Context: an optimization exercise on an open-source flow, tuned for small area. The choices shown serve that exercise and are no tape-out recipe.
Where RTL was checked, it was by simulation tests only, not by an equivalence proof against the original.
Some runs may be left out. An edit can pass the tests and still lose a function that they never use.
Function not checked in run 2: the RTL went through the layout flow alone.
No driver is modelled on the clock port, so clocking that relies on it looks cheaper here than on a real chip.

==> design/flow/design.v <==
`timescale 1ns / 1ps
module hz_counter(
	input wire clk_100kHz,
	input wire rst,
	input wire sig_source,
	input wire tick_1Hz,
	output reg [13:0] sig_Hz
    );
	localparam [16:0] N = 17'd100000;
	reg src_d;
	reg sig_state;
	reg [16:0] cnt;
	reg [15:0] rem;
	reg [3:0] scnt;
	reg [3:0] step;
	reg [13:0] quot;
	wire sig_rise = sig_source & ~src_d;
	wire m_end   = ~rst & sig_rise & sig_state;
	wire m_start = ~rst & sig_rise & ~sig_state;
	wire busy = (step != 4'd0);
	wire last = (step == 4'd15);
	wire [3:0] bidx = 4'd15 - step;
	wire [16:0] t = {rem, N[bidx]};
	wire [17:0] diff = {1'b0, t} + {1'b0, ~cnt};
	wire ge = diff[17];
	wire [15:0] rem_nx = ge ? diff[15:0] : t[15:0];
	reg [13:0] small_q;
	always @(*) begin
		case (cnt[2:0])
			3'd0: small_q = 14'd8249;
			3'd1: small_q = 14'd10678;
			3'd2: small_q = 14'd7118;
			3'd3: small_q = 14'd11892;
			3'd4: small_q = 14'd6892;
			3'd5: small_q = 14'd3559;
			default: small_q = 14'd1178;
		endcase
	end
	wire is_small = (cnt[16:3] == 14'd0) && (cnt[2:0] != 3'd7);
	always @ (posedge clk_100kHz) begin
		src_d <= sig_source;
	end
	always @ (posedge clk_100kHz) begin
		if (rst)
			sig_state <= 1'b0;
		else if (sig_rise)
			sig_state <= ~sig_state;
	end
	always @(posedge clk_100kHz) begin
		if (m_end) begin
			if (busy)
				cnt <= {13'd0, scnt};
		end else if (busy && !last) begin
			cnt <= cnt;
		end else if (m_start) begin
			cnt <= 17'd0;
		end else if (sig_state) begin
			if (busy)
				cnt <= {13'd0, scnt} + 17'd1;
			else
				cnt <= cnt + 17'd1;
		end
	end
	always @(posedge clk_100kHz) begin
		if (m_start)
			scnt <= 4'd0;
		else
			scnt <= scnt + 4'd1;
	end
	always @(posedge clk_100kHz) begin
		if (rst)
			step <= 4'd0;
		else if (m_end)
			step <= 4'd1;
		else if (busy)
			step <= step + 4'd1;
	end
	always @(posedge clk_100kHz) begin
		if (m_end)
			rem <= N[16:15];
		else
			rem <= rem_nx;
	end
	always @(posedge clk_100kHz) begin
		if (rst)
			quot <= 14'd0;
		else if (busy) begin
			if (last && is_small)
				quot <= small_q;
			else
				quot <= {quot[12:0], ge};
		end
	end
	always @ (posedge clk_100kHz) begin
		if (rst)
			sig_Hz <= 0;
		else if (tick_1Hz)
			sig_Hz <= quot;
	end
endmodule
==> design/flow/run.sh <==
#!/bin/bash
# synth_recipe.tcl (not shown) runs the flow's synth.tcl, then flattens the netlist and writes it again
# the make line also repeats each setting of config.mk as NAME=value (left out here)
make -C /OpenROAD-flow-scripts/flow DESIGN_CONFIG=/design/flow/config.mk WORK_HOME=/design/flow/orfs CLKGATE_MAP_FILE= SYNTH_SCRIPT=/design/flow/synth_recipe.tcl finish
==> design/flow/config.mk <==
export PLATFORM = sky130hd
export DESIGN_NAME = hz_counter
export DESIGN_NICKNAME = hz_counter
export VERILOG_FILES = /design/flow/design.v
export SDC_FILE = /design/flow/constraint.sdc
export NUM_CORES = 4
export LEC_CHECK = 0
export CAP_MARGIN = 20
export CORE_MARGIN = 2
export CORE_UTILIZATION = 40
export SLEW_MARGIN = 20
==> design/flow/constraint.sdc <==
create_clock -name core_clock -period 50.0 [get_ports {clk_100kHz}]
set_input_delay 10.0000 -clock core_clock [delete_from_list [all_inputs] [get_ports {clk_100kHz}]]
set_output_delay 10.0000 -clock core_clock [all_outputs]
set_load 0.01 [all_outputs]
==> impl_results.md, run 1 <==
- Outcome: complete, no violations
- Met3 routed WL: ~330 um
- Largest stage delay, worst path: 470 ps
- Fraction of standard cell area that is sequential: 34.43%
- Number of hold violations in the final report: 0
- Number of filler cells placed in the layout: 1015
- Global-route wire length before repair: 15660 um
- Sequential area share after synthesis: a little under two fifths
- Crit-path leading delay family: simple AND/OR/NAND/NOR gates
- Multi-input combinational cell count: 366
- WP depth: 7
- Uppermost metal layer occupied by signal nets: met4
- WP buf/inv: 2
- Cell type with the highest aggregate area in the netlist: sky130_fd_sc_hd__dfxtp_1
- Yosys warning count: 1
- Number of cells on the worst reg-to-reg path: 11
- Crit Path Category: in2reg
- Syn nets: 520
- CTS sink count: between 70 and 80
- Multi-input combinational cell area: about 0.0024 mm2
- Area post-placement: around 0.0044 mm2
- Multiplexer fraction of the synthesized cell area: 4.335%
- Cells along the critical path: clkdlybuf4s50_1, nor2b_1, nor2b_1, nand2_1, o21ai_0, a21oi_1, buf_4
- Synth area leaders: sky130_fd_sc_hd__dfxtp_1 (26%), sky130_fd_sc_hd__edfxtp_1 (12%), sky130_fd_sc_hd__ha_1 (7.8%), sky130_fd_sc_hd__a21oi_1 (4.3%), sky130_fd_sc_hd__nor2_1 (4.3%)
- Fraction of area in clock buffers and inverters: 3.736%
- Via count of the first global-routing pass: roughly 3200
- Number of gates given a new drive strength after cts: 0
- Number of buffers inserted by post-CTS setup repair: 0
- Max reg flops: 17
- Leading cell category by total area: multi-input gates
- Top register by number of flip-flops: cnt
- Non-filler cells in the finished layout: 635
- FF+latch count, synth: 71
- Worst-path cell with the longest stage delay: sky130_fd_sc_hd__clkdlybuf4s50_1
- Area of all placed cells without fillers: 0.004622 mm2
- Met2 layer usage reported by global route: 27.11%
- Xor and xnor area share after synthesis: under 10%
- Number of stages on the worst hold path: 2
- Pin count of the biggest net entering global routing: 36
- Final Max Slew Viols: 0
- WHS Endpoint: rem[9]$_SDFF_PP0_
- Count of hold-fix buffers inserted at cts: 0
- Most prevalent standard cell on the critical path: sky130_fd_sc_hd__nor2b_1
- Arrival time of the worst setup path: between 10000 and 15000 ps
- Share of cells above drive strength 1: approximately 6.2%
- Total Nets Final: 525
- Row count: 37
- Post-synthesis share of cell area spent on and, or, nand and nor gates: 20.66%
- Clock buffers: 9
- Die Ht: 106.3 um
- Met2 layer wire length in the routed design: 4204 um
- Maximum count of clock buffers along a single path: 2
- Number of sequential cells: 71
- CTS Root Cell: sky130_fd_sc_hd__clkbuf_8
- Post-synth top area share: 25.83%
- Critical-path maximum fanout: 17
- Detail Placement HPWL: between 6000 and 7000 um
- Clock transition at the register clock pins on the worst setup and hold paths after CTS: around 80 ps
- Well-tap cell count: 136
- Cell count after synthesis: 489
- Drt wl/cell: 14.59 um
- Leading cell type by number of instances after synthesis: sky130_fd_sc_hd__dfxtp_1
- H-tree levels: 3
- Startpoint type of the worst setup path: input port
- Most common flop cell mapped by yosys: sky130_fd_sc_hd__dfxtp_1
- Post-Route Hold Slack: between 400 and 500 ps
- Termination of the worst setup path: cnt[15]$_SDFFCE_PP0P_
- Count of flip-flops with a built-in enable after synthesis: 17
- Synth Area in Adders: 8.251%
- Non-clk bufs: 20
- Remaining number of nets flagged by the antenna check after routing: 0
- Vias per inst: 5.395
- Sequential cell area: 0.001592 mm2
- Synthesized area per cell: 8.559 um2
- Critical Path RT: 50090 ps
- Highest Clock Rate: 84.40 MHz
- Post-route DRC: 0
- Hold path startpoint: rem[8]$_SDFF_PP0_
- Commonest cells after routing, fill and taps aside: sky130_fd_sc_hd__dfxtp_1 (54), sky130_fd_sc_hd__nor2_1 (48), sky130_fd_sc_hd__nand2_1 (47)
- Final TNS setup: 0 ps
- Initial antenna violation count: 0
- Overall overflow remaining after global route: 0
- GR peak layer: met2
- Kind of capture point of the worst setup path: flop
- Placed cell count: 619
- Number of buffers inserted by port buffering: 17
- Post-layout min period: 11850 ps
- Fraction of standard cell area in multi-input logic: 51.87%
- Synth async-reset ratio: 0%
- Crit share post-route: 23.70%
- Path type of the worst min-delay path: reg2reg
- Total global routing track utilization: 17.24%
- Floorplan die width: 106.3 um
- Starting DRT DRC Count: 163
- Clock latency reported for the late side of the worst-skew pair: 350 ps
- Pre-antenna DRT Iters: 5
- Most common cell after layout, fill and taps aside: sky130_fd_sc_hd__dfxtp_1
- TritonCTS clock tree: done
- Weighted congestion reported at the end of routability-driven placement: 0.8291
- Worst setup slack for register-to-register paths: 46680 ps
- Setup repair after global routing missed its margin: no
- Area fraction in compound gates after synthesis: 18.89%
- Reg2Reg Capture Point: rem[13]$_SDFF_PP0_
- Distinct cell type count of the synthesized netlist: 57
- Crit path launch: sig_source
- Worst slew margin relative to its limit: 30.03%
- Diodes inserted: 0
- Area delta synth->final: 10.43%
- Post-synth design cell area: 0.004185 mm2
- Area of the die: between 0.01 and 0.015 mm2
- Number of top-level pins: 18
- Worst Tran Pin Value: 1048 ps
- Max-cap viol count: 0
- Total setup violations reported at the end of the flow: 0
- Combinational family with the most area after synthesis: simple AND/OR/NAND/NOR gates
- Reg-to-Reg Start: step[0]$_SDFFE_PP0P_
- Non-clock inverter count in the final layout: 26
- Least setup slack across all paths after layout: between 30000 and 40000 ps
- Met1 layer wirelength in the final routing: 4645 um
- Top cell types by occurrence after synthesis: sky130_fd_sc_hd__dfxtp_1 (54), sky130_fd_sc_hd__nor2_1 (48), sky130_fd_sc_hd__nand2_1 (47)
- Registers with the highest flip-flop counts: cnt (17), rem (16)
- Worst slack at placement: 37810 ps
- Global routing met3 resource utilization: 2.575%
- Final-layout non-clock buffer area share: under 10%
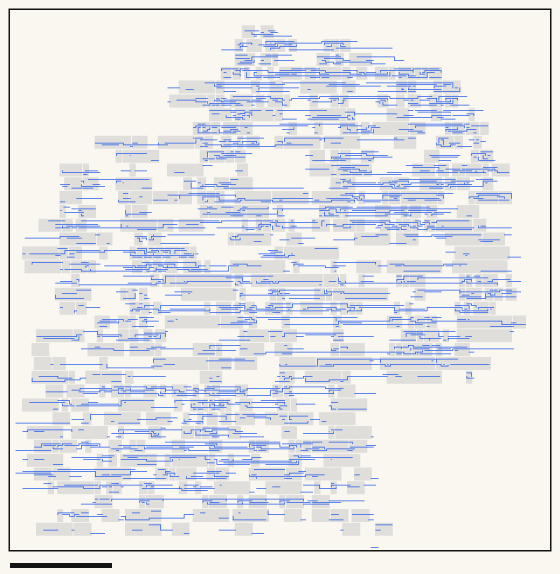
run_1/layer_met1.png
Bar = 20 um.
498 nets have wire on it. The layer holds 50% of the routed length.
wire length after detailed routing: 9264 um
GR met1 Demand/Resource: 23.92%
Vias: 3426

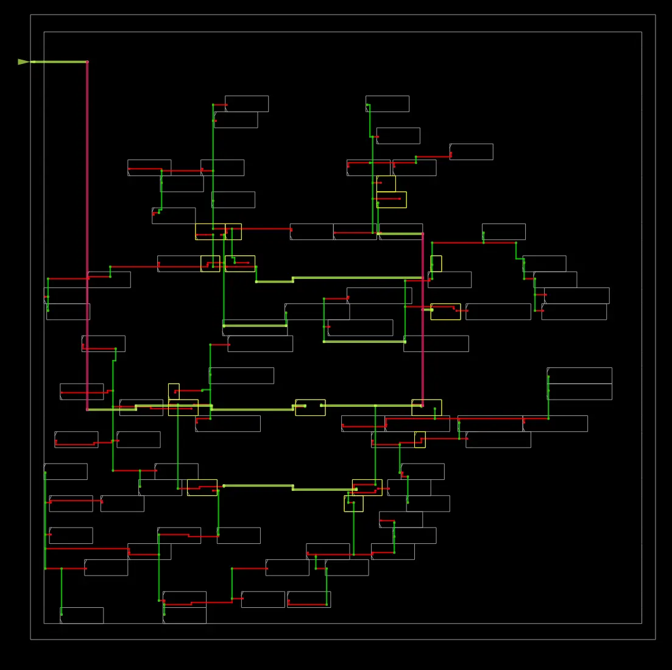
run_1/clocks.png
clock skew: 10.57 ps
Num CTS Buffers: 9

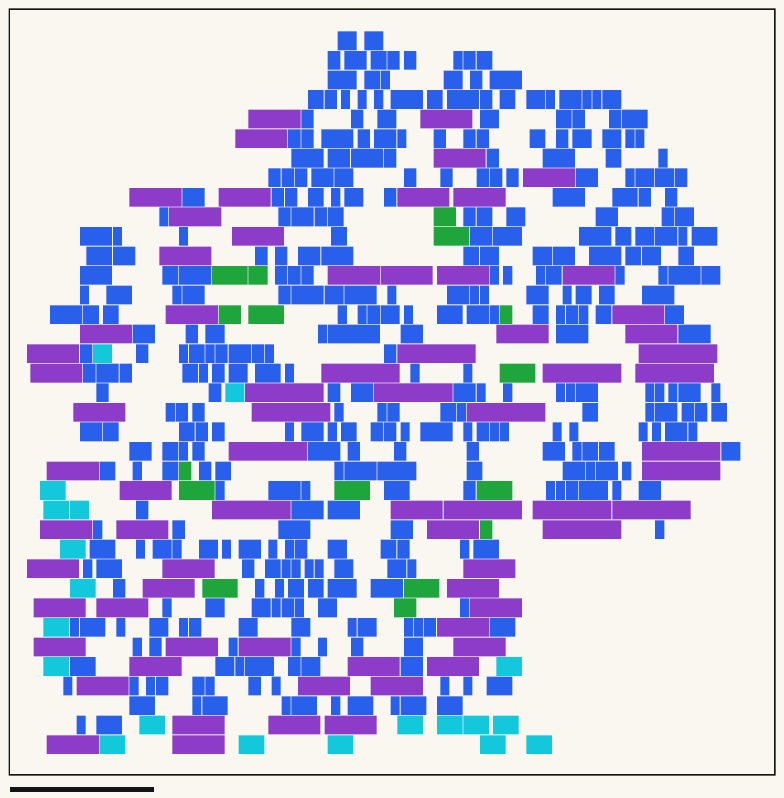
run_1/placement_by_type.png
Bar = 20 um.
Blue shows combinational and other logic, cells 392. Cyan shows other buffers and delay cells, cells 20. Purple shows flops, cells 71. Green shows clock drivers and dummy loads, cells 16.

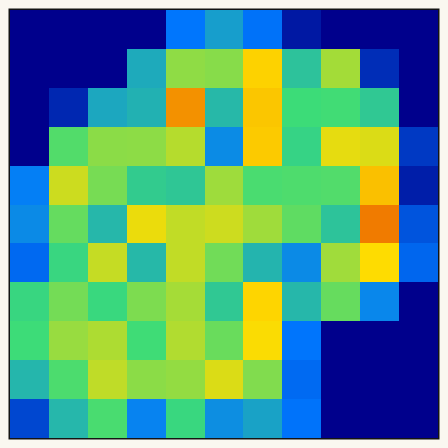
run_1/cell_density.png
The die is cut into 11 by 11 equal tiles; dark blue is low, red is high, 0 to 100% covered.
The mean over all tiles is 39%. 5.8% of the tiles are over 75% full. The fullest tile reaches 86%. 20% of the tiles are nearly empty.
Floorplan Core Area: 0.01023 mm2
Finished Core Util: 45.18%
starting density of the core: 40.91%

--- run 2 (diff from run 1) ---
==> design/flow/design.v (replaced) <==
`timescale 1ns / 1ps
module hz_counter(
	input wire clk_100kHz,
	input wire rst,
	input wire sig_source,
	input wire tick_1Hz,
	output reg [13:0] sig_Hz
    );
	localparam [19:0] N = 20'd1000000;
	reg src_d;
	reg sig_state;
	reg [16:0] sig_Hz_reg;
	reg [16:0] sig_count;
	wire sig_rise = sig_source & ~src_d;
	wire [17:0] sig_period = {1'b0, sig_count} + 18'd1;
	wire [19:0] sig_quot = N / sig_period;
	always @ (posedge clk_100kHz) begin
		src_d <= sig_source;
	end 
	always @ (posedge clk_100kHz) begin
		if (rst) 
			sig_state <= 1'b0;
		else if (sig_rise) 
			sig_state <= ~sig_state;
	end 
	always @(posedge clk_100kHz) begin
		if (rst)
			sig_count <= 0;
		else if (sig_state) 
			sig_count <= sig_count + 1;
		else 
			sig_count <= 0;
	end 
	always @ (posedge clk_100kHz) begin 
		if (rst)
			sig_Hz_reg <= 0;
		else if (sig_rise && sig_state)
			sig_Hz_reg <= sig_quot[16:0];
	end 
	always @ (posedge clk_100kHz) begin
		if (rst)
			sig_Hz <= 0;
		else if (tick_1Hz)
			sig_Hz <= sig_Hz_reg / 10;
	end 
endmodule
==> impl_results.md, run 2 <==
- Floorplan die width: 193.8 um (+82%)
- Clock buffers: 7 (-2)
- Top cell types by occurrence after synthesis: sky130_fd_sc_hd__nand2_1 (217), sky130_fd_sc_hd__nor2_1 (211), sky130_fd_sc_hd__a21oi_1 (187)
- Met1 layer wirelength in the final routing: 22680 um (+390%)
- Post-Route Hold Slack: 478.1 ps (+4.168 ps)
- Detail Placement HPWL: 37130 um (+450%)
- Placed cell count: 2514 (+310%)
- Well-tap cell count: 461 (+240%)
- Vias per inst: 6.251 (+16%)
- Post-synth design cell area: 0.01441 mm2 (+240%)
- Setup repair after global routing missed its margin: no
- Worst-path cell with the longest stage delay: sky130_fd_sc_hd__o21bai_2
- Clock latency reported for the late side of the worst-skew pair: 300 ps (-50 ps)
- Wire length after detailed routing: 48930 um (+430%)
- Worst slew margin relative to its limit: 30.95% (+0.92 points)
- Distinct cell type count of the synthesized netlist: 122 (+110%)
- Max reg flops: 30 (+13)
- Path type of the worst min-delay path: reg2reg
- Multiplexer fraction of the synthesized cell area: 3.985% (-0.35 points)
- WHS Endpoint: sig_Hz[13]$_SDFFE_PP0P_
- Number of buffers inserted by post-CTS setup repair: 0 (unchanged)
- Synth Area in Adders: 15.09% (+6.8 points)
- Arrival time of the worst setup path: 43660 ps (+31720 ps)
- Overall overflow remaining after global route: 0 (unchanged)
- Most common cell after layout, fill and taps aside: sky130_fd_sc_hd__nand2_1
- Commonest cells after routing, fill and taps aside: sky130_fd_sc_hd__nand2_1 (217), sky130_fd_sc_hd__nor2_1 (211), sky130_fd_sc_hd__a21oi_1 (186)
- WP buf/inv: 9 (+7)
- Pin count of the biggest net entering global routing: 65 (+81%)
- Maximum count of clock buffers along a single path: 2 (unchanged)
- Drt wl/cell: 19.40 um (+33%)
- Crit Path Category: reg2reg
- Initial antenna violation count: 0 (unchanged)
- Final TNS setup: 0 ps (unchanged)
- Multi-input combinational cell area: 0.01268 mm2 (+430%)
- Termination of the worst setup path: sig_Hz_reg[1]$_SDFFE_PP0P_
- Remaining number of nets flagged by the antenna check after routing: 0 (unchanged)
- Num CTS Buffers: 5 (-4)
- Clock skew: 10.32 ps (-0.2505 ps)
- Syn nets: 2275 (+340%)
- Cell type with the highest aggregate area in the netlist: sky130_fd_sc_hd__ha_1
- Synthesized area per cell: 6.870 um2 (-20%)
- Count of flip-flops with a built-in enable after synthesis: 0 (-17)
- Number of sequential cells: 49 (-31%)
- CTS sink count: 49 (-31%)
- Leading cell type by number of instances after synthesis: sky130_fd_sc_hd__nand2_1
- Reg-to-Reg Start: sig_count[1]$_SDFF_PP0_
- Outcome: complete, no violations
- Synth area leaders: sky130_fd_sc_hd__ha_1 (15%), sky130_fd_sc_hd__dfxtp_1 (6.8%), sky130_fd_sc_hd__a21oi_1 (6.5%), sky130_fd_sc_hd__nand2_1 (5.7%), sky130_fd_sc_hd__xnor2_1 (5.6%)
- Highest Clock Rate: 23.01 MHz (-73%)
- Number of buffers inserted by port buffering: 17 (unchanged)
- FF+latch count, synth: 49 (-31%)
- Post-layout min period: 43470 ps (+31620 ps)
- Leading cell category by total area: multi-input gates
- Kind of capture point of the worst setup path: flop
- Uppermost metal layer occupied by signal nets: met4
- Fraction of area in clock buffers and inverters: 0.9238% (-2.8 points)
- Via count of the first global-routing pass: 14360 (+350%)
- Sequential cell area: 982.2 um2 (-38%)
- Post-synth top area share: 15.02% (-11 points)
- Number of filler cells placed in the layout: 3708 (+270%)
- Area delta synth->final: 5.252%
- Synth async-reset ratio: 0% (unchanged)
- Number of hold violations in the final report: 0 (unchanged)
- Largest stage delay, worst path: 860 ps (+390 ps)
- Total Nets Final: 2237 (+330%)
- Met3 routed WL: 3043 um (+840%)
- Non-clk bufs: 47 (+140%)
- Area post-placement: 0.01503 mm2 (+240%)
- Met2 layer wire length in the routed design: 21910 um (+420%)
- Vias: 15770 (+360%)
- Area of the die: 0.03757 mm2 (+230%)
- Worst setup slack for register-to-register paths: 6530 ps (-40150 ps)
- Post-route DRC: 0 (unchanged)
- Starting DRT DRC Count: 1492 (+820%)
- Multi-input combinational cell count: 1853 (+410%)
- Share of cells above drive strength 1: 6.599% (+0.39 points)
- Die Ht: 193.8 um (+82%)
- WP depth: 166 (+159)
- Area fraction in compound gates after synthesis: 34.84% (+16 points)
- Crit path launch: sig_count[1]$_SDFF_PP0_
- Non-filler cells in the finished layout: 2522 (+300%)
- Number of stages on the worst hold path: 2 (unchanged)
- Worst slack at placement: 7637 ps (-30170 ps)
- Crit-path leading delay family: compound AO/OA/AOI/OAI gates
- Number of top-level pins: 18 (unchanged)
- Fraction of standard cell area in multi-input logic: 83.62% (+32 points)
- Non-clock inverter count in the final layout: 104 (+300%)
- Count of hold-fix buffers inserted at cts: 0 (unchanged)
- Least setup slack across all paths after layout: 6532 ps (-31620 ps)
- H-tree levels: 2 (-1)
- Total global routing track utilization: 24.96% (+7.7 points)
- Reg2Reg Capture Point: sig_Hz_reg[1]$_SDFFE_PP0P_
- Critical Path RT: 50190 ps (+100 ps)
- Startpoint type of the worst setup path: flop
- GR met1 Demand/Resource: 35.08% (+11 points)
- Worst Tran Pin Value: 1028 ps (-20.59 ps)
- Cell count after synthesis: 2098 (+330%)
- Met2 layer usage reported by global route: 40.87% (+14 points)
- Most prevalent standard cell on the critical path: sky130_fd_sc_hd__o21ai_0
- CTS Root Cell: sky130_fd_sc_hd__clkbuf_16
- Weighted congestion reported at the end of routability-driven placement: 0.9575 (+15%)
- Combinational family with the most area after synthesis: compound AO/OA/AOI/OAI gates
- Most common flop cell mapped by yosys: sky130_fd_sc_hd__dfxtp_1
- Final Max Slew Viols: 0 (unchanged)
- Number of cells on the worst reg-to-reg path: 166 (+155)
- Hold path startpoint: sig_Hz[13]$_SDFFE_PP0P_
- Diodes inserted: 0 (unchanged)
- Xor and xnor area share after synthesis: 8.239% (+3.2 points)
- Critical-path maximum fanout: 25 (+8)
- Final-layout non-clock buffer area share: 2.606% (-1.6 points)
- Global-route wire length before repair: 77770 um (+400%)
- Fraction of standard cell area that is sequential: 6.475% (-28 points)
- GR peak layer: met2
- Yosys warning count: 1 (unchanged)
- Max-cap viol count: 0 (unchanged)
- Post-synthesis share of cell area spent on and, or, nand and nor gates: 25.42% (+4.8 points)
- Crit share post-route: 86.94% (+63 points)
- Number of gates given a new drive strength after cts: 0 (unchanged)
- Clock transition at the register clock pins on the worst setup and hold paths after CTS: 70 ps (about the same)
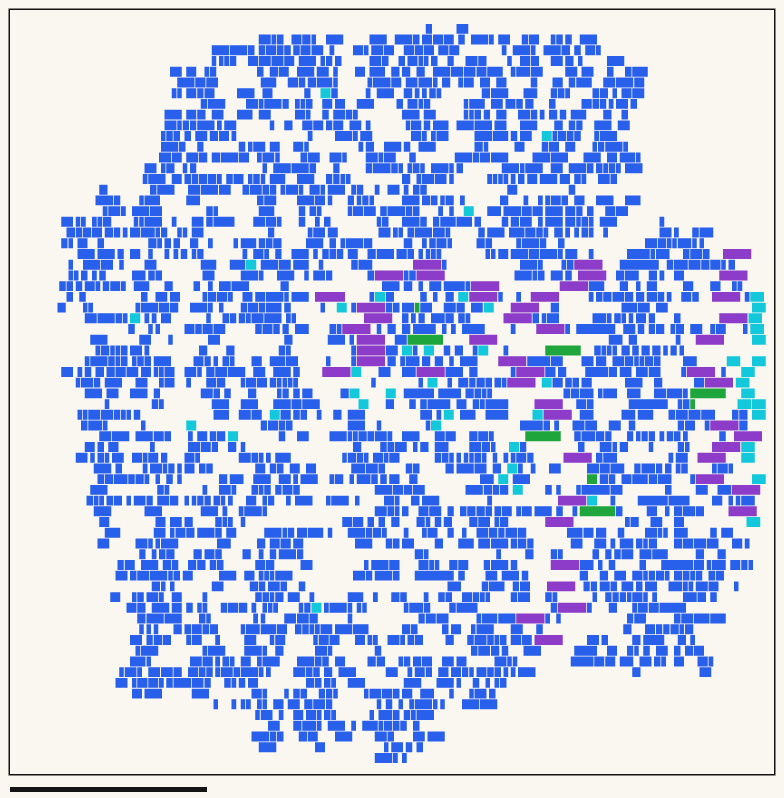
run_2/placement_by_type.png
Bar = 50 um.
Green shows clock drivers and dummy loads, cells 8. Purple shows flops, cells 49. Blue shows combinational and other logic, cells 1957. Cyan shows other buffers and delay cells, cells 47.
Finished Core Util: 42.65%
Floorplan Core Area: 0.03557 mm2
area of all placed cells without fillers: 0.01517 mm2
row count: 69

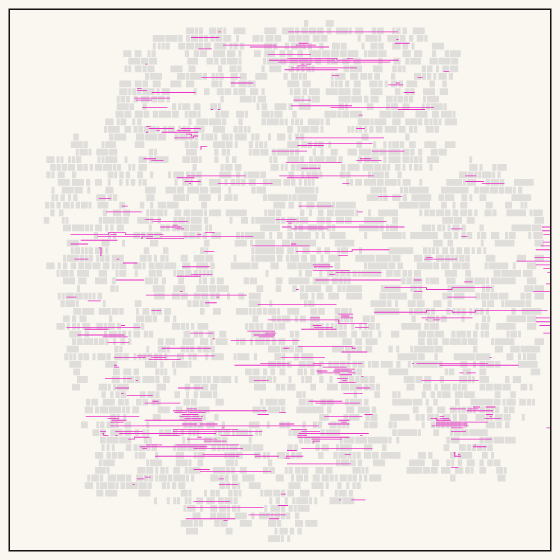
run_2/layer_met3.png
The layer carries 3040 um of wire. 215 nets have wire on it.

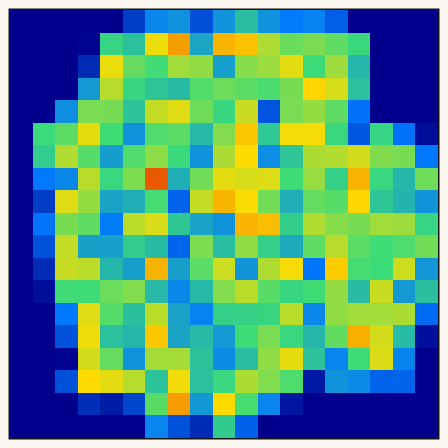
run_2/cell_density.png
The die is cut into 19 by 19 equal tiles; dark blue is low, red is high, 0 to 100% covered.
starting density of the core: 40.52%

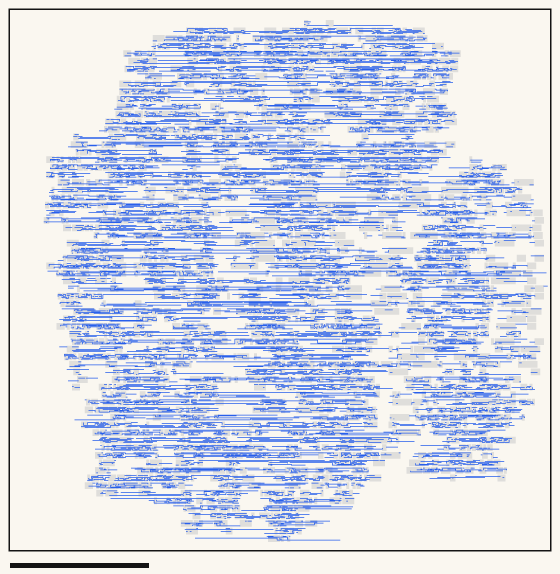
run_2/layer_met1.png
Bar = 50 um.
The longest straight run is 56.6 um. 2137 nets have wire on it. The layer carries 22.7 mm of wire. The layer holds 46% of the routed length.

--- run 3 (diff from run 2) ---
==> design/flow/design.v (replaced) <==
`timescale 1ns / 1ps
module hz_counter(
	input wire clk_100kHz,
	input wire rst,
	input wire sig_source,
	input wire tick_1Hz,
	output reg [13:0] sig_Hz
    );
	reg src_d;
	reg sig_state;
	reg [16:0] cnt;
	reg [3:0] scnt;
	reg [15:0] rem;
	reg [14:0] quot;
	wire sig_rise = sig_source & ~src_d;
	wire m_end = ~rst & sig_rise & sig_state;
	wire busy = ~quot[14];
	wire last = busy & quot[13];
	wire z9 = ~|quot[13:9];
	wire z7 = z9 & ~quot[8] & ~quot[7];
	wire z5 = z7 & ~quot[6] & ~quot[5];
	wire z4 = z5 & ~quot[4];
	wire nbit = (z9 & quot[8]) | (z7 & quot[6]) | (z5 & quot[4]) | (z4 & quot[3]);
	wire [16:0] t = {rem, nbit};
	wire [16:0] b = busy ? ~t : 17'd0;
	wire [17:0] c;
	wire [16:0] s;
	assign c[0] = ~busy;
	genvar i;
	generate for (i = 0; i < 17; i = i + 1) begin : add
		assign s[i] = cnt[i] ^ b[i] ^ c[i];
		assign c[i+1] = (cnt[i] & b[i]) | (c[i] & (cnt[i] ^ b[i]));
	end endgenerate
	wire ge = ~c[17];                        
	wire [15:0] rem_nx = ge ? ~s[15:0] : t[15:0];
	wire [3:0] scnt_nx = sig_state ? scnt + 4'd1 : 4'd0;
	reg [13:0] small_q;
	always @(*) begin
		case (cnt[2:0])
			3'd0: small_q = 14'd0;
			3'd1: small_q = 14'd8249;
			3'd2: small_q = 14'd10678;
			3'd3: small_q = 14'd7118;
			3'd4: small_q = 14'd11892;
			3'd5: small_q = 14'd6892;
			3'd6: small_q = 14'd3559;
			default: small_q = 14'd1178;
		endcase
	end
	wire is_small = ~|cnt[16:3];
	reg [14:0] quot_nx;
	always @(*) begin
		if (rst)
			quot_nx = 15'h4000;
		else if (m_end)
			quot_nx = 15'd1;
		else if (last && is_small)
			quot_nx = {1'b1, small_q};
		else if (busy)
			quot_nx = {quot[13:0], ge};
		else
			quot_nx = quot;
	end
	always @ (posedge clk_100kHz) begin
		src_d <= sig_source;
	end
	always @ (posedge clk_100kHz) begin
		if (rst)
			sig_state <= 1'b0;
		else if (sig_rise)
			sig_state <= ~sig_state;
	end
	always @(posedge clk_100kHz) begin
		if (busy) begin
			if (m_end || last)
				cnt <= {13'd0, scnt_nx};
		end else if (sig_state)
			cnt <= s[16:0];
		else
			cnt <= 17'd0;
	end
	always @(posedge clk_100kHz) begin
		scnt <= scnt_nx;
	end
	always @(posedge clk_100kHz) begin
		if (m_end)
			rem <= 16'd6;
		else
			rem <= rem_nx;
	end
	always @(posedge clk_100kHz) begin
		quot <= quot_nx;
	end
	always @ (posedge clk_100kHz) begin
		if (rst || tick_1Hz)
			sig_Hz <= quot_nx[13:0];
	end
endmodule
==> impl_results.md, run 3 <==
- Outcome: complete, no violations
- Setup repair after global routing missed its margin: no
- FF+latch count, synth: 68 (+39%)
- Area fraction in compound gates after synthesis: 5.609% (-29 points)
- CTS sink count: 68 (+39%)
- Non-clk bufs: 19 (-60%)
- Number of cells on the worst reg-to-reg path: 21 (-87%)
- Detail Placement HPWL: 3913 um (-89%)
- Number of top-level pins: 18 (unchanged)
- Reg-to-Reg Start: quot[14]$_SDFF_PP1_
- Critical Path RT: 49970 ps (-220 ps)
- Count of hold-fix buffers inserted at cts: 0 (unchanged)
- Total Nets Final: 313 (-86%)
- Drt wl/cell: 13.98 um (-28%)
- Area post-placement: 0.003463 mm2 (-77%)
- Multiplexer fraction of the synthesized cell area: 10.99% (+7.0 points)
- Path type of the worst min-delay path: reg2reg
- WP depth: 4 (-98%)
- Distinct cell type count of the synthesized netlist: 37 (-70%)
- Number of gates given a new drive strength after cts: 0 (unchanged)
- Crit-path leading delay family: simple AND/OR/NAND/NOR gates
- Yosys warning count: 1 (unchanged)
- Critical-path maximum fanout: 17 (-32%)
- H-tree levels: 3 (+1)
- Xor and xnor area share after synthesis: 1.896% (-6.3 points)
- Weighted congestion reported at the end of routability-driven placement: 0.7507 (-22%)
- Clock latency reported for the late side of the worst-skew pair: 340 ps (+40 ps)
- Multi-input combinational cell count: 176 (-91%)
- Via count of the first global-routing pass: 1934 (-87%)
- Uppermost metal layer occupied by signal nets: met4
- Leading cell type by number of instances after synthesis: sky130_fd_sc_hd__nor2_1
- Non-clock inverter count in the final layout: 17 (-84%)
- Synth Area in Adders: 10.68% (-4.4 points)
- Combinational family with the most area after synthesis: simple AND/OR/NAND/NOR gates
- Starting DRT DRC Count: 84 (-94%)
- Multi-input combinational cell area: 0.001411 mm2 (-89%)
- Worst Tran Pin Value: 1050 ps (+22.03 ps)
- Synth async-reset ratio: 0% (unchanged)
- Crit share post-route: 22.98% (-64 points)
- Starting density of the core: 41.64% (+1.1 points)
- Number of buffers inserted by port buffering: 17 (unchanged)
- Area of all placed cells without fillers: 0.003612 mm2 (-76%)
- Startpoint type of the worst setup path: input port
- Arrival time of the worst setup path: 11460 ps (-32200 ps)
- Hold path startpoint: scnt[0]$_DFF_P_
- Post-synth top area share: 28.78% (+14 points)
- Met1 layer wirelength in the final routing: 3030 um (-87%)
- Cell count after synthesis: 277 (-87%)
- Number of stages on the worst hold path: 1 (-1)
- Initial antenna violation count: 0 (unchanged)
- Max-cap viol count: 0 (unchanged)
- Crit Path Category: in2reg
- Syn nets: 299 (-87%)
- Worst-path cell with the longest stage delay: sky130_fd_sc_hd__nand2_1
- Fraction of standard cell area in multi-input logic: 39.07% (-45 points)
- Synth area leaders: sky130_fd_sc_hd__edfxtp_1 (29%), sky130_fd_sc_hd__dfxtp_1 (23%), sky130_fd_sc_hd__fa_1 (9.9%), sky130_fd_sc_hd__mux2i_1 (9.6%), sky130_fd_sc_hd__nor2_1 (4.4%)
- Clock transition at the register clock pins on the worst setup and hold paths after CTS: 60 ps (about the same)
- Most common flop cell mapped by yosys: sky130_fd_sc_hd__dfxtp_1
- Floorplan die width: 93.92 um (-52%)
- Met2 layer usage reported by global route: 20.12% (-21 points)
- Final TNS setup: 0 ps (unchanged)
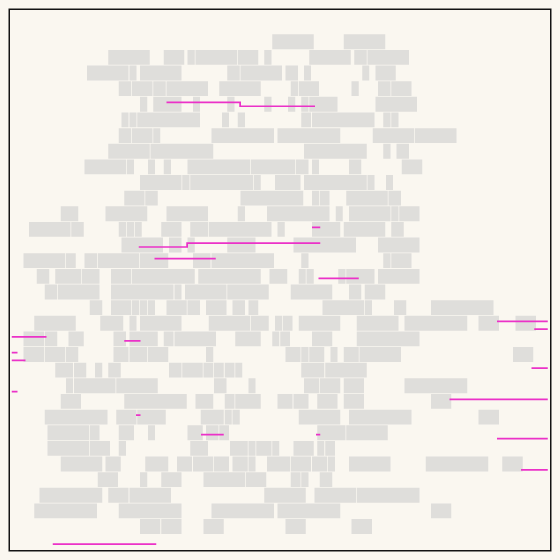
run_3/layer_met3.png
The layer holds 2.8% of the routed length. The longest straight run is 23.0 um. The wires run mostly horizontal.
wire length after detailed routing: 5549 um
global routing met3 resource utilization: 3.210%
Vias: 1908

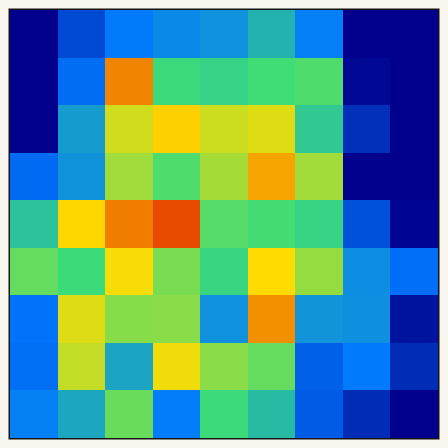
run_3/cell_density.png
The die is cut into 9 by 9 equal tiles; dark blue is low, red is high, 0 to 100% covered.
15% of the tiles are nearly empty. 9.9% of the tiles are over 75% full. The densest ninth of the die: center.
Finished Core Util: 46.50%
Floorplan Core Area: 0.007767 mm2

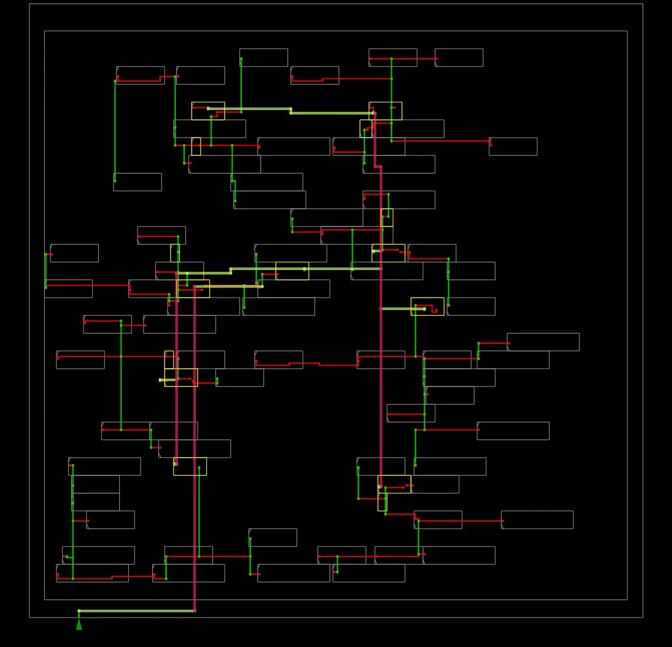
run_3/clocks.png
number of sequential cells: 68
clock buffers: 11
clock skew: 8.367 ps

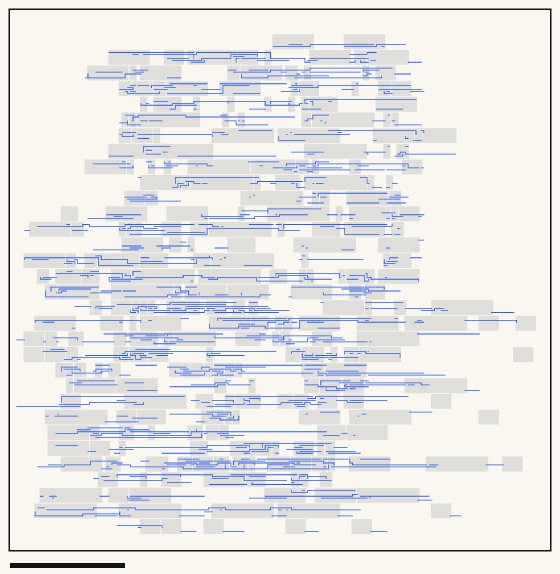
run_3/layer_met1.png
Bar = 20 um.
The layer holds 55% of the routed length. The layer carries 3030 um of wire.

--- run 4 (diff from run 3) ---
==> design/flow/flow/run.sh (new file) <==
#!/bin/bash
# Own layout flow: the standard ORFS flow (standard.sh) with
#  - synthesis: standard script, ABC with an area-oriented script
#  - port buffers: smallest buffer cell
#  - clock tree: settings in cts_args.txt
# Each tool's output goes to the ORFS logs under orfs/logs; make's output
# to flow_make.log here.
set -eo pipefail
F=$PWD/flow
CTS="$(cat $F/cts_args.txt)"
bash standard.sh \
  SYNTH_SCRIPT=$F/my_synth.tcl \
  MY_ABC_SCRIPT=$F/abc_area.script \
  "BUFFER_PORTS_ARGS=-buffer_cell sky130_fd_sc_hd__buf_1" \
  "CTS_ARGS=$CTS" \
  finish > flow_make.log 2>&1
==> design/flow/flow/abc_area.script (new file) <==
strash
dch
map -a
topo
==> design/flow/flow/cts_args.txt (new file) <==
-sink_clustering_enable -repair_clock_nets -buf_list sky130_fd_sc_hd__clkbuf_8 -root_buf sky130_fd_sc_hd__clkbuf_8 -sink_clustering_size 40 -sink_clustering_max_diameter 300 -dont_use_dummy_load
==> design/flow/flow/my_synth.tcl (new file) <==
# Standard synthesis (synth_recipe.tcl) with one change: ABC maps the
# combinational logic with the area-oriented script in MY_ABC_SCRIPT.
# Flip-flops are mapped by dfflibmap before ABC runs, so the registers
# (names, count, cell types) are those of the standard synthesis.
proc synth {args} { yosys synth -nofsm -noshare {*}$args }
proc abc {args} {
  set i [lsearch -exact $args -script]
  if { $i >= 0 } { lset args [expr {$i + 1}] $::env(MY_ABC_SCRIPT) }
  yosys abc {*}$args
}
source $::env(SCRIPTS_DIR)/synth.tcl
# left out here: clear keep_hierarchy, flatten, clean up, hide names made inside functions, write 1_2_yosys.v
==> design/flow/standard.sh (new file) <==
#!/bin/bash
# synth_recipe.tcl (not shown) runs the flow's synth.tcl, then flattens the netlist and writes it again
# the make line also repeats each setting of config.mk as NAME=value (left out here)
make -C /OpenROAD-flow-scripts/flow DESIGN_CONFIG=/design/flow/config.mk WORK_HOME=/design/flow/orfs CLKGATE_MAP_FILE= SYNTH_SCRIPT=/design/flow/synth_recipe.tcl "${@:-finish}"
removed: design/flow/run.sh
==> impl_results.md, run 4 <==
- Floorplan die width: 91.11 um (-3.0%)
- Starting density of the core: 41.63% (about the same)
- Sequential cell area: 0.001672 mm2
- Most common cell after layout, fill and taps aside: sky130_fd_sc_hd__nand2_1
- Multi-input combinational cell area: 0.001217 mm2 (-14%)
- Non-filler cells in the finished layout: 434
- Number of buffers inserted by port buffering: 17 (unchanged)
- Setup repair after global routing missed its margin: no
- Worst slew margin relative to its limit: 51.42%
- H-tree levels: 3 (unchanged)
- Uppermost metal layer occupied by signal nets: met4
- Met2 layer usage reported by global route: 24.38% (+4.3 points)
- Number of buffers inserted by post-CTS setup repair: 0
- Initial antenna violation count: 0 (unchanged)
- Syn nets: 330 (+10%)
- Synth area leaders: sky130_fd_sc_hd__edfxtp_1 (31%), sky130_fd_sc_hd__dfxtp_1 (24%), sky130_fd_sc_hd__fa_1 (11%), sky130_fd_sc_hd__nand2_1 (7.4%), sky130_fd_sc_hd__a21oi_1 (4.9%)
- Non-clk bufs: 18 (-1)
- Global routing met3 resource utilization: 4.066% (+0.86 points)
- Multi-input combinational cell count: 201 (+14%)
- Count of hold-fix buffers inserted at cts: 0 (unchanged)
- Most common flop cell mapped by yosys: sky130_fd_sc_hd__dfxtp_1
- Drt wl/cell: 13.54 um (-3.1%)
- Combinational family with the most area after synthesis: simple AND/OR/NAND/NOR gates
- WP depth: 7 (+3)
- Reg-to-Reg Start: quot[14]$_SDFF_PP1_
- Xor and xnor area share after synthesis: 0.2885% (-1.6 points)
- Fraction of standard cell area in multi-input logic: 36.29% (-2.8 points)
- Diodes inserted: 0
- Number of stages on the worst hold path: 2 (+1)
- Starting DRT DRC Count: 83 (-1.2%)
- Leading cell type by number of instances after synthesis: sky130_fd_sc_hd__nand2_1
- Registers with the highest flip-flop counts: cnt (17), rem (16), quot (15)
- Crit Path Category: in2reg
- Number of gates given a new drive strength after cts: 0 (unchanged)
- Cell count after synthesis: 308 (+11%)
- Hold path startpoint: rem[3]$_SDFF_PP0_
- Detail Placement HPWL: 4163 um (+6.4%)
- Worst-path cell with the longest stage delay: sky130_fd_sc_hd__nand2_1
- Number of sequential cells: 68 (unchanged)
- Distinct cell type count of the synthesized netlist: 23 (-38%)
- Critical-path maximum fanout: 17 (unchanged)
- Max-cap viol count: 0 (unchanged)
- Met2 layer wire length in the routed design: about 2700 um
- Worst setup slack for register-to-register paths: 41080 ps
- Path type of the worst min-delay path: reg2reg
- Multiplexer fraction of the synthesized cell area: 0.3298% (-11 points)
- Crit share post-route: 22.45% (-0.53 points)
- Number of cells on the worst reg-to-reg path: 22 (+4.8%)
- Weighted congestion reported at the end of routability-driven placement: 0.8711 (+16%)
- Finished Core Util: 46.00% (-0.50 points)
- Yosys warning count: 1 (unchanged)
- Startpoint type of the worst setup path: input port
- Non-clock inverter count in the final layout: 39 (+22)
- Synth Area in Adders: 11.38% (+0.70 points)
- Final TNS setup: 0 ps (unchanged)
- Via count of the first global-routing pass: 2137 (+10%)
- Wire length after detailed routing: 5876 um (+5.9%)
- Post-synth top area share: 30.67% (+1.9 points)
- Critical Path RT: 49950 ps (-20 ps)
- Total global routing track utilization: 15.29%
- Met1 layer wirelength in the final routing: 2831 um (-6.6%)
- Worst Tran Pin Value: 726.6 ps (-323.3 ps)
- Highest Clock Rate: 89.10 MHz
- Synth async-reset ratio: 0% (unchanged)
- Vias: 2143 (+12%)
- Area post-placement: 0.003231 mm2 (-6.7%)
- Clock transition at the register clock pins on the worst setup and hold paths after CTS: 60 ps (about the same)
- Arrival time of the worst setup path: 11180 ps (-280 ps)
- Total Nets Final: 359 (+15%)
- Number of top-level pins: 18 (unchanged)
- Crit-path leading delay family: simple AND/OR/NAND/NOR gates
- Area fraction in compound gates after synthesis: 10.96% (+5.4 points)
- Outcome: complete, no violations
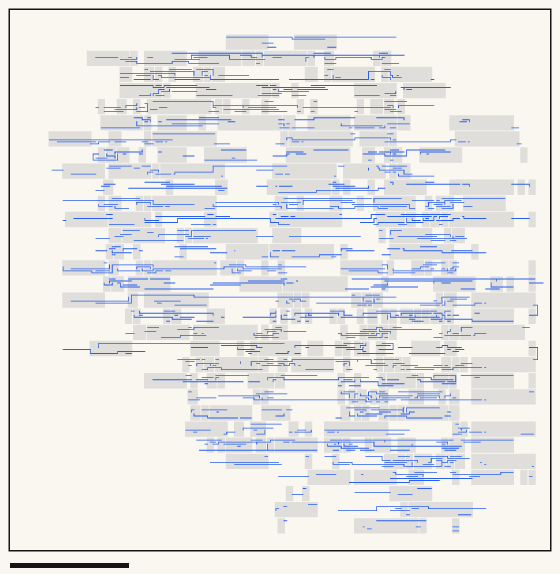
run_4/layer_met1.png
Bar = 20 um.
The layer holds 48% of the routed length. The longest straight run is 34.0 um. 324 nets have wire on it. The layer carries 2830 um of wire. The wires run mostly horizontal.

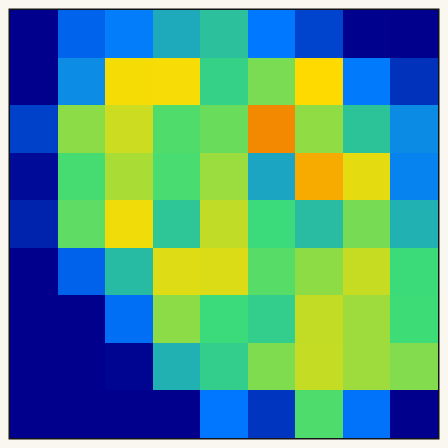
run_4/cell_density.png
The die is cut into 9 by 9 equal tiles; dark blue is low, red is high, 0 to 100% covered.
The mean over all tiles is 39%. 19% of the tiles are nearly empty. 3.7% of the tiles are over 75% full.

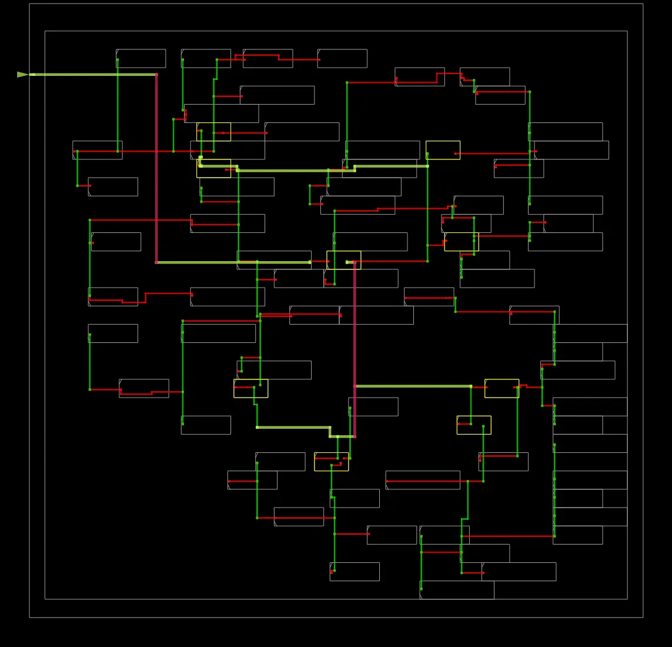
run_4/clocks.png
clock latency reported for the late side of the worst-skew pair: 330 ps
clock buffers: 9
CTS sink count: 68
clock skew: 17.65 ps

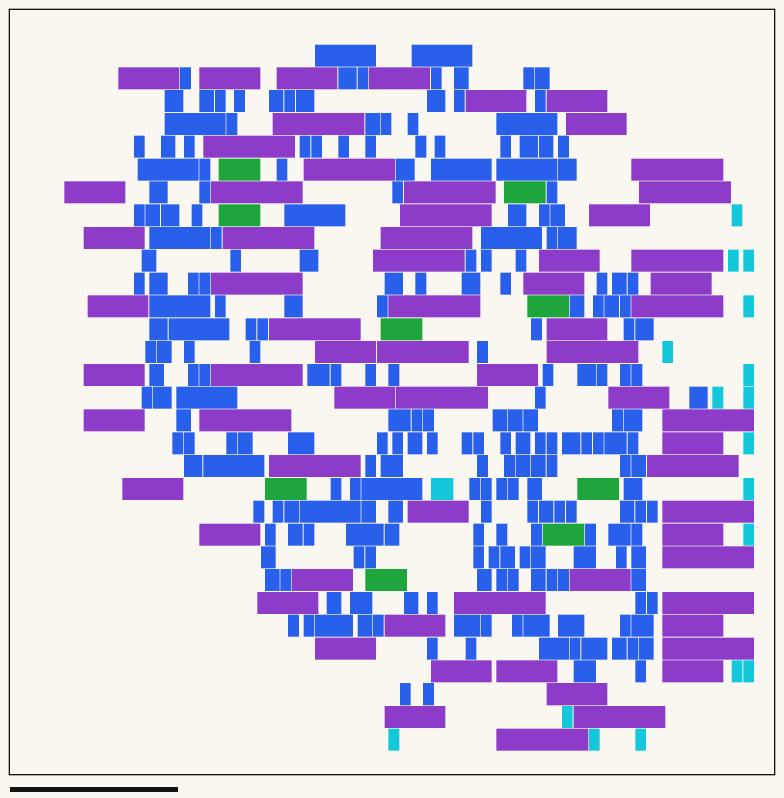
run_4/placement_by_type.png
Bar = 20 um.
area of all placed cells without fillers: 0.003354 mm2
Floorplan Core Area: 0.007292 mm2

--- run 5 (diff from run 4) ---
==> design/flow/flow/run.sh (replaced) <==
#!/bin/bash
# Own layout flow: the standard ORFS flow (standard.sh) with
#  - synthesis: the standard script, but ABC maps with the area-oriented
#    script abc_area.script (registers are mapped before ABC, unchanged)
#  - port buffers: the smallest buffer cell
#  - clock: instead of TritonCTS's H-tree, clock_buf.tcl (run just before
#    CTS) drives the flip-flops from MYCLKN buffers placed at the centres of
#    position clusters of the clock pins; CTS then finds the clock already
#    buffered and leaves it.
# Each tool's output goes to its ORFS log under orfs/logs; make's output to
# flow_make.log here.
set -eo pipefail
F=$PWD/flow
export MYCLKN=${MYCLKN:-4}
export MYCLKBUF=${MYCLKBUF:-sky130_fd_sc_hd__clkbuf_8}
bash standard.sh \
  SYNTH_SCRIPT=$F/my_synth.tcl \
  MY_ABC_SCRIPT=$F/abc_area.script \
  "BUFFER_PORTS_ARGS=-buffer_cell sky130_fd_sc_hd__buf_1" \
  PRE_CTS_TCL=$F/clock_buf.tcl \
  finish > flow_make.log 2>&1
==> design/flow/flow/clock_buf.tcl (new file) <==
# Clock buffering: split the clock pins into MYCLKN groups by position
# (k-means) and drive each group from its own buffer at the group's centre.
set dbu [[ord::get_db_tech] getDbUnitsPerMicron]
set pins {}
foreach p [get_pins */CLK] {
  set inst [[sta::sta_to_db_pin $p] getInst]
  set bb [$inst getBBox]
  lappend pins [list $p [expr {([$bb xMin] + [$bb xMax]) / 2.0 / $dbu}] [expr {([$bb yMin] + [$bb yMax]) / 2.0 / $dbu}]]
}
set k $::env(MYCLKN)
# initial centres: spread along x
set sorted [lsort -real -index 1 $pins]
set n [llength $sorted]
set cents {}
for {set i 0} {$i < $k} {incr i} {
  set e [lindex $sorted [expr {int(($i + 0.5) * $n / $k)}]]
  lappend cents [list [lindex $e 1] [lindex $e 2]]
}
for {set it 0} {$it < 30} {incr it} {
  set groups {}
  for {set i 0} {$i < $k} {incr i} { lappend groups {} }
  foreach e $pins {
    set best 0; set bd 1e18
    for {set i 0} {$i < $k} {incr i} {
      set c [lindex $cents $i]
      set d [expr {abs([lindex $e 1] - [lindex $c 0]) + abs([lindex $e 2] - [lindex $c 1])}]
      if {$d < $bd} { set bd $d; set best $i }
    }
    lset groups $best [concat [lindex $groups $best] [list $e]]
  }
  set cents {}
  foreach g $groups {
    set sx 0; set sy 0
    foreach e $g { set sx [expr {$sx + [lindex $e 1]}]; set sy [expr {$sy + [lindex $e 2]}] }
    set m [llength $g]; if {$m == 0} { set m 1 }
    lappend cents [list [expr {$sx / $m}] [expr {$sy / $m}]]
  }
}
for {set i 0} {$i < $k} {incr i} {
  set g [lindex $groups $i]
  if {[llength $g] == 0} continue
  set loads {}
  foreach e $g { lappend loads [lindex $e 0] }
  set c [lindex $cents $i]
  puts "clock buffer $i at $c drives [llength $g] pins"
  insert_buffer -buffer_cell $::env(MYCLKBUF) -net clk_100kHz -load_pins $loads -buffer_name clkbuf_leaf_$i -net_name clknet_leaf_$i -location $c
}
--- a/design/flow/config.mk
+++ b/design/flow/config.mk
@@ -9,3 +9,3 @@
 export CORE_MARGIN = 2
-export CORE_UTILIZATION = 40
+export CORE_UTILIZATION = 70
 export SLEW_MARGIN = 20
removed: design/flow/flow/cts_args.txt
==> impl_results.md, run 5 <==
- Finished Core Util: 78.90% (+33 points)
- WP depth: 7 (unchanged)
- Distinct cell type count of the synthesized netlist: 23 (unchanged)
- Weighted congestion reported at the end of routability-driven placement: 0.9115 (+4.6%)
- Crit share post-route: 22.73% (+0.28 points)
- Final Max Slew Viols: 0
- Area post-placement: 0.003169 mm2 (-1.9%)
- Setup repair after global routing missed its margin: no
- Diodes inserted: 0 (unchanged)
- Detail Placement HPWL: 4079 um (-2.0%)
- Area of the die: 0.004879 mm2
- Starting density of the core: 74.28% (+33 points)
- Global routing met3 resource utilization: 1.154% (-2.9 points)
- Arrival time of the worst setup path: 11160 ps (-20 ps)
- Uppermost metal layer occupied by signal nets: met4
- Startpoint type of the worst setup path: input port
- Worst setup slack for register-to-register paths: 41150 ps (+70 ps)
- Synth Area in Adders: 11.38% (unchanged)
- Number of hold violations in the final report: 0
- Critical-path maximum fanout: 17 (unchanged)
- Area of all placed cells without fillers: 0.003224 mm2 (-3.9%)
- Drt wl/cell: 14.82 um (+9.5%)
- Number of gates given a new drive strength after cts: 0 (unchanged)
- Synth async-reset ratio: 0% (unchanged)
- Number of stages on the worst hold path: 2 (unchanged)
- Leading cell type by number of instances after synthesis: sky130_fd_sc_hd__nand2_1
- Worst Tran Pin Value: 772.5 ps (+45.93 ps)
- Multi-input combinational cell count: 201 (unchanged)
- Clock transition at the register clock pins on the worst setup and hold paths after CTS: 100 ps (+40 ps)
- Pre-antenna DRT Iters: 5
- Multi-input combinational cell area: 0.001217 mm2 (unchanged)
- Die Ht: 69.85 um
- Critical Path RT: 49800 ps (-150 ps)
- Syn nets: 330 (unchanged)
- Cell count after synthesis: 308 (unchanged)
- Total Nets Final: 354 (-1.4%)
- Overall overflow remaining after global route: 0
- Outcome: complete, no violations
- Count of hold-fix buffers inserted at cts: 0 (unchanged)
- Multiplexer fraction of the synthesized cell area: 0.3298% (unchanged)
- Crit Path Category: in2reg
- Starting DRT DRC Count: 152 (+83%)
- Number of cells on the worst reg-to-reg path: 27 (+23%)
- Path type of the worst min-delay path: reg2reg
- Floorplan Core Area: 0.004086 mm2 (-44%)
- Yosys warning count: 1 (unchanged)
- Number of top-level pins: 18 (unchanged)
- Sequential area share after synthesis: 55.07%
- Fraction of standard cell area in multi-input logic: 37.76% (+1.5 points)
- Most common cell after layout, fill and taps aside: sky130_fd_sc_hd__nand2_1
- Post-synth top area share: 30.67% (unchanged)
- Crit path launch: sig_source
- Registers with the highest flip-flop counts: cnt (17), rem (16), quot (15)
- Non-filler cells in the finished layout: 380 (-12%)
- Hold path startpoint: rem[8]$_SDFF_PP0_
- Floorplan die width: 69.85 um (-23%)
- Initial antenna violation count: 0 (unchanged)
- Met1 layer wirelength in the final routing: 2743 um (-3.1%)
- Post-route DRC: 0
- Number of buffers inserted by post-CTS setup repair: 0 (unchanged)
- Max-cap viol count: 0 (unchanged)
- Total global routing track utilization: 24.51% (+9.2 points)
- Sequential cell area: 0.001672 mm2 (unchanged)
- Met2 layer wire length in the routed design: 2554 um (-6.4%)
- Reg-to-Reg Start: quot[4]$_DFF_P_
- Combinational family with the most area after synthesis: simple AND/OR/NAND/NOR gates
- Worst slew margin relative to its limit: 48.35% (-3.1 points)
- Row count: 23
- Final TNS setup: 0 ps (unchanged)
- Most common flop cell mapped by yosys: sky130_fd_sc_hd__dfxtp_1
- Worst-path cell with the longest stage delay: sky130_fd_sc_hd__nand2_1
- Highest Clock Rate: 87.99 MHz (-1.2%)
- Via count of the first global-routing pass: 2048 (-4.2%)
- Number of sequential cells: 68 (unchanged)
- Number of filler cells placed in the layout: 287
- Number of buffers inserted by port buffering: 17 (unchanged)
- Synth area leaders: sky130_fd_sc_hd__edfxtp_1 (31%), sky130_fd_sc_hd__dfxtp_1 (24%), sky130_fd_sc_hd__fa_1 (11%), sky130_fd_sc_hd__nand2_1 (7.4%), sky130_fd_sc_hd__a21oi_1 (4.9%)
- Post-synth design cell area: 0.003035 mm2
- Met2 layer usage reported by global route: 38.41% (+14 points)
- Non-clock inverter count in the final layout: 39 (unchanged)
- Xor and xnor area share after synthesis: 0.2885% (unchanged)
- Area fraction in compound gates after synthesis: 10.96% (unchanged)
- Crit-path leading delay family: simple AND/OR/NAND/NOR gates
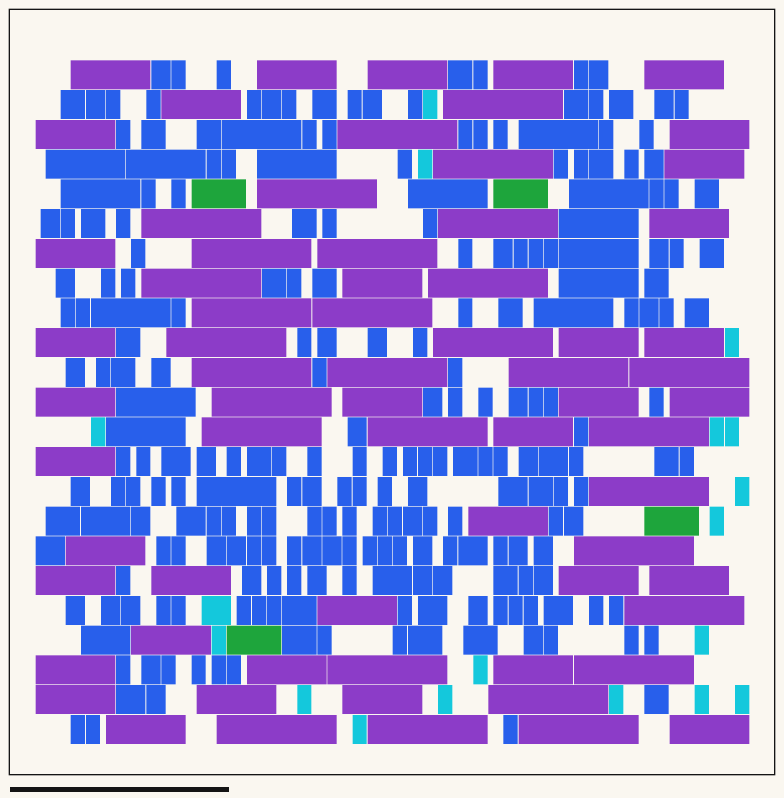
run_5/placement_by_type.png
Bar = 20 um.
Cyan shows other buffers and delay cells, cells 18. Blue shows combinational and other logic, cells 240. Purple shows flops, cells 68. Green shows clock drivers, cells 4.

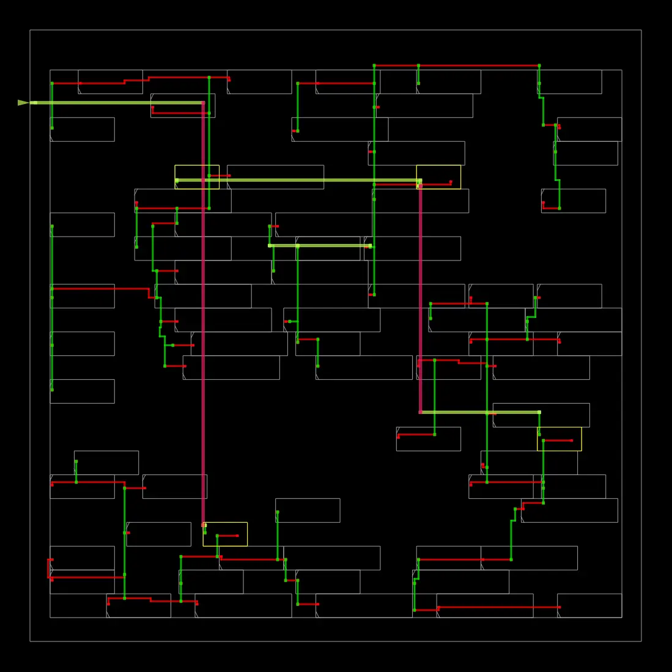
run_5/clocks.png
clock skew: 22.94 ps
clock latency reported for the late side of the worst-skew pair: 160 ps

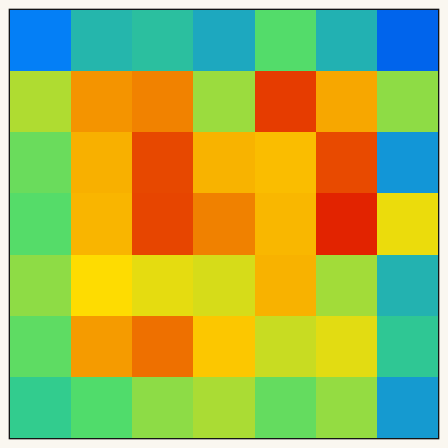
run_5/cell_density.png
The die is cut into 7 by 7 equal tiles; dark blue is low, red is high, 0 to 100% covered.
The mean over all tiles is 65%. The fullest tile reaches 96%. The densest ninth of the die: center. 37% of the tiles are over 75% full.

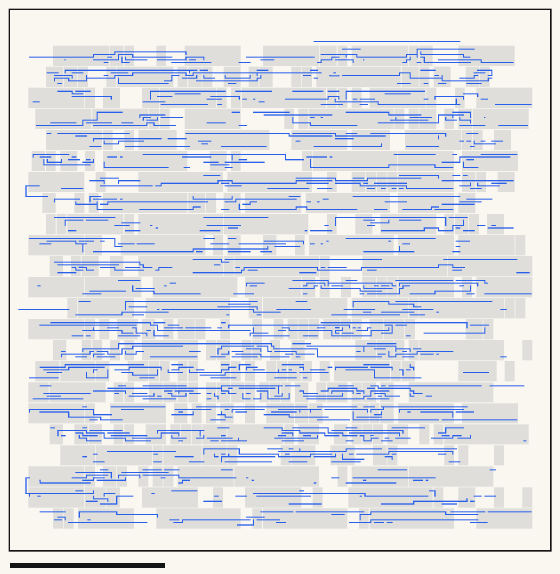
run_5/layer_met1.png
Bar = 20 um.
The layer holds 49% of the routed length. 324 nets have wire on it. The longest straight run is 20.2 um. The layer carries 2740 um of wire. The wires run mostly horizontal.
GR met1 Demand/Resource: 39.68%
wire length after detailed routing: 5633 um
Vias: 2156

--- run 6 (diff from run 5) ---
--- a/design/flow/design.v
+++ b/design/flow/design.v
@@ -36,29 +36,17 @@
 	wire [3:0] scnt_nx = sig_state ? scnt + 4'd1 : 4'd0;
-	reg [13:0] small_q;
-	always @(*) begin
-		case (cnt[2:0])
-			3'd0: small_q = 14'd0;
-			3'd1: small_q = 14'd8249;
-			3'd2: small_q = 14'd10678;
-			3'd3: small_q = 14'd7118;
-			3'd4: small_q = 14'd11892;
-			3'd5: small_q = 14'd6892;
-			3'd6: small_q = 14'd3559;
-			default: small_q = 14'd1178;
-		endcase
-	end
+	wire [13:0] small_q =
+		(cnt[2:0] == 3'd0) ? 14'd0 :
+		(cnt[2:0] == 3'd1) ? 14'd8249 :
+		(cnt[2:0] == 3'd2) ? 14'd10678 :
+		(cnt[2:0] == 3'd3) ? 14'd7118 :
+		(cnt[2:0] == 3'd4) ? 14'd11892 :
+		(cnt[2:0] == 3'd5) ? 14'd6892 :
+		(cnt[2:0] == 3'd6) ? 14'd3559 :
+		                      14'd1178;
 	wire is_small = ~|cnt[16:3];
-	reg [14:0] quot_nx;
-	always @(*) begin
-		if (rst)
-			quot_nx = 15'h4000;
-		else if (m_end)
-			quot_nx = 15'd1;
-		else if (last && is_small)
-			quot_nx = {1'b1, small_q};
-		else if (busy)
-			quot_nx = {quot[13:0], ge};
-		else
-			quot_nx = quot;
-	end
+	wire [14:0] quot_nx =
+		rst   ? 15'h4000 :
+		m_end ? 15'd1 :
+		busy  ? ({quot[13:0], ge & ~is_small} | {1'b0, small_q & {14{last & is_small}}}) :
+		        quot;
 	always @ (posedge clk_100kHz) begin
@@ -72,10 +60,7 @@
 	end
+	wire c_load = busy & (m_end | last);
+	wire c_hold = busy & ~(m_end | last);
+	wire c_inc = ~busy & sig_state;
 	always @(posedge clk_100kHz) begin
-		if (busy) begin
-			if (m_end || last)
-				cnt <= {13'd0, scnt_nx};
-		end else if (sig_state)
-			cnt <= s[16:0];
-		else
-			cnt <= 17'd0;
+		cnt <= ({17{c_hold}} & cnt) | ({17{c_inc}} & s[16:0]) | ({17{c_load}} & {13'd0, scnt_nx});
 	end
==> design/flow/flow/abc_area.script (replaced) <==
strash
dc2
dch -f
map -a
topo
==> impl_results.md, run 6 <==
- Syn nets: 324 (-1.8%)
- Yosys warning count: 1 (unchanged)
- Post-synth design cell area: 0.002879 mm2 (-5.2%)
- Sequential area share after synthesis: 52.15% (-2.9 points)
- Synth async-reset ratio: 0% (unchanged)
- Initial antenna violation count: 0 (unchanged)
- Number of sequential cells: 68 (unchanged)
- Area fraction in compound gates after synthesis: 14.91% (+3.9 points)
- Overall overflow remaining after global route: 0 (unchanged)
- Worst slew margin relative to its limit: 56.95% (+8.6 points)
- Final TNS setup: 0 ps (unchanged)
- Post-Route Hold Slack: 460.3 ps
- Distinct cell type count of the synthesized netlist: 22 (-4.3%)
- WP depth: 9 (+2)
- Synth area leaders: sky130_fd_sc_hd__dfxtp_1 (38%), sky130_fd_sc_hd__edfxtp_1 (15%), sky130_fd_sc_hd__fa_1 (11%), sky130_fd_sc_hd__nand2_1 (5.7%), sky130_fd_sc_hd__clkinv_1 (5.3%)
- Worst-path cell with the longest stage delay: sky130_fd_sc_hd__nand2_1
- Detail Placement HPWL: 4080 um (about the same)
- Fraction of standard cell area in multi-input logic: 39.69% (+1.9 points)
- Uppermost metal layer occupied by signal nets: met4
- Combinational family with the most area after synthesis: simple AND/OR/NAND/NOR gates
- Via count of the first global-routing pass: 2090 (+2.1%)
- Worst Tran Pin Value: 640.7 ps (-131.8 ps)
- Startpoint type of the worst setup path: input port
- Number of top-level pins: 18 (unchanged)
- Reg-to-Reg Start: quot[3]$_DFF_P_
- Met2 layer usage reported by global route: 49.64% (+11 points)
- Total global routing track utilization: 26.20% (+1.7 points)
- Crit-path leading delay family: simple AND/OR/NAND/NOR gates
- Max-cap viol count: 0 (unchanged)
- Leading cell type by number of instances after synthesis: sky130_fd_sc_hd__dfxtp_1
- Non-clock inverter count in the final layout: 41 (+5.1%)
- Xor and xnor area share after synthesis: 0.3042% (+0.016 points)
- Crit path launch: sig_source
- Path type of the worst min-delay path: reg2reg
- Synth Area in Adders: 11.99% (+0.62 points)
- Critical-path maximum fanout: 16 (-1)
- Worst setup slack for register-to-register paths: 41160 ps (about the same)
- Met1 layer wirelength in the final routing: 2334 um (-15%)
- Die Ht: 68.13 um (-2.5%)
- Sequential cell area: 0.001501 mm2 (-10%)
- Pre-antenna DRT Iters: 4 (-1)
- Number of buffers inserted by port buffering: 17 (unchanged)
- Most common flop cell mapped by yosys: sky130_fd_sc_hd__dfxtp_1
- Met2 layer wire length in the routed design: 2959 um (+16%)
- Number of buffers inserted by post-CTS setup repair: 0 (unchanged)
- Multi-input combinational cell count: 193 (-4.0%)
- Number of stages on the worst hold path: 2 (unchanged)
- Registers with the highest flip-flop counts: cnt (17), rem (16), quot (15)
- Crit Path Category: in2reg
- Crit share post-route: 23.07% (+0.34 points)
- Placed cell count: roughly 370
- Outcome: complete, no violations
- Area post-placement: 0.003028 mm2 (-4.5%)
- Area of the die: 0.004642 mm2 (-4.9%)
- Total Nets Final: 350 (-1.1%)
- Critical Path RT: 50030 ps (+230 ps)
- Number of cells on the worst reg-to-reg path: 29 (+7.4%)
- Number of gates given a new drive strength after cts: 0 (unchanged)
- Weighted congestion reported at the end of routability-driven placement: 0.8616 (-5.5%)
- Starting DRT DRC Count: 147 (-3.3%)
- Number of filler cells placed in the layout: 283 (-1.4%)
- Most common cell after layout, fill and taps aside: sky130_fd_sc_hd__dfxtp_1
- Highest Clock Rate: 86.70 MHz (-1.5%)
- Floorplan die width: 68.13 um (-2.5%)
- Diodes inserted: 0 (unchanged)
- GR met1 Demand/Resource: 32.73% (-7.0 points)
- Final Max Slew Viols: 0 (unchanged)
- Setup repair after global routing missed its margin: no
- Cell count after synthesis: 302 (-1.9%)
- Drt wl/cell: 14.80 um (-0.19%)
- Area of all placed cells without fillers: 0.003083 mm2 (-4.4%)
- Multiplexer fraction of the synthesized cell area: 0% (-0.33 points)
- WP buf/inv: 4
- Row count: 23 (unchanged)
- Non-filler cells in the finished layout: 376 (-1.1%)
- Multi-input combinational cell area: 0.001224 mm2 (+0.51%)
- Post-synth top area share: 37.55% (+6.9 points)
- Clock transition at the register clock pins on the worst setup and hold paths after CTS: 100 ps (about the same)
- Post-route DRC: 0 (unchanged)
- Hold path startpoint: rem[11]$_SDFF_PP0_
- Number of hold violations in the final report: 0 (unchanged)
- Clock latency reported for the late side of the worst-skew pair: 160 ps (about the same)
- Count of hold-fix buffers inserted at cts: 0 (unchanged)
- Arrival time of the worst setup path: 11560 ps (+400 ps)
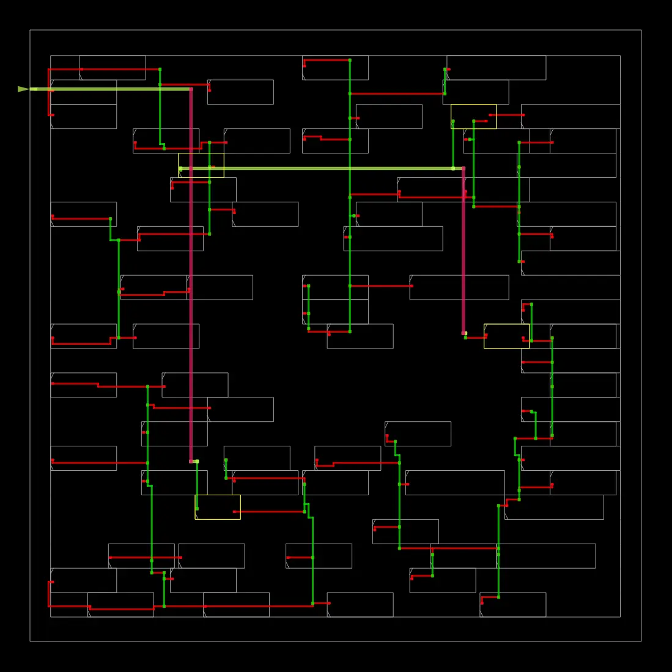
run_6/clocks.png
clock skew: 17.89 ps

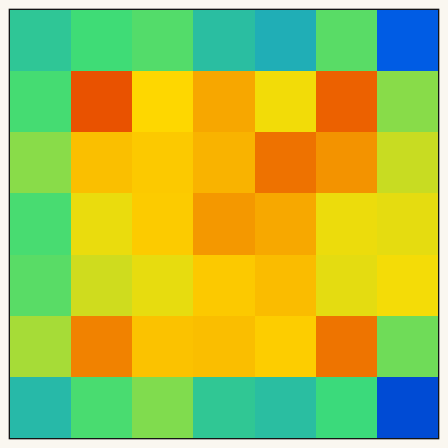
run_6/cell_density.png
The die is cut into 7 by 7 equal tiles; dark blue is low, red is high, 0 to 100% covered.
Finished Core Util: 77.63%
starting density of the core: 72.50%
Floorplan Core Area: 0.003971 mm2

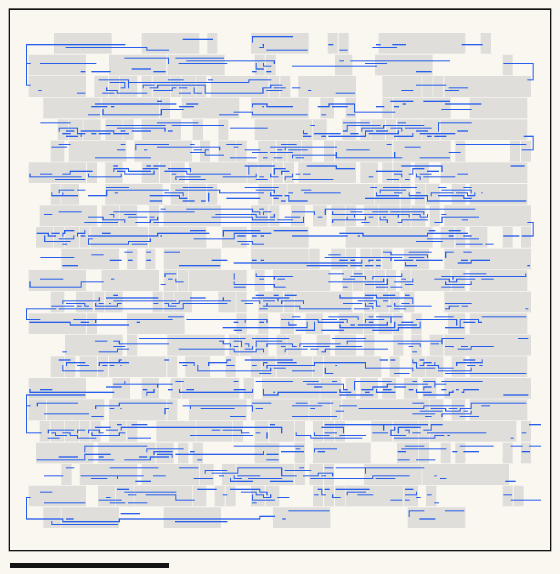
run_6/layer_met1.png
Bar = 20 um.
wire length after detailed routing: 5563 um
Vias: 2153

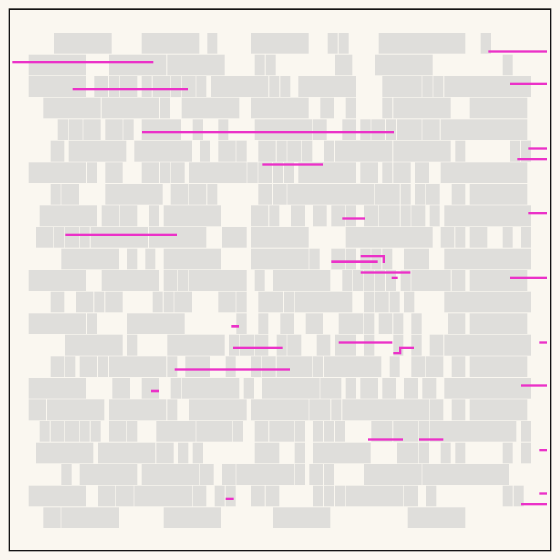
run_6/layer_met3.png
global routing met3 resource utilization: 1.316%

--- run 7 (diff from run 6) ---
==> design/flow/flow/run.sh (replaced) <==
#!/bin/bash
# Own layout flow: the standard ORFS flow (standard.sh) with these changes.
#  - Synthesis: the standard script (my_synth.tcl = synth_recipe.tcl plus an
#    override of ABC's script). Flip-flops are mapped before ABC runs, so the
#    registers (names, count, cell types) are the standard synthesis's. The
#    synthesis is tried with each area-oriented ABC script abc_*.script (in
#    try_<name>/, log try_<name>.log) and the one giving the smallest cell
#    area is used for the layout.
#  - Port buffers: the smallest buffer cell (sky130_fd_sc_hd__buf_1).
#  - Clock: instead of TritonCTS's H-tree, clock_buf.tcl (run just before
#    CTS) drives the flip-flops from MYCLKN buffers, each at the centre of a
#    position cluster of clock pins; CTS then finds the clock already
#    buffered and leaves it.
# Each tool's output goes to its ORFS log under orfs/logs (try_*/logs for
# the synthesis trials); make's output to flow_make.log / try_<name>.log.
set -eo pipefail
F=$PWD/flow
export MYCLKN=${MYCLKN:-4}
export MYCLKBUF=${MYCLKBUF:-sky130_fd_sc_hd__clkbuf_8}

best=""
best_area=""
for sc in "$F"/abc_*.script; do
  name=$(basename "$sc" .script)
  if bash standard.sh SYNTH_SCRIPT="$F/my_synth.tcl" MY_ABC_SCRIPT="$sc" \
      WORK_HOME="$PWD/try_$name" synth > "try_$name.log" 2>&1; then
    stat="$PWD/try_$name/reports/$FLOW_PLATFORM/hz_counter/base/synth_stat.txt"
    area=$(sed -n "s/.*Chip area for module.*: *\([0-9.]*\).*/\1/p" "$stat" | tail -1)
    echo "$name $area" >> synth_trials.txt
    if [[ -n "$area" ]] && { [[ -z "$best_area" ]] || awk -v a="$area" -v b="$best_area" 'BEGIN{exit !(a < b)}'; }; then
      best=$sc
      best_area=$area
    fi
  else
    echo "$name failed" >> synth_trials.txt
  fi
done
echo "chosen $(basename "$best") $best_area" >> synth_trials.txt

bash standard.sh \
  SYNTH_SCRIPT="$F/my_synth.tcl" \
  MY_ABC_SCRIPT="$best" \
  "BUFFER_PORTS_ARGS=-buffer_cell sky130_fd_sc_hd__buf_1" \
  PRE_CTS_TCL="$F/clock_buf.tcl" \
  finish > flow_make.log 2>&1
==> design/flow/flow/abc_a1.script (new file) <==
strash
dch
map -a
topo
==> design/flow/flow/abc_b1.script (new file) <==
strash
dch -f
map -a
topo
==> design/flow/flow/abc_b3.script (new file) <==
strash
dc2
dch -f
map -a
topo
==> design/flow/flow/abc_b5.script (new file) <==
strash
&get -n
&st
&dch -f
&nf -a -R 1000
&put
topo
==> design/flow/flow/abc_c1.script (new file) <==
strash
dch -f
amap
topo
==> design/flow/flow/abc_c2.script (new file) <==
strash
dc2
dch -f
map -a
strash
dch -f
map -a
topo
==> design/flow/flow/abc_c6.script (new file) <==
strash
ifraig
dc2
dch -f
map -a
topo
removed: design/flow/flow/abc_area.script
==> impl_results.md, run 7 <==
- Remaining number of nets flagged by the antenna check after routing: 0
- Critical Path RT: 49950 ps (-80 ps)
- Floorplan die width: 67.74 um (-0.57%)
- Global routing met3 resource utilization: 2.167% (+0.85 points)
- Area post-placement: 0.002985 mm2 (-1.4%)
- Die Ht: 67.74 um (-0.57%)
- Syn nets: 302 (-6.8%)
- Non-filler cells in the finished layout: 353 (-6.1%)
- Top cell types by occurrence after synthesis: sky130_fd_sc_hd__dfxtp_1 (54), sky130_fd_sc_hd__nor2_1 (44), sky130_fd_sc_hd__clkinv_1 (31)
- Count of hold-fix buffers inserted at cts: 0 (unchanged)
- Cell count after synthesis: 280 (-7.3%)
- Number of hold violations in the final report: 0 (unchanged)
- Final Max Slew Viols: 0 (unchanged)
- Number of stages on the worst hold path: 2 (unchanged)
- Well-tap cell count: 50
- Crit Path Category: in2reg
- WHS Endpoint: scnt[3]$_DFF_P_
- Count of flip-flops with a built-in enable after synthesis: 14
- Crit-path leading delay family: compound AO/OA/AOI/OAI gates
- Starting DRT DRC Count: 182 (+24%)
- WP buf/inv: 2 (-2)
- Termination of the worst setup path: sig_Hz[3]$_DFFE_PP_
- Placed cell count: 349 (-6.2%)
- Distinct cell type count of the synthesized netlist: 25 (+14%)
- Vias: 2041 (-5.2%)
- Met2 layer usage reported by global route: 43.38% (-6.3 points)
- Hold path startpoint: scnt[3]$_DFF_P_
- Registers with the highest flip-flop counts: cnt (17), rem (16), quot (15)
- Total global routing track utilization: 25.67% (-0.53 points)
- Vias per inst: slightly below 6
- Yosys warning count: 1 (unchanged)
- Worst slack at placement: 38380 ps
- Diodes inserted: 0 (unchanged)
- Sequential area share after synthesis: 52.79% (+0.64 points)
- Commonest cells after routing, fill and taps aside: sky130_fd_sc_hd__dfxtp_1 (54), sky130_fd_sc_hd__nor2_1 (44), sky130_fd_sc_hd__clkinv_1 (31)
- GR met1 Demand/Resource: 35.83% (+3.1 points)
- Met3 routed WL: roughly 200 um
- Setup repair after global routing missed its margin: no
- Max reg flops: 17
- WP depth: 5 (-4)
- Initial antenna violation count: 0 (unchanged)
- Met1 layer wirelength in the final routing: 2359 um (+1.1%)
- Combinational family with the most area after synthesis: compound AO/OA/AOI/OAI gates
- Sequential cell area: 0.001501 mm2 (unchanged)
- Synth Area in Adders: 12.14% (+0.15 points)
- Multi-input combinational cell area: 0.001226 mm2 (+0.21%)
- Outcome: complete, no violations
- Crit path launch: sig_source
- Worst slew margin relative to its limit: 36.96% (-20 points)
- FF+latch count, synth: 68
- Post-Route Hold Slack: 455.9 ps (-4.313 ps)
- Cells along the critical path: buf_1, nor2b_1, a21oi_1, clkinv_1, a211oi_1
- Area of the die: 0.004589 mm2 (-1.1%)
- Number of top-level pins: 18 (unchanged)
- Overall overflow remaining after global route: 0 (unchanged)
- Cell type with the highest aggregate area in the netlist: sky130_fd_sc_hd__dfxtp_1
- Fraction of standard cell area in multi-input logic: 40.33% (+0.64 points)
- Share of cells above drive strength 1: 1.980%
- Pre-antenna DRT Iters: 4 (unchanged)
- Clock transition at the register clock pins on the worst setup and hold paths after CTS: 110 ps (about the same)
- Clock latency reported for the late side of the worst-skew pair: 160 ps (about the same)
- Leading cell category by total area: sequential cells
- Xor and xnor area share after synthesis: 0% (-0.30 points)
- Multiplexer fraction of the synthesized cell area: 0% (unchanged)
- Number of cells on the worst reg-to-reg path: 31 (+6.9%)
- Via count of the first global-routing pass: 2023 (-3.2%)
- Global-route wire length before repair: 9197 um
- Critical-path maximum fanout: 9 (-7)
- Weighted congestion reported at the end of routability-driven placement: 0.8748 (+1.5%)
- Most common flop cell mapped by yosys: sky130_fd_sc_hd__dfxtp_1
- Final TNS setup: 0 ps (unchanged)
- Startpoint type of the worst setup path: input port
- Post-layout min period: 11560 ps
- Reg-to-Reg Start: quot[4]$_DFF_P_
- Drt wl/cell: 15.16 um (+2.5%)
- Number of buffers inserted by port buffering: 17 (unchanged)
- Total setup violations reported at the end of the flow: 0
- Max-cap viol count: 0 (unchanged)
- Post-synth top area share: 38.01% (+0.46 points)
- Post-synth design cell area: 0.002844 mm2 (-1.2%)
- Reg2Reg Capture Point: rem[6]$_SDFF_PP0_
- Detail Placement HPWL: 3769 um (-7.6%)
- Total Nets Final: 327 (-6.6%)
- Synth async-reset ratio: 0% (unchanged)
- Highest Clock Rate: 86.47 MHz (-0.26%)
- Top register by number of flip-flops: cnt
- Met2 layer wire length in the routed design: 2640 um (-11%)
- Least setup slack across all paths after layout: 38440 ps
- Post-route DRC: 0 (unchanged)
- Path type of the worst min-delay path: reg2reg
- Number of sequential cells: 68 (unchanged)
- GR peak layer: met2
- Row count: 23 (unchanged)
- Number of filler cells placed in the layout: 281 (-0.71%)
- Kind of capture point of the worst setup path: flop
- Leading cell type by number of instances after synthesis: sky130_fd_sc_hd__dfxtp_1
- Uppermost metal layer occupied by signal nets: met4
- Most common cell after layout, fill and taps aside: sky130_fd_sc_hd__dfxtp_1
- Number of buffers inserted by post-CTS setup repair: 0 (unchanged)
- Wire length after detailed routing: 5351 um (-3.8%)
- Arrival time of the worst setup path: 11520 ps (-40 ps)
- Worst-path cell with the longest stage delay: sky130_fd_sc_hd__a21oi_1
- Crit share post-route: 23.13% (+0.060 points)
- Pin count of the biggest net entering global routing: 40
- Synth area leaders: sky130_fd_sc_hd__dfxtp_1 (38%), sky130_fd_sc_hd__edfxtp_1 (15%), sky130_fd_sc_hd__fa_1 (11%), sky130_fd_sc_hd__nor2_1 (5.8%), sky130_fd_sc_hd__clkinv_1 (4.1%)
- Worst setup slack for register-to-register paths: 41300 ps (+140 ps)
- Multi-input combinational cell count: 181 (-6.2%)
- Non-clock inverter count in the final layout: 31 (-24%)
- Area delta synth->final: 6.907%
- Post-synthesis share of cell area spent on and, or, nand and nor gates: 14.43%
- Area fraction in compound gates after synthesis: 16.54% (+1.6 points)
- Worst Tran Pin Value: 945.6 ps (+304.8 ps)
- Number of gates given a new drive strength after cts: 0 (unchanged)
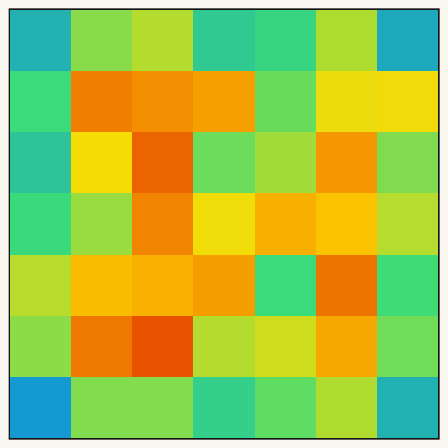
run_7/cell_density.png
The die is cut into 7 by 7 equal tiles; dark blue is low, red is high, 0 to 100% covered.
The fullest tile reaches 91%. The mean over all tiles is 65%. 31% of the tiles are over 75% full.
starting density of the core: 72.14%
Floorplan Core Area: 0.003943 mm2
Finished Core Util: 77.12%

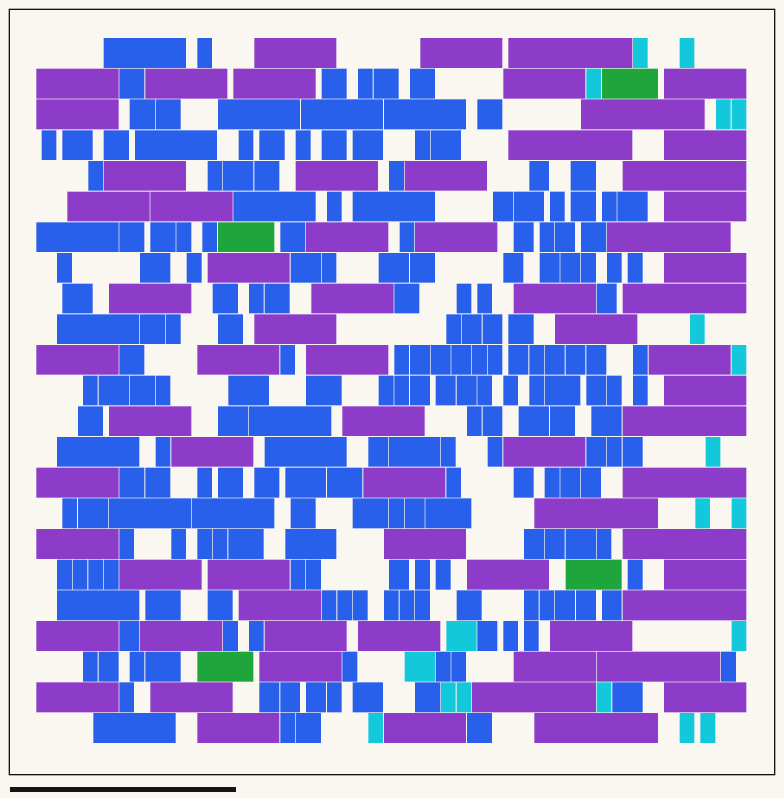
run_7/placement_by_type.png
Bar = 20 um.
area of all placed cells without fillers: 0.003040 mm2
fraction of standard cell area that is sequential: 49.38%

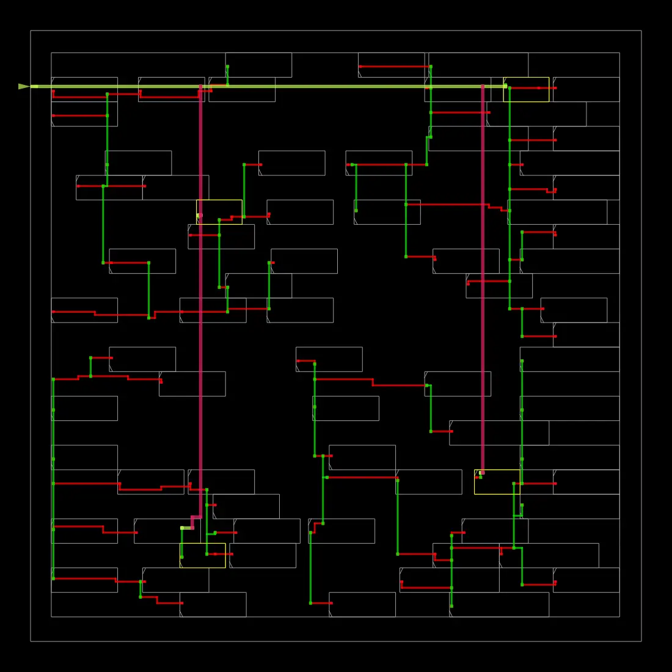
run_7/clocks.png
clock skew: 23.34 ps

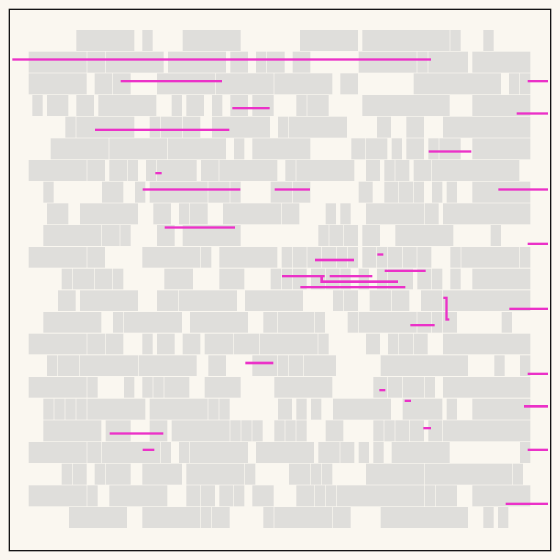
run_7/layer_met3.png
The layer carries 207 um of wire. The wires run mostly horizontal. The layer holds 3.9% of the routed length.

--- run 8 (diff from run 7) ---
--- a/design/flow/flow/run.sh
+++ b/design/flow/flow/run.sh
@@ -6,4 +6,5 @@
 #    synthesis is tried with each area-oriented ABC script abc_*.script (in
-#    try_<name>/, log try_<name>.log) and the one giving the smallest cell
-#    area is used for the layout.
+#    try_<name>/, log try_<name>.log; abc_ds* run ABC's deepsyn with
+#    different seeds) and the one giving the smallest cell area is used for
+#    the layout.
 #  - Port buffers: the smallest buffer cell (sky130_fd_sc_hd__buf_1).
@@ -20,5 +21,5 @@
 
-best=""
-best_area=""
-for sc in "$F"/abc_*.script; do
+# the trials run NUM_CORES at a time
+trial() {
+  local sc=$1 name
   name=$(basename "$sc" .script)
@@ -27,13 +28,21 @@
     stat="$PWD/try_$name/reports/$FLOW_PLATFORM/hz_counter/base/synth_stat.txt"
-    area=$(sed -n "s/.*Chip area for module.*: *\([0-9.]*\).*/\1/p" "$stat" | tail -1)
-    echo "$name $area" >> synth_trials.txt
-    if [[ -n "$area" ]] && { [[ -z "$best_area" ]] || awk -v a="$area" -v b="$best_area" 'BEGIN{exit !(a < b)}'; }; then
-      best=$sc
-      best_area=$area
-    fi
-  else
-    echo "$name failed" >> synth_trials.txt
+    area=$(sed -n "s/.*Chip area for.*: *\([0-9.]*\).*/\1/p" "$stat" | tail -1)
+    echo "$area $sc" > "try_$name.area"
   fi
+}
+n=0
+for sc in "$F"/abc_*.script; do
+  trial "$sc" &
+  n=$((n + 1))
+  if (( n % ${NUM_CORES:-4} == 0 )); then wait; fi
 done
+wait
+cat try_*.area | sort -g > synth_trials.txt
+best=$(head -1 synth_trials.txt | cut -d' ' -f2)
+best_area=$(head -1 synth_trials.txt | cut -d' ' -f1)
 echo "chosen $(basename "$best") $best_area" >> synth_trials.txt
+# continue from the chosen trial's synthesis (deepsyn stops on a timeout, so
+# a rerun could differ)
+mkdir -p orfs
+cp -a "try_$(basename "$best" .script)/." orfs/
 
==> design/flow/flow/abc_ds1.script (new file) <==
strash
&get -n
&deepsyn -T 60 -S 1
&put
dch -f
amap
topo
==> design/flow/flow/abc_ds2.script (new file) <==
strash
&get -n
&deepsyn -T 60 -S 2
&put
dch -f
amap
topo
==> design/flow/flow/abc_ds3.script (new file) <==
strash
&get -n
&deepsyn -T 60 -S 3
&put
dch -f
amap
topo
==> design/flow/flow/abc_ds4.script (new file) <==
strash
&get -n
&deepsyn -T 60 -S 4
&put
dch -f
amap
topo
==> design/flow/flow/abc_ds5.script (new file) <==
strash
&get -n
&deepsyn -T 60 -S 5
&put
dch -f
amap
topo
==> design/flow/flow/abc_ds6.script (new file) <==
strash
&get -n
&deepsyn -T 60 -S 6
&put
dch -f
amap
topo
==> design/flow/flow/abc_ds7.script (new file) <==
strash
&get -n
&deepsyn -T 60 -S 7
&put
dch -f
amap
topo
==> design/flow/flow/abc_ds8.script (new file) <==
strash
&get -n
&deepsyn -T 60 -S 8
&put
dch -f
amap
topo
removed: design/flow/flow/abc_b3.script
removed: design/flow/flow/abc_b5.script
removed: design/flow/flow/abc_c6.script
==> impl_results.md, run 8 <==
- Worst setup slack for register-to-register paths: 41290 ps (about the same)
- Fraction of standard cell area in multi-input logic: 36.23% (-4.1 points)
- Die Ht: 67.15 um (-0.87%)
- Total setup violations reported at the end of the flow: 0 (unchanged)
- Commonest cells after routing, fill and taps aside: sky130_fd_sc_hd__clkinv_1 (57), sky130_fd_sc_hd__dfxtp_1 (54), sky130_fd_sc_hd__nor2_1 (25), sky130_fd_sc_hd__nand2_1 (25), sky130_fd_sc_hd__o22ai_1 (25)
- Total Nets Final: 322 (-1.5%)
- Sequential area share after synthesis: 53.79% (+0.99 points)
- Vias per inst: 5.818 (+0.62%)
- Multiplexer fraction of the synthesized cell area: 0% (unchanged)
- Remaining number of nets flagged by the antenna check after routing: 0 (unchanged)
- Termination of the worst setup path: cnt[0]$_DFF_P_
- Global routing met3 resource utilization: 2.000% (-0.17 points)
- Detail Placement HPWL: 3950 um (+4.8%)
- Post-Route Hold Slack: 439.5 ps (-16.49 ps)
- Least setup slack across all paths after layout: 38230 ps (-205.0 ps)
- Fraction of standard cell area that is sequential: 50.55% (+1.2 points)
- Area post-placement: 0.002915 mm2 (-2.3%)
- WP buf/inv: 4 (+2)
- Post-synth design cell area: 0.002791 mm2 (-1.8%)
- Multi-input combinational cell area: 0.001076 mm2 (-12%)
- Count of flip-flops with a built-in enable after synthesis: 14 (unchanged)
- Area of all placed cells without fillers: 0.002970 mm2 (-2.3%)
- Number of filler cells placed in the layout: 232 (-17%)
- Area delta synth->final: 6.410%
- Synth async-reset ratio: 0% (unchanged)
- WP depth: 11 (+6)
- Crit-path leading delay family: simple AND/OR/NAND/NOR gates
- Post-synth top area share: 38.73% (+0.72 points)
- Arrival time of the worst setup path: 11810 ps (+290 ps)
- Number of buffers inserted by post-CTS setup repair: 0 (unchanged)
- Post-layout min period: 11770 ps (+205.0 ps)
- Xor and xnor area share after synthesis: 0% (unchanged)
- Max reg flops: 17 (unchanged)
- Drt wl/cell: 15.60 um (+2.9%)
- Largest stage delay, worst path: 400 ps
- Leading cell type by number of instances after synthesis: sky130_fd_sc_hd__clkinv_1
- Number of stages on the worst hold path: 2 (unchanged)
- Most common flop cell mapped by yosys: sky130_fd_sc_hd__dfxtp_1
- Share of cells above drive strength 1: 1.342% (-0.64 points)
- Kind of capture point of the worst setup path: flop
- Placed cell count: 342 (-2.0%)
- Final Max Slew Viols: 0 (unchanged)
- Number of hold violations in the final report: 0 (unchanged)
- Crit share post-route: 23.54% (+0.41 points)
- GR peak layer: met2
- Distinct cell type count of the synthesized netlist: 27 (+8.0%)
- Uppermost metal layer occupied by signal nets: met4
- Cells along the critical path: buf_1, nor2b_1, nand2_1, nor2_1, clkinv_1, nand2_1, clkinv_1, nor2_1, clkinv_1, o21ai_0, a21oi_1
- Cell type with the highest aggregate area in the netlist: sky130_fd_sc_hd__dfxtp_1
- Yosys warning count: 1 (unchanged)
- Starting DRT DRC Count: 207 (+14%)
- Number of cells on the worst reg-to-reg path: 29 (-6.5%)
- FF+latch count, synth: 68 (unchanged)
- Weighted congestion reported at the end of routability-driven placement: 0.8123 (-7.1%)
- Worst Tran Pin Value: 997.9 ps (+52.35 ps)
- Row count: 22 (-4.3%)
- Non-clock inverter count in the final layout: 57 (+84%)
- Post-synthesis share of cell area spent on and, or, nand and nor gates: 11.12% (-3.3 points)
- Syn nets: 299 (-0.99%)
- Pre-antenna DRT Iters: 4 (unchanged)
- Clock transition at the register clock pins on the worst setup and hold paths after CTS: 120 ps (about the same)
- Met3 routed WL: 194 um (-5.8%)
- Total global routing track utilization: 26.19% (+0.53 points)
- Well-tap cell count: 48 (-4.0%)
- Via count of the first global-routing pass: 2023 (unchanged)
- Crit Path Category: in2reg
- Reg2Reg Capture Point: rem[4]$_SDFF_PP0_
- Critical Path RT: 50040 ps (+90 ps)
- Global-route wire length before repair: 9163 um (-0.37%)
- Sequential cell area: 0.001501 mm2 (unchanged)
- Max-cap viol count: 0 (unchanged)
- Initial antenna violation count: 0 (unchanged)
- Critical-path maximum fanout: 14 (+5)
- Path type of the worst min-delay path: reg2reg
- Combinational family with the most area after synthesis: compound AO/OA/AOI/OAI gates
- Synth area leaders: sky130_fd_sc_hd__dfxtp_1 (39%), sky130_fd_sc_hd__edfxtp_1 (15%), sky130_fd_sc_hd__fa_1 (11%), sky130_fd_sc_hd__clkinv_1 (7.7%), sky130_fd_sc_hd__o22ai_1 (5.6%)
- Multi-input combinational cell count: 152 (-16%)
- Final TNS setup: 0 ps (unchanged)
- Crit path launch: sig_source
- Top register by number of flip-flops: cnt
- Area fraction in compound gates after synthesis: 15.06% (-1.5 points)
- Leading cell category by total area: sequential cells
- Met2 layer usage reported by global route: 46.16% (+2.8 points)
- Startpoint type of the worst setup path: input port
- Reg-to-Reg Start: quot[3]$_DFF_P_
- Synthesized area per cell: 10.08 um2
- Number of sequential cells: 68 (unchanged)
- Overall overflow remaining after global route: 0 (unchanged)
- Number of top-level pins: 18 (unchanged)
- Most common cell after layout, fill and taps aside: sky130_fd_sc_hd__clkinv_1
- Pin count of the biggest net entering global routing: 25 (-38%)
- Worst slew margin relative to its limit: 33.47% (-3.5 points)
- Diodes inserted: 0 (unchanged)
- Registers with the highest flip-flop counts: cnt (17), rem (16), quot (15)
- Number of gates given a new drive strength after cts: 0 (unchanged)
- Met1 layer wirelength in the final routing: 2525 um (+7.0%)
- Count of hold-fix buffers inserted at cts: 0 (unchanged)
- Synth Area in Adders: 12.37% (+0.23 points)
- Met2 layer wire length in the routed design: 2633 um (-0.27%)
- WHS Endpoint: rem[6]$_SDFF_PP0_
- Worst-path cell with the longest stage delay: sky130_fd_sc_hd__nand2_1
- Most prevalent standard cell on the critical path: sky130_fd_sc_hd__clkinv_1
- Area of the die: 0.004509 mm2 (-1.7%)
- Post-route DRC: 0 (unchanged)
- Worst slack at placement: 38100 ps (-277.6 ps)
- Top cell types by occurrence after synthesis: sky130_fd_sc_hd__clkinv_1 (57), sky130_fd_sc_hd__dfxtp_1 (54), sky130_fd_sc_hd__nand2_1 (25), sky130_fd_sc_hd__nor2_1 (25), sky130_fd_sc_hd__o22ai_1 (25)
- Cell count after synthesis: 277 (-1.1%)
- Floorplan die width: 67.15 um (-0.87%)
- Setup repair after global routing missed its margin: no
- Outcome: complete, no violations
- Number of buffers inserted by port buffering: 17 (unchanged)
- Highest Clock Rate: 84.97 MHz (-1.7%)
- Hold path startpoint: rem[5]$_SDFF_PP0_
- Non-filler cells in the finished layout: 346 (-2.0%)
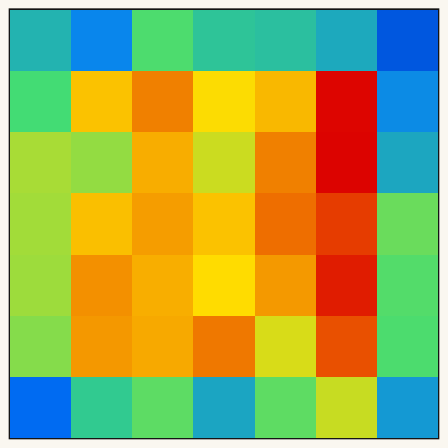
run_8/cell_density.png
The die is cut into 7 by 7 equal tiles; dark blue is low, red is high, 0 to 100% covered.
The mean over all tiles is 65%. The fullest tile reaches 100%. 43% of the tiles are over 75% full.
starting density of the core: 74.57%
Floorplan Core Area: 0.003744 mm2
Finished Core Util: 79.34%

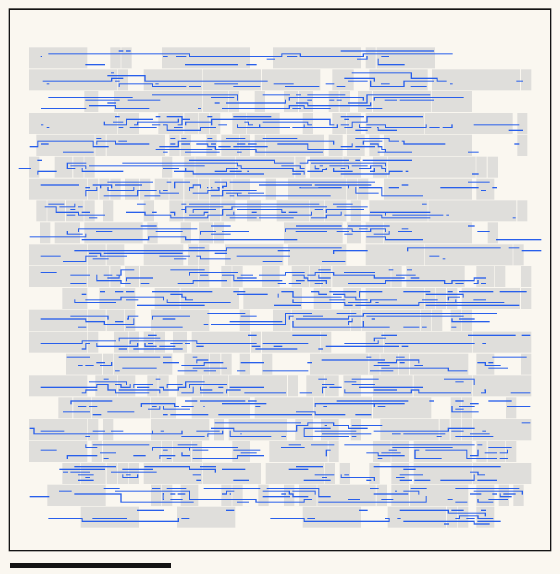
run_8/layer_met1.png
Bar = 20 um.
306 nets have wire on it. The layer holds 47% of the routed length.
wire length after detailed routing: 5396 um
GR met1 Demand/Resource: 36.88%
Vias: 2013

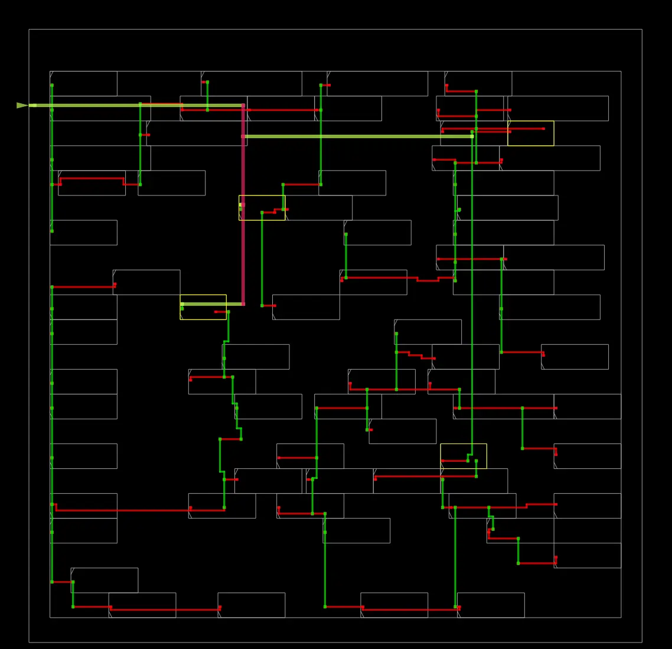
run_8/clocks.png
clock skew: 31.08 ps
clock latency reported for the late side of the worst-skew pair: 170 ps

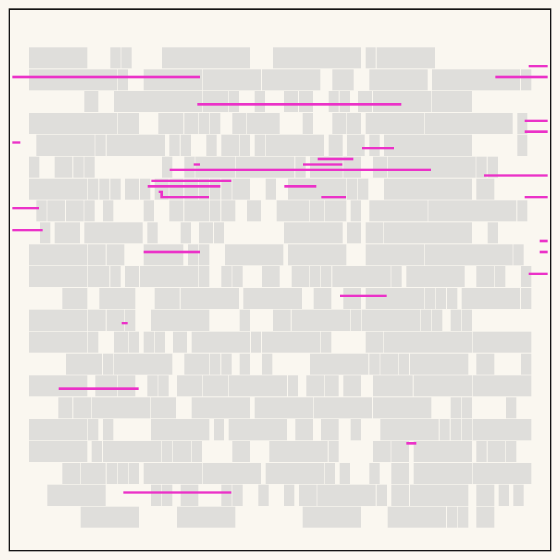
run_8/layer_met3.png
25 nets have wire on it. The layer holds 3.6% of the routed length. The layer carries 195 um of wire.

--- run 9 (diff from run 8) ---
==> design/flow/flow/clock_buf.tcl (replaced) <==
# Clock buffering in place of TritonCTS: split the flip-flop clock pins into
# MYCLKN (a power of 2) groups of equal size by recursive bisection of their
# positions (each cut at the median, across the longer side of the group's
# bounding box), and drive each group from its own MYCLKBUF buffer placed at
# the group's centre. The clock port then drives only the MYCLKN buffers.
set dbu [[ord::get_db_tech] getDbUnitsPerMicron]
set pins {}
foreach p [get_pins */CLK] {
  set inst [[sta::sta_to_db_pin $p] getInst]
  set bb [$inst getBBox]
  lappend pins [list $p [expr {([$bb xMin] + [$bb xMax]) / 2.0 / $dbu}] \
                     [expr {([$bb yMin] + [$bb yMax]) / 2.0 / $dbu}]]
}

proc bisect { group parts } {
  if { $parts <= 1 || [llength $group] < 2 } { return [list $group] }
  set xs {}; set ys {}
  foreach e $group { lappend xs [lindex $e 1]; lappend ys [lindex $e 2] }
  set xs [lsort -real $xs]; set ys [lsort -real $ys]
  set w [expr {[lindex $xs end] - [lindex $xs 0]}]
  set h [expr {[lindex $ys end] - [lindex $ys 0]}]
  set idx [expr {$w >= $h ? 1 : 2}]
  set sorted [lsort -real -index $idx $group]
  set half [expr {[llength $sorted] / 2}]
  return [concat [bisect [lrange $sorted 0 [expr {$half - 1}]] [expr {$parts / 2}]] \
                 [bisect [lrange $sorted $half end] [expr {$parts / 2}]]]
}

set i 0
foreach g [bisect $pins $::env(MYCLKN)] {
  set loads {}; set sx 0; set sy 0
  foreach e $g {
    lappend loads [lindex $e 0]
    set sx [expr {$sx + [lindex $e 1]}]; set sy [expr {$sy + [lindex $e 2]}]
  }
  set c [list [expr {$sx / [llength $g]}] [expr {$sy / [llength $g]}]]
  puts "clock buffer $i at $c drives [llength $g] pins"
  insert_buffer -buffer_cell $::env(MYCLKBUF) -net clk_100kHz -load_pins $loads \
    -buffer_name clkbuf_leaf_$i -net_name clknet_leaf_$i -location $c
  incr i
}
--- a/design/flow/config.mk
+++ b/design/flow/config.mk
@@ -9,3 +9,3 @@
 export CORE_MARGIN = 2
-export CORE_UTILIZATION = 70
+export CORE_UTILIZATION = 85
 export SLEW_MARGIN = 20
==> impl_results.md, run 9 <==
- Outcome: stopped before the end
- Exit stage: clock tree synthesis
- Tool error: [ERROR DPL-0033] detailed placement checks failed during check placement.
- Area post-placement: 0.002910 mm2 (-0.17%)
- Weighted congestion reported at the end of routability-driven placement: 0.9110 (+12%)
- Leading cell type by number of instances after synthesis: sky130_fd_sc_hd__clkinv_1
- Multiplexer fraction of the synthesized cell area: 0% (unchanged)
- Number of top-level pins: 18 (unchanged)
- Yosys warning count: 1 (unchanged)
- Post-synthesis share of cell area spent on and, or, nand and nor gates: 11.12% (unchanged)
- Number of buffers inserted by port buffering: 17 (unchanged)
- Row count: 20 (-9.1%)
- Post-synth design cell area: 0.002791 mm2 (unchanged)
- Xor and xnor area share after synthesis: 0% (unchanged)
- Number of gates given a new drive strength after cts: 0 (unchanged)
- Syn nets: 299 (unchanged)
- Post-synth top area share: 38.73% (unchanged)
- Most common flop cell mapped by yosys: sky130_fd_sc_hd__dfxtp_1
- Synthesized area per cell: 10.08 um2 (unchanged)
- FF+latch count, synth: 68 (unchanged)
- Cell type with the highest aggregate area in the netlist: sky130_fd_sc_hd__dfxtp_1
- Cell count after synthesis: 277 (unchanged)
- Synth Area in Adders: 12.37% (unchanged)
- Distinct cell type count of the synthesized netlist: 27 (unchanged)
- Synth async-reset ratio: 0% (unchanged)
- Combinational family with the most area after synthesis: compound AO/OA/AOI/OAI gates
- Placed cell count: 338 (-1.2%)
- Count of flip-flops with a built-in enable after synthesis: 14 (unchanged)
- Number of buffers inserted by post-CTS setup repair: 0 (unchanged)
- Count of hold-fix buffers inserted at cts: 0 (unchanged)
- Sequential area share after synthesis: 53.79% (unchanged)
- Floorplan die width: 61.31 um (-8.7%)
- Area fraction in compound gates after synthesis: 15.06% (unchanged)
- Worst slack at placement: 37740 ps (-354.4 ps)
- Detail Placement HPWL: 4777 um (+21%)
- Die Ht: 61.31 um (-8.7%)
- Top cell types by occurrence after synthesis: sky130_fd_sc_hd__clkinv_1 (57), sky130_fd_sc_hd__dfxtp_1 (54), sky130_fd_sc_hd__nand2_1 (25), sky130_fd_sc_hd__nor2_1 (25), sky130_fd_sc_hd__o22ai_1 (25)
- Synth area leaders: sky130_fd_sc_hd__dfxtp_1 (39%), sky130_fd_sc_hd__edfxtp_1 (15%), sky130_fd_sc_hd__fa_1 (11%), sky130_fd_sc_hd__clkinv_1 (7.7%), sky130_fd_sc_hd__o22ai_1 (5.6%)
- Starting density of the core: 90.69% (+16 points)
--- run 10 (diff from run 9) ---
--- a/design/flow/config.mk
+++ b/design/flow/config.mk
@@ -9,3 +9,3 @@
 export CORE_MARGIN = 2
-export CORE_UTILIZATION = 85
+export CORE_UTILIZATION = 70
 export SLEW_MARGIN = 20
==> impl_results.md, run 10 <==
- Distinct cell type count of the synthesized netlist: 27 (unchanged)
- Post-synth top area share: 38.73% (unchanged)
- Synth async-reset ratio: 0% (unchanged)
- Row count: 22 (+10%)
- Hold path startpoint: rem[5]$_SDFF_PP0_
- Crit-path leading delay family: simple AND/OR/NAND/NOR gates
- Synth area leaders: sky130_fd_sc_hd__dfxtp_1 (39%), sky130_fd_sc_hd__edfxtp_1 (15%), sky130_fd_sc_hd__fa_1 (11%), sky130_fd_sc_hd__clkinv_1 (7.7%), sky130_fd_sc_hd__o22ai_1 (5.6%)
- Most common flop cell mapped by yosys: sky130_fd_sc_hd__dfxtp_1
- Worst setup slack for register-to-register paths: 41260 ps
- Leading cell type by number of instances after synthesis: sky130_fd_sc_hd__clkinv_1
- Number of gates given a new drive strength after cts: 0 (unchanged)
- Area of the die: around 0.0045 mm2
- Area fraction in compound gates after synthesis: 15.06% (unchanged)
- FF+latch count, synth: 68 (unchanged)
- Syn nets: 299 (unchanged)
- Top register by number of flip-flops: cnt
- Synth Area in Adders: 12.37% (unchanged)
- Worst slew margin relative to its limit: roughly 34%
- Placed cell count: 342 (+1.2%)
- Worst slack at placement: 38100 ps (+354.4 ps)
- Number of hold violations in the final report: 0
- WP depth: 11
- Overall overflow remaining after global route: 0
- Xor and xnor area share after synthesis: 0% (unchanged)
- Cell count after synthesis: 277 (unchanged)
- Number of buffers inserted by post-CTS setup repair: 0 (unchanged)
- Clock latency reported for the late side of the worst-skew pair: 160 ps
- Die Ht: 67.15 um (+9.5%)
- Arrival time of the worst setup path: 11840 ps
- Max reg flops: 17
- Finished Core Util: roughly 80%
- GR peak layer: met2
- Count of flip-flops with a built-in enable after synthesis: 14 (unchanged)
- Cell type with the highest aggregate area in the netlist: sky130_fd_sc_hd__dfxtp_1
- Pre-antenna DRT Iters: 4
- Met2 layer usage reported by global route: about 46%
- Post-synthesis share of cell area spent on and, or, nand and nor gates: 11.12% (unchanged)
- Cells along the critical path: buf_1, nor2b_1, nand2_1, nor2_1, clkinv_1, nand2_1, clkinv_1, nor2_1, clkinv_1, o21ai_0, a21oi_1
- Clock transition at the register clock pins on the worst setup and hold paths after CTS: 100 ps
- Combinational family with the most area after synthesis: compound AO/OA/AOI/OAI gates
- Starting density of the core: 74.57% (-16 points)
- Area post-placement: 0.002915 mm2 (+0.17%)
- Met2 layer wire length in the routed design: 2512 um
- Commonest cells after routing, fill and taps aside: sky130_fd_sc_hd__clkinv_1 (57), sky130_fd_sc_hd__dfxtp_1 (54), sky130_fd_sc_hd__nor2_1 (25), sky130_fd_sc_hd__nand2_1 (25), sky130_fd_sc_hd__o22ai_1 (25)
- Outcome: complete, no violations
- Weighted congestion reported at the end of routability-driven placement: 0.8123 (-11%)
- Well-tap cell count: 48
- Floorplan die width: 67.15 um (+9.5%)
- Multiplexer fraction of the synthesized cell area: 0% (unchanged)
- WP buf/inv: 4
- Critical-path maximum fanout: 14
- Number of top-level pins: 18 (unchanged)
- Vias per inst: 5.798
- Post-synth design cell area: 0.002791 mm2 (unchanged)
- Total Nets Final: 322
- Reg-to-Reg Start: quot[3]$_DFF_P_
- Sequential area share after synthesis: 53.79% (unchanged)
- Area of all placed cells without fillers: between 0.002 and 0.003 mm2
- Synthesized area per cell: 10.08 um2 (unchanged)
- Post-route DRC: 0
- Via count of the first global-routing pass: 2028
- Least setup slack across all paths after layout: 38220 ps
- Yosys warning count: 1 (unchanged)
- Count of hold-fix buffers inserted at cts: 0 (unchanged)
- Top cell types by occurrence after synthesis: sky130_fd_sc_hd__clkinv_1 (57), sky130_fd_sc_hd__dfxtp_1 (54), sky130_fd_sc_hd__nand2_1 (25), sky130_fd_sc_hd__nor2_1 (25), sky130_fd_sc_hd__o22ai_1 (25)
- Number of buffers inserted by port buffering: 17 (unchanged)
- Number of cells on the worst reg-to-reg path: 29
- Detail Placement HPWL: 3950 um (-17%)
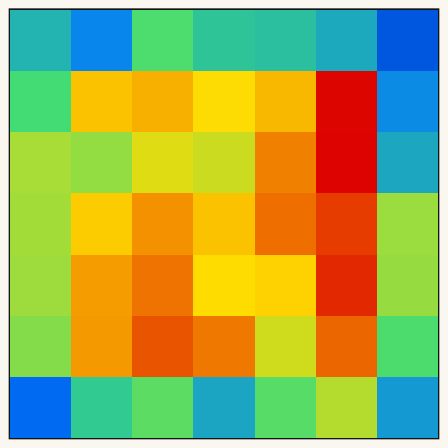
run_10/cell_density.png
The die is cut into 7 by 7 equal tiles; dark blue is low, red is high, 0 to 100% covered.
41% of the tiles are over 75% full. The mean over all tiles is 65%. The fullest tile reaches 100%.

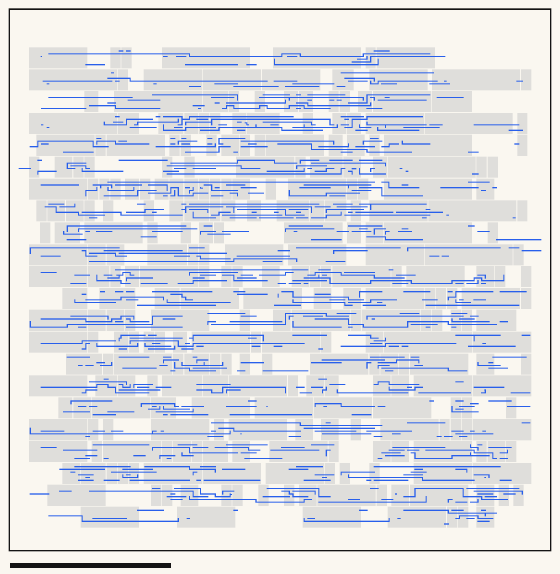
run_10/layer_met1.png
Bar = 20 um.
wire length after detailed routing: 5352 um
Vias: 2006
GR met1 Demand/Resource: 36.65%

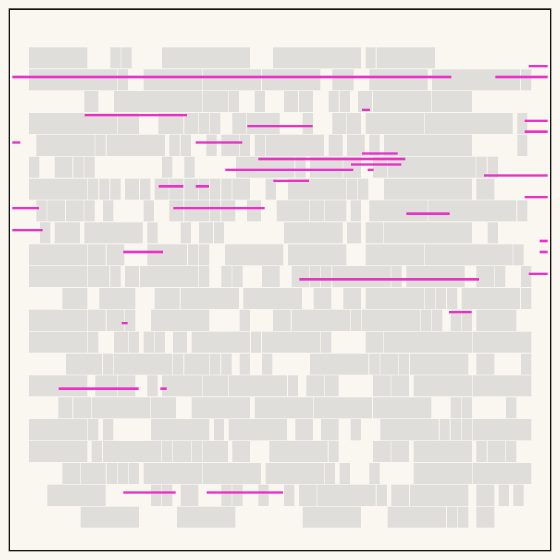
run_10/layer_met3.png
global routing met3 resource utilization: 1.500%

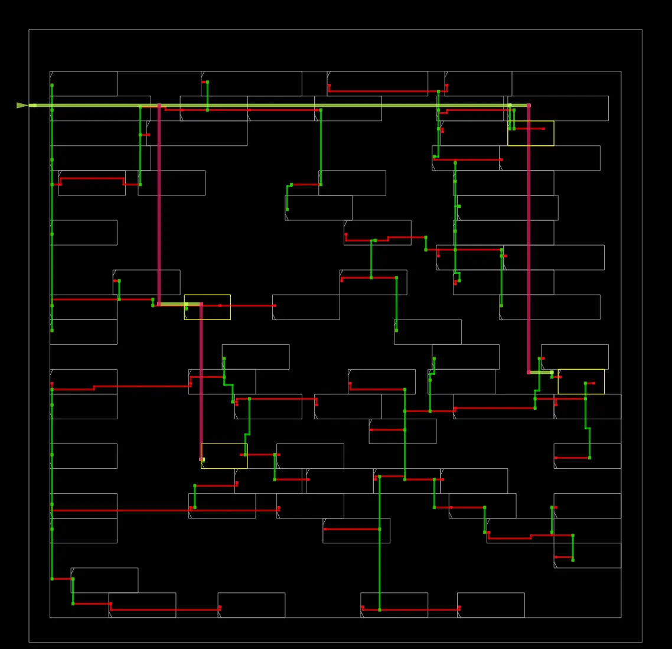
run_10/clocks.png
clock skew: 8.263 ps


## Gallery

Placement by cell class.
Bar = 20 um.
image #1
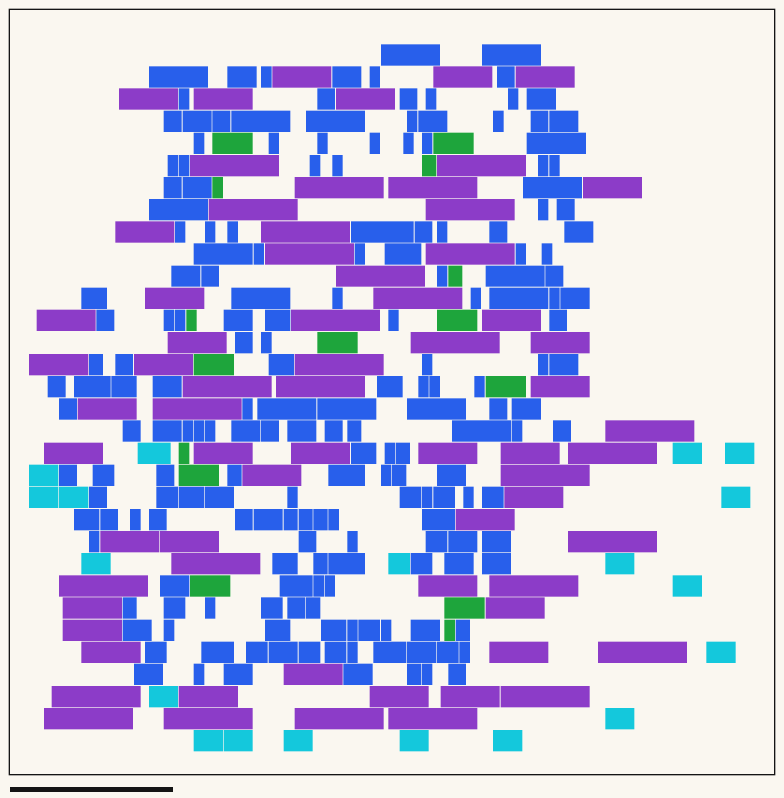
image #2
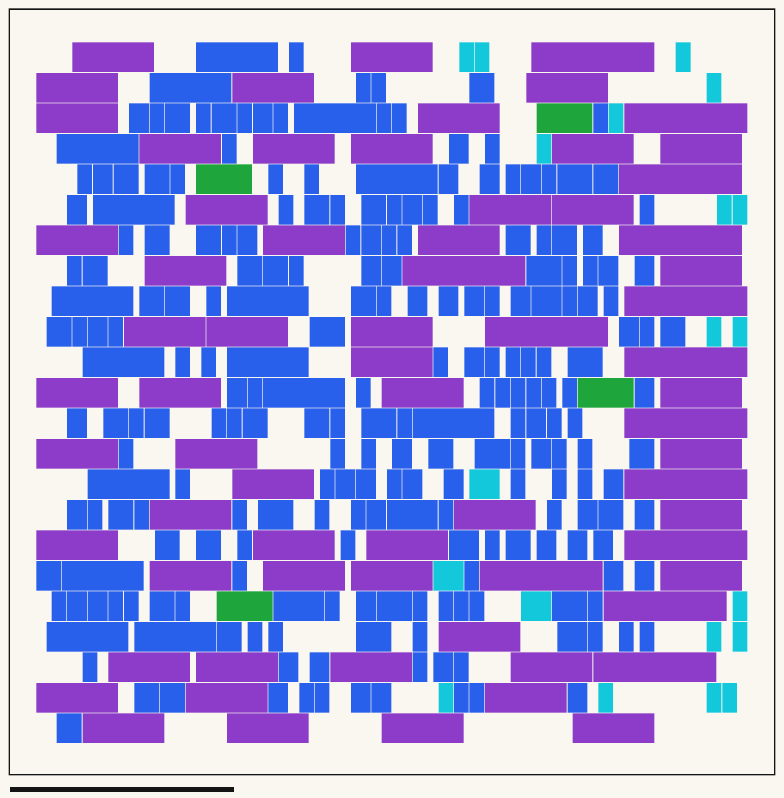
image #3
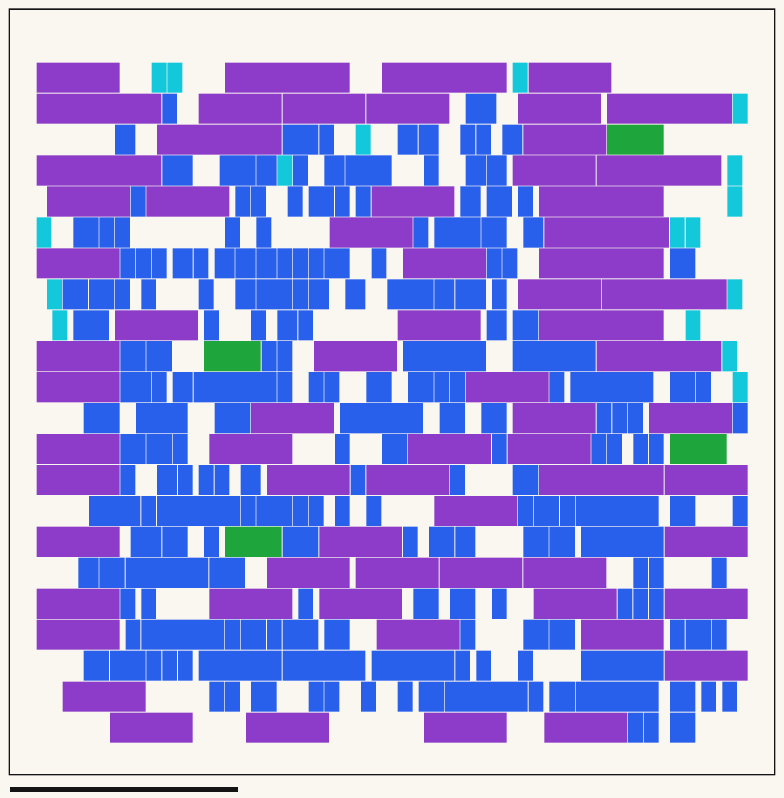
Image #2 is run 6.
Image #3 is run 10.
Image #1 is run 3.
Of these, largest die: image #1

Key to image #1:
Cyan shows other buffers and delay cells, cells 19. Blue shows combinational and other logic, cells 193. Green shows clock drivers and dummy loads, cells 15. Purple shows flops, cells 68.


==> gallery <==
M3 wires.
(a)
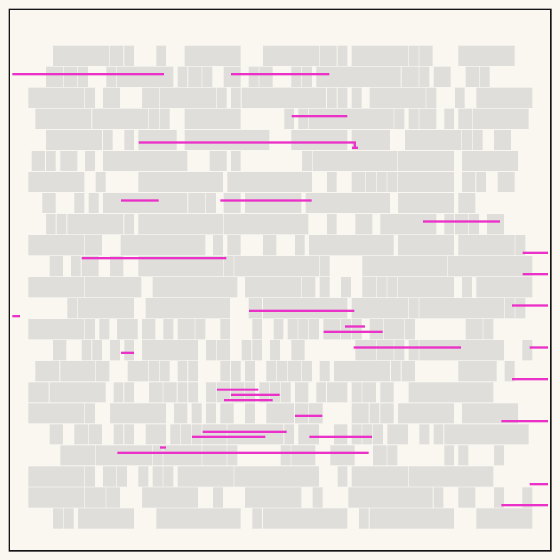
(b)
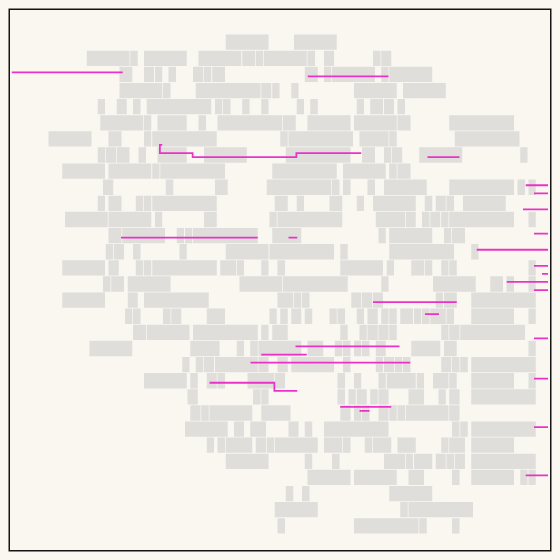
(c)
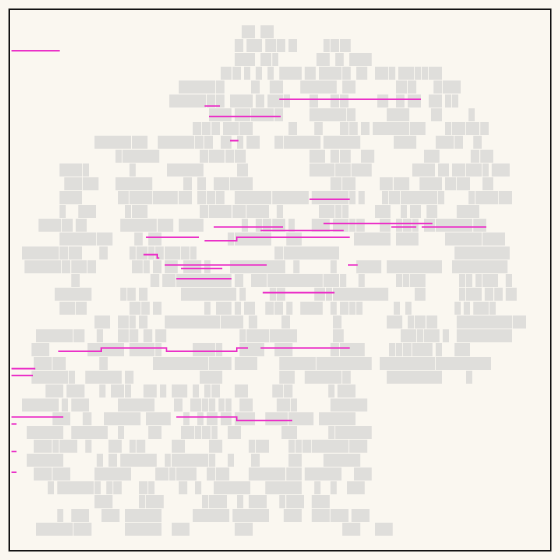
run 5 -> (a)
run 4 -> (b)
run 1 -> (c)

separate check: timing with driven ports:
Ports are ideal in the flow. The routed layouts listed here were re-timed in OpenROAD.
Step 1, drivers: a clkbuf_16 drives clk_100kHz and a buf_2 each remaining input, both assumed.
Step 2 also shifts input and output timing later by t, the mid clock arrival at the registers, as if the neighbouring blocks saw the same clock.
Three values: ideal ports, drivers, drivers and shift; two values: the first two.
run | t (ns) | setup WS [ns] | worst hold slack (ns) | pins driven straight from the clock port
run 1 | 0.376 | 38.152 / 38.161 / 37.785 | 0.474 / 0.474 / 0.474 | 1
run 2 | 0.332 | 6.532 / 6.532 / 6.532 | 0.478 / 0.478 / 0.478 | 1
run 3 | 0.362 | 38.510 / 38.518 / 38.156 | 0.474 / 0.474 / 0.474 | 1
run 4 | 0.355 | 38.776 / 38.785 / 38.430 | 0.449 / 0.449 / 0.449 | 1
run 5 | 0.211 | 38.635 / 38.666 / 38.455 | 0.458 / 0.458 / 0.458 | 4
run 6 | 0.213 | 38.466 / 38.500 / 38.287 | 0.460 / 0.460 / 0.460 | 4
run 7 | 0.213 | 38.436 / 38.476 / 38.263 | 0.456 / 0.456 / 0.456 | 4
run 8 | 0.215 | 38.231 / 38.264 / 38.050 | 0.439 / 0.440 / 0.440 | 4
run 10 | 0.213 | 38.219 / 38.256 / 38.043 | 0.466 / 0.466 / 0.466 | 4
After both steps setup and hold are still met in every run listed. The setup slack of run 1, which loses most, moves by +0.009 ns with the drivers and by -0.367 ns with both steps.
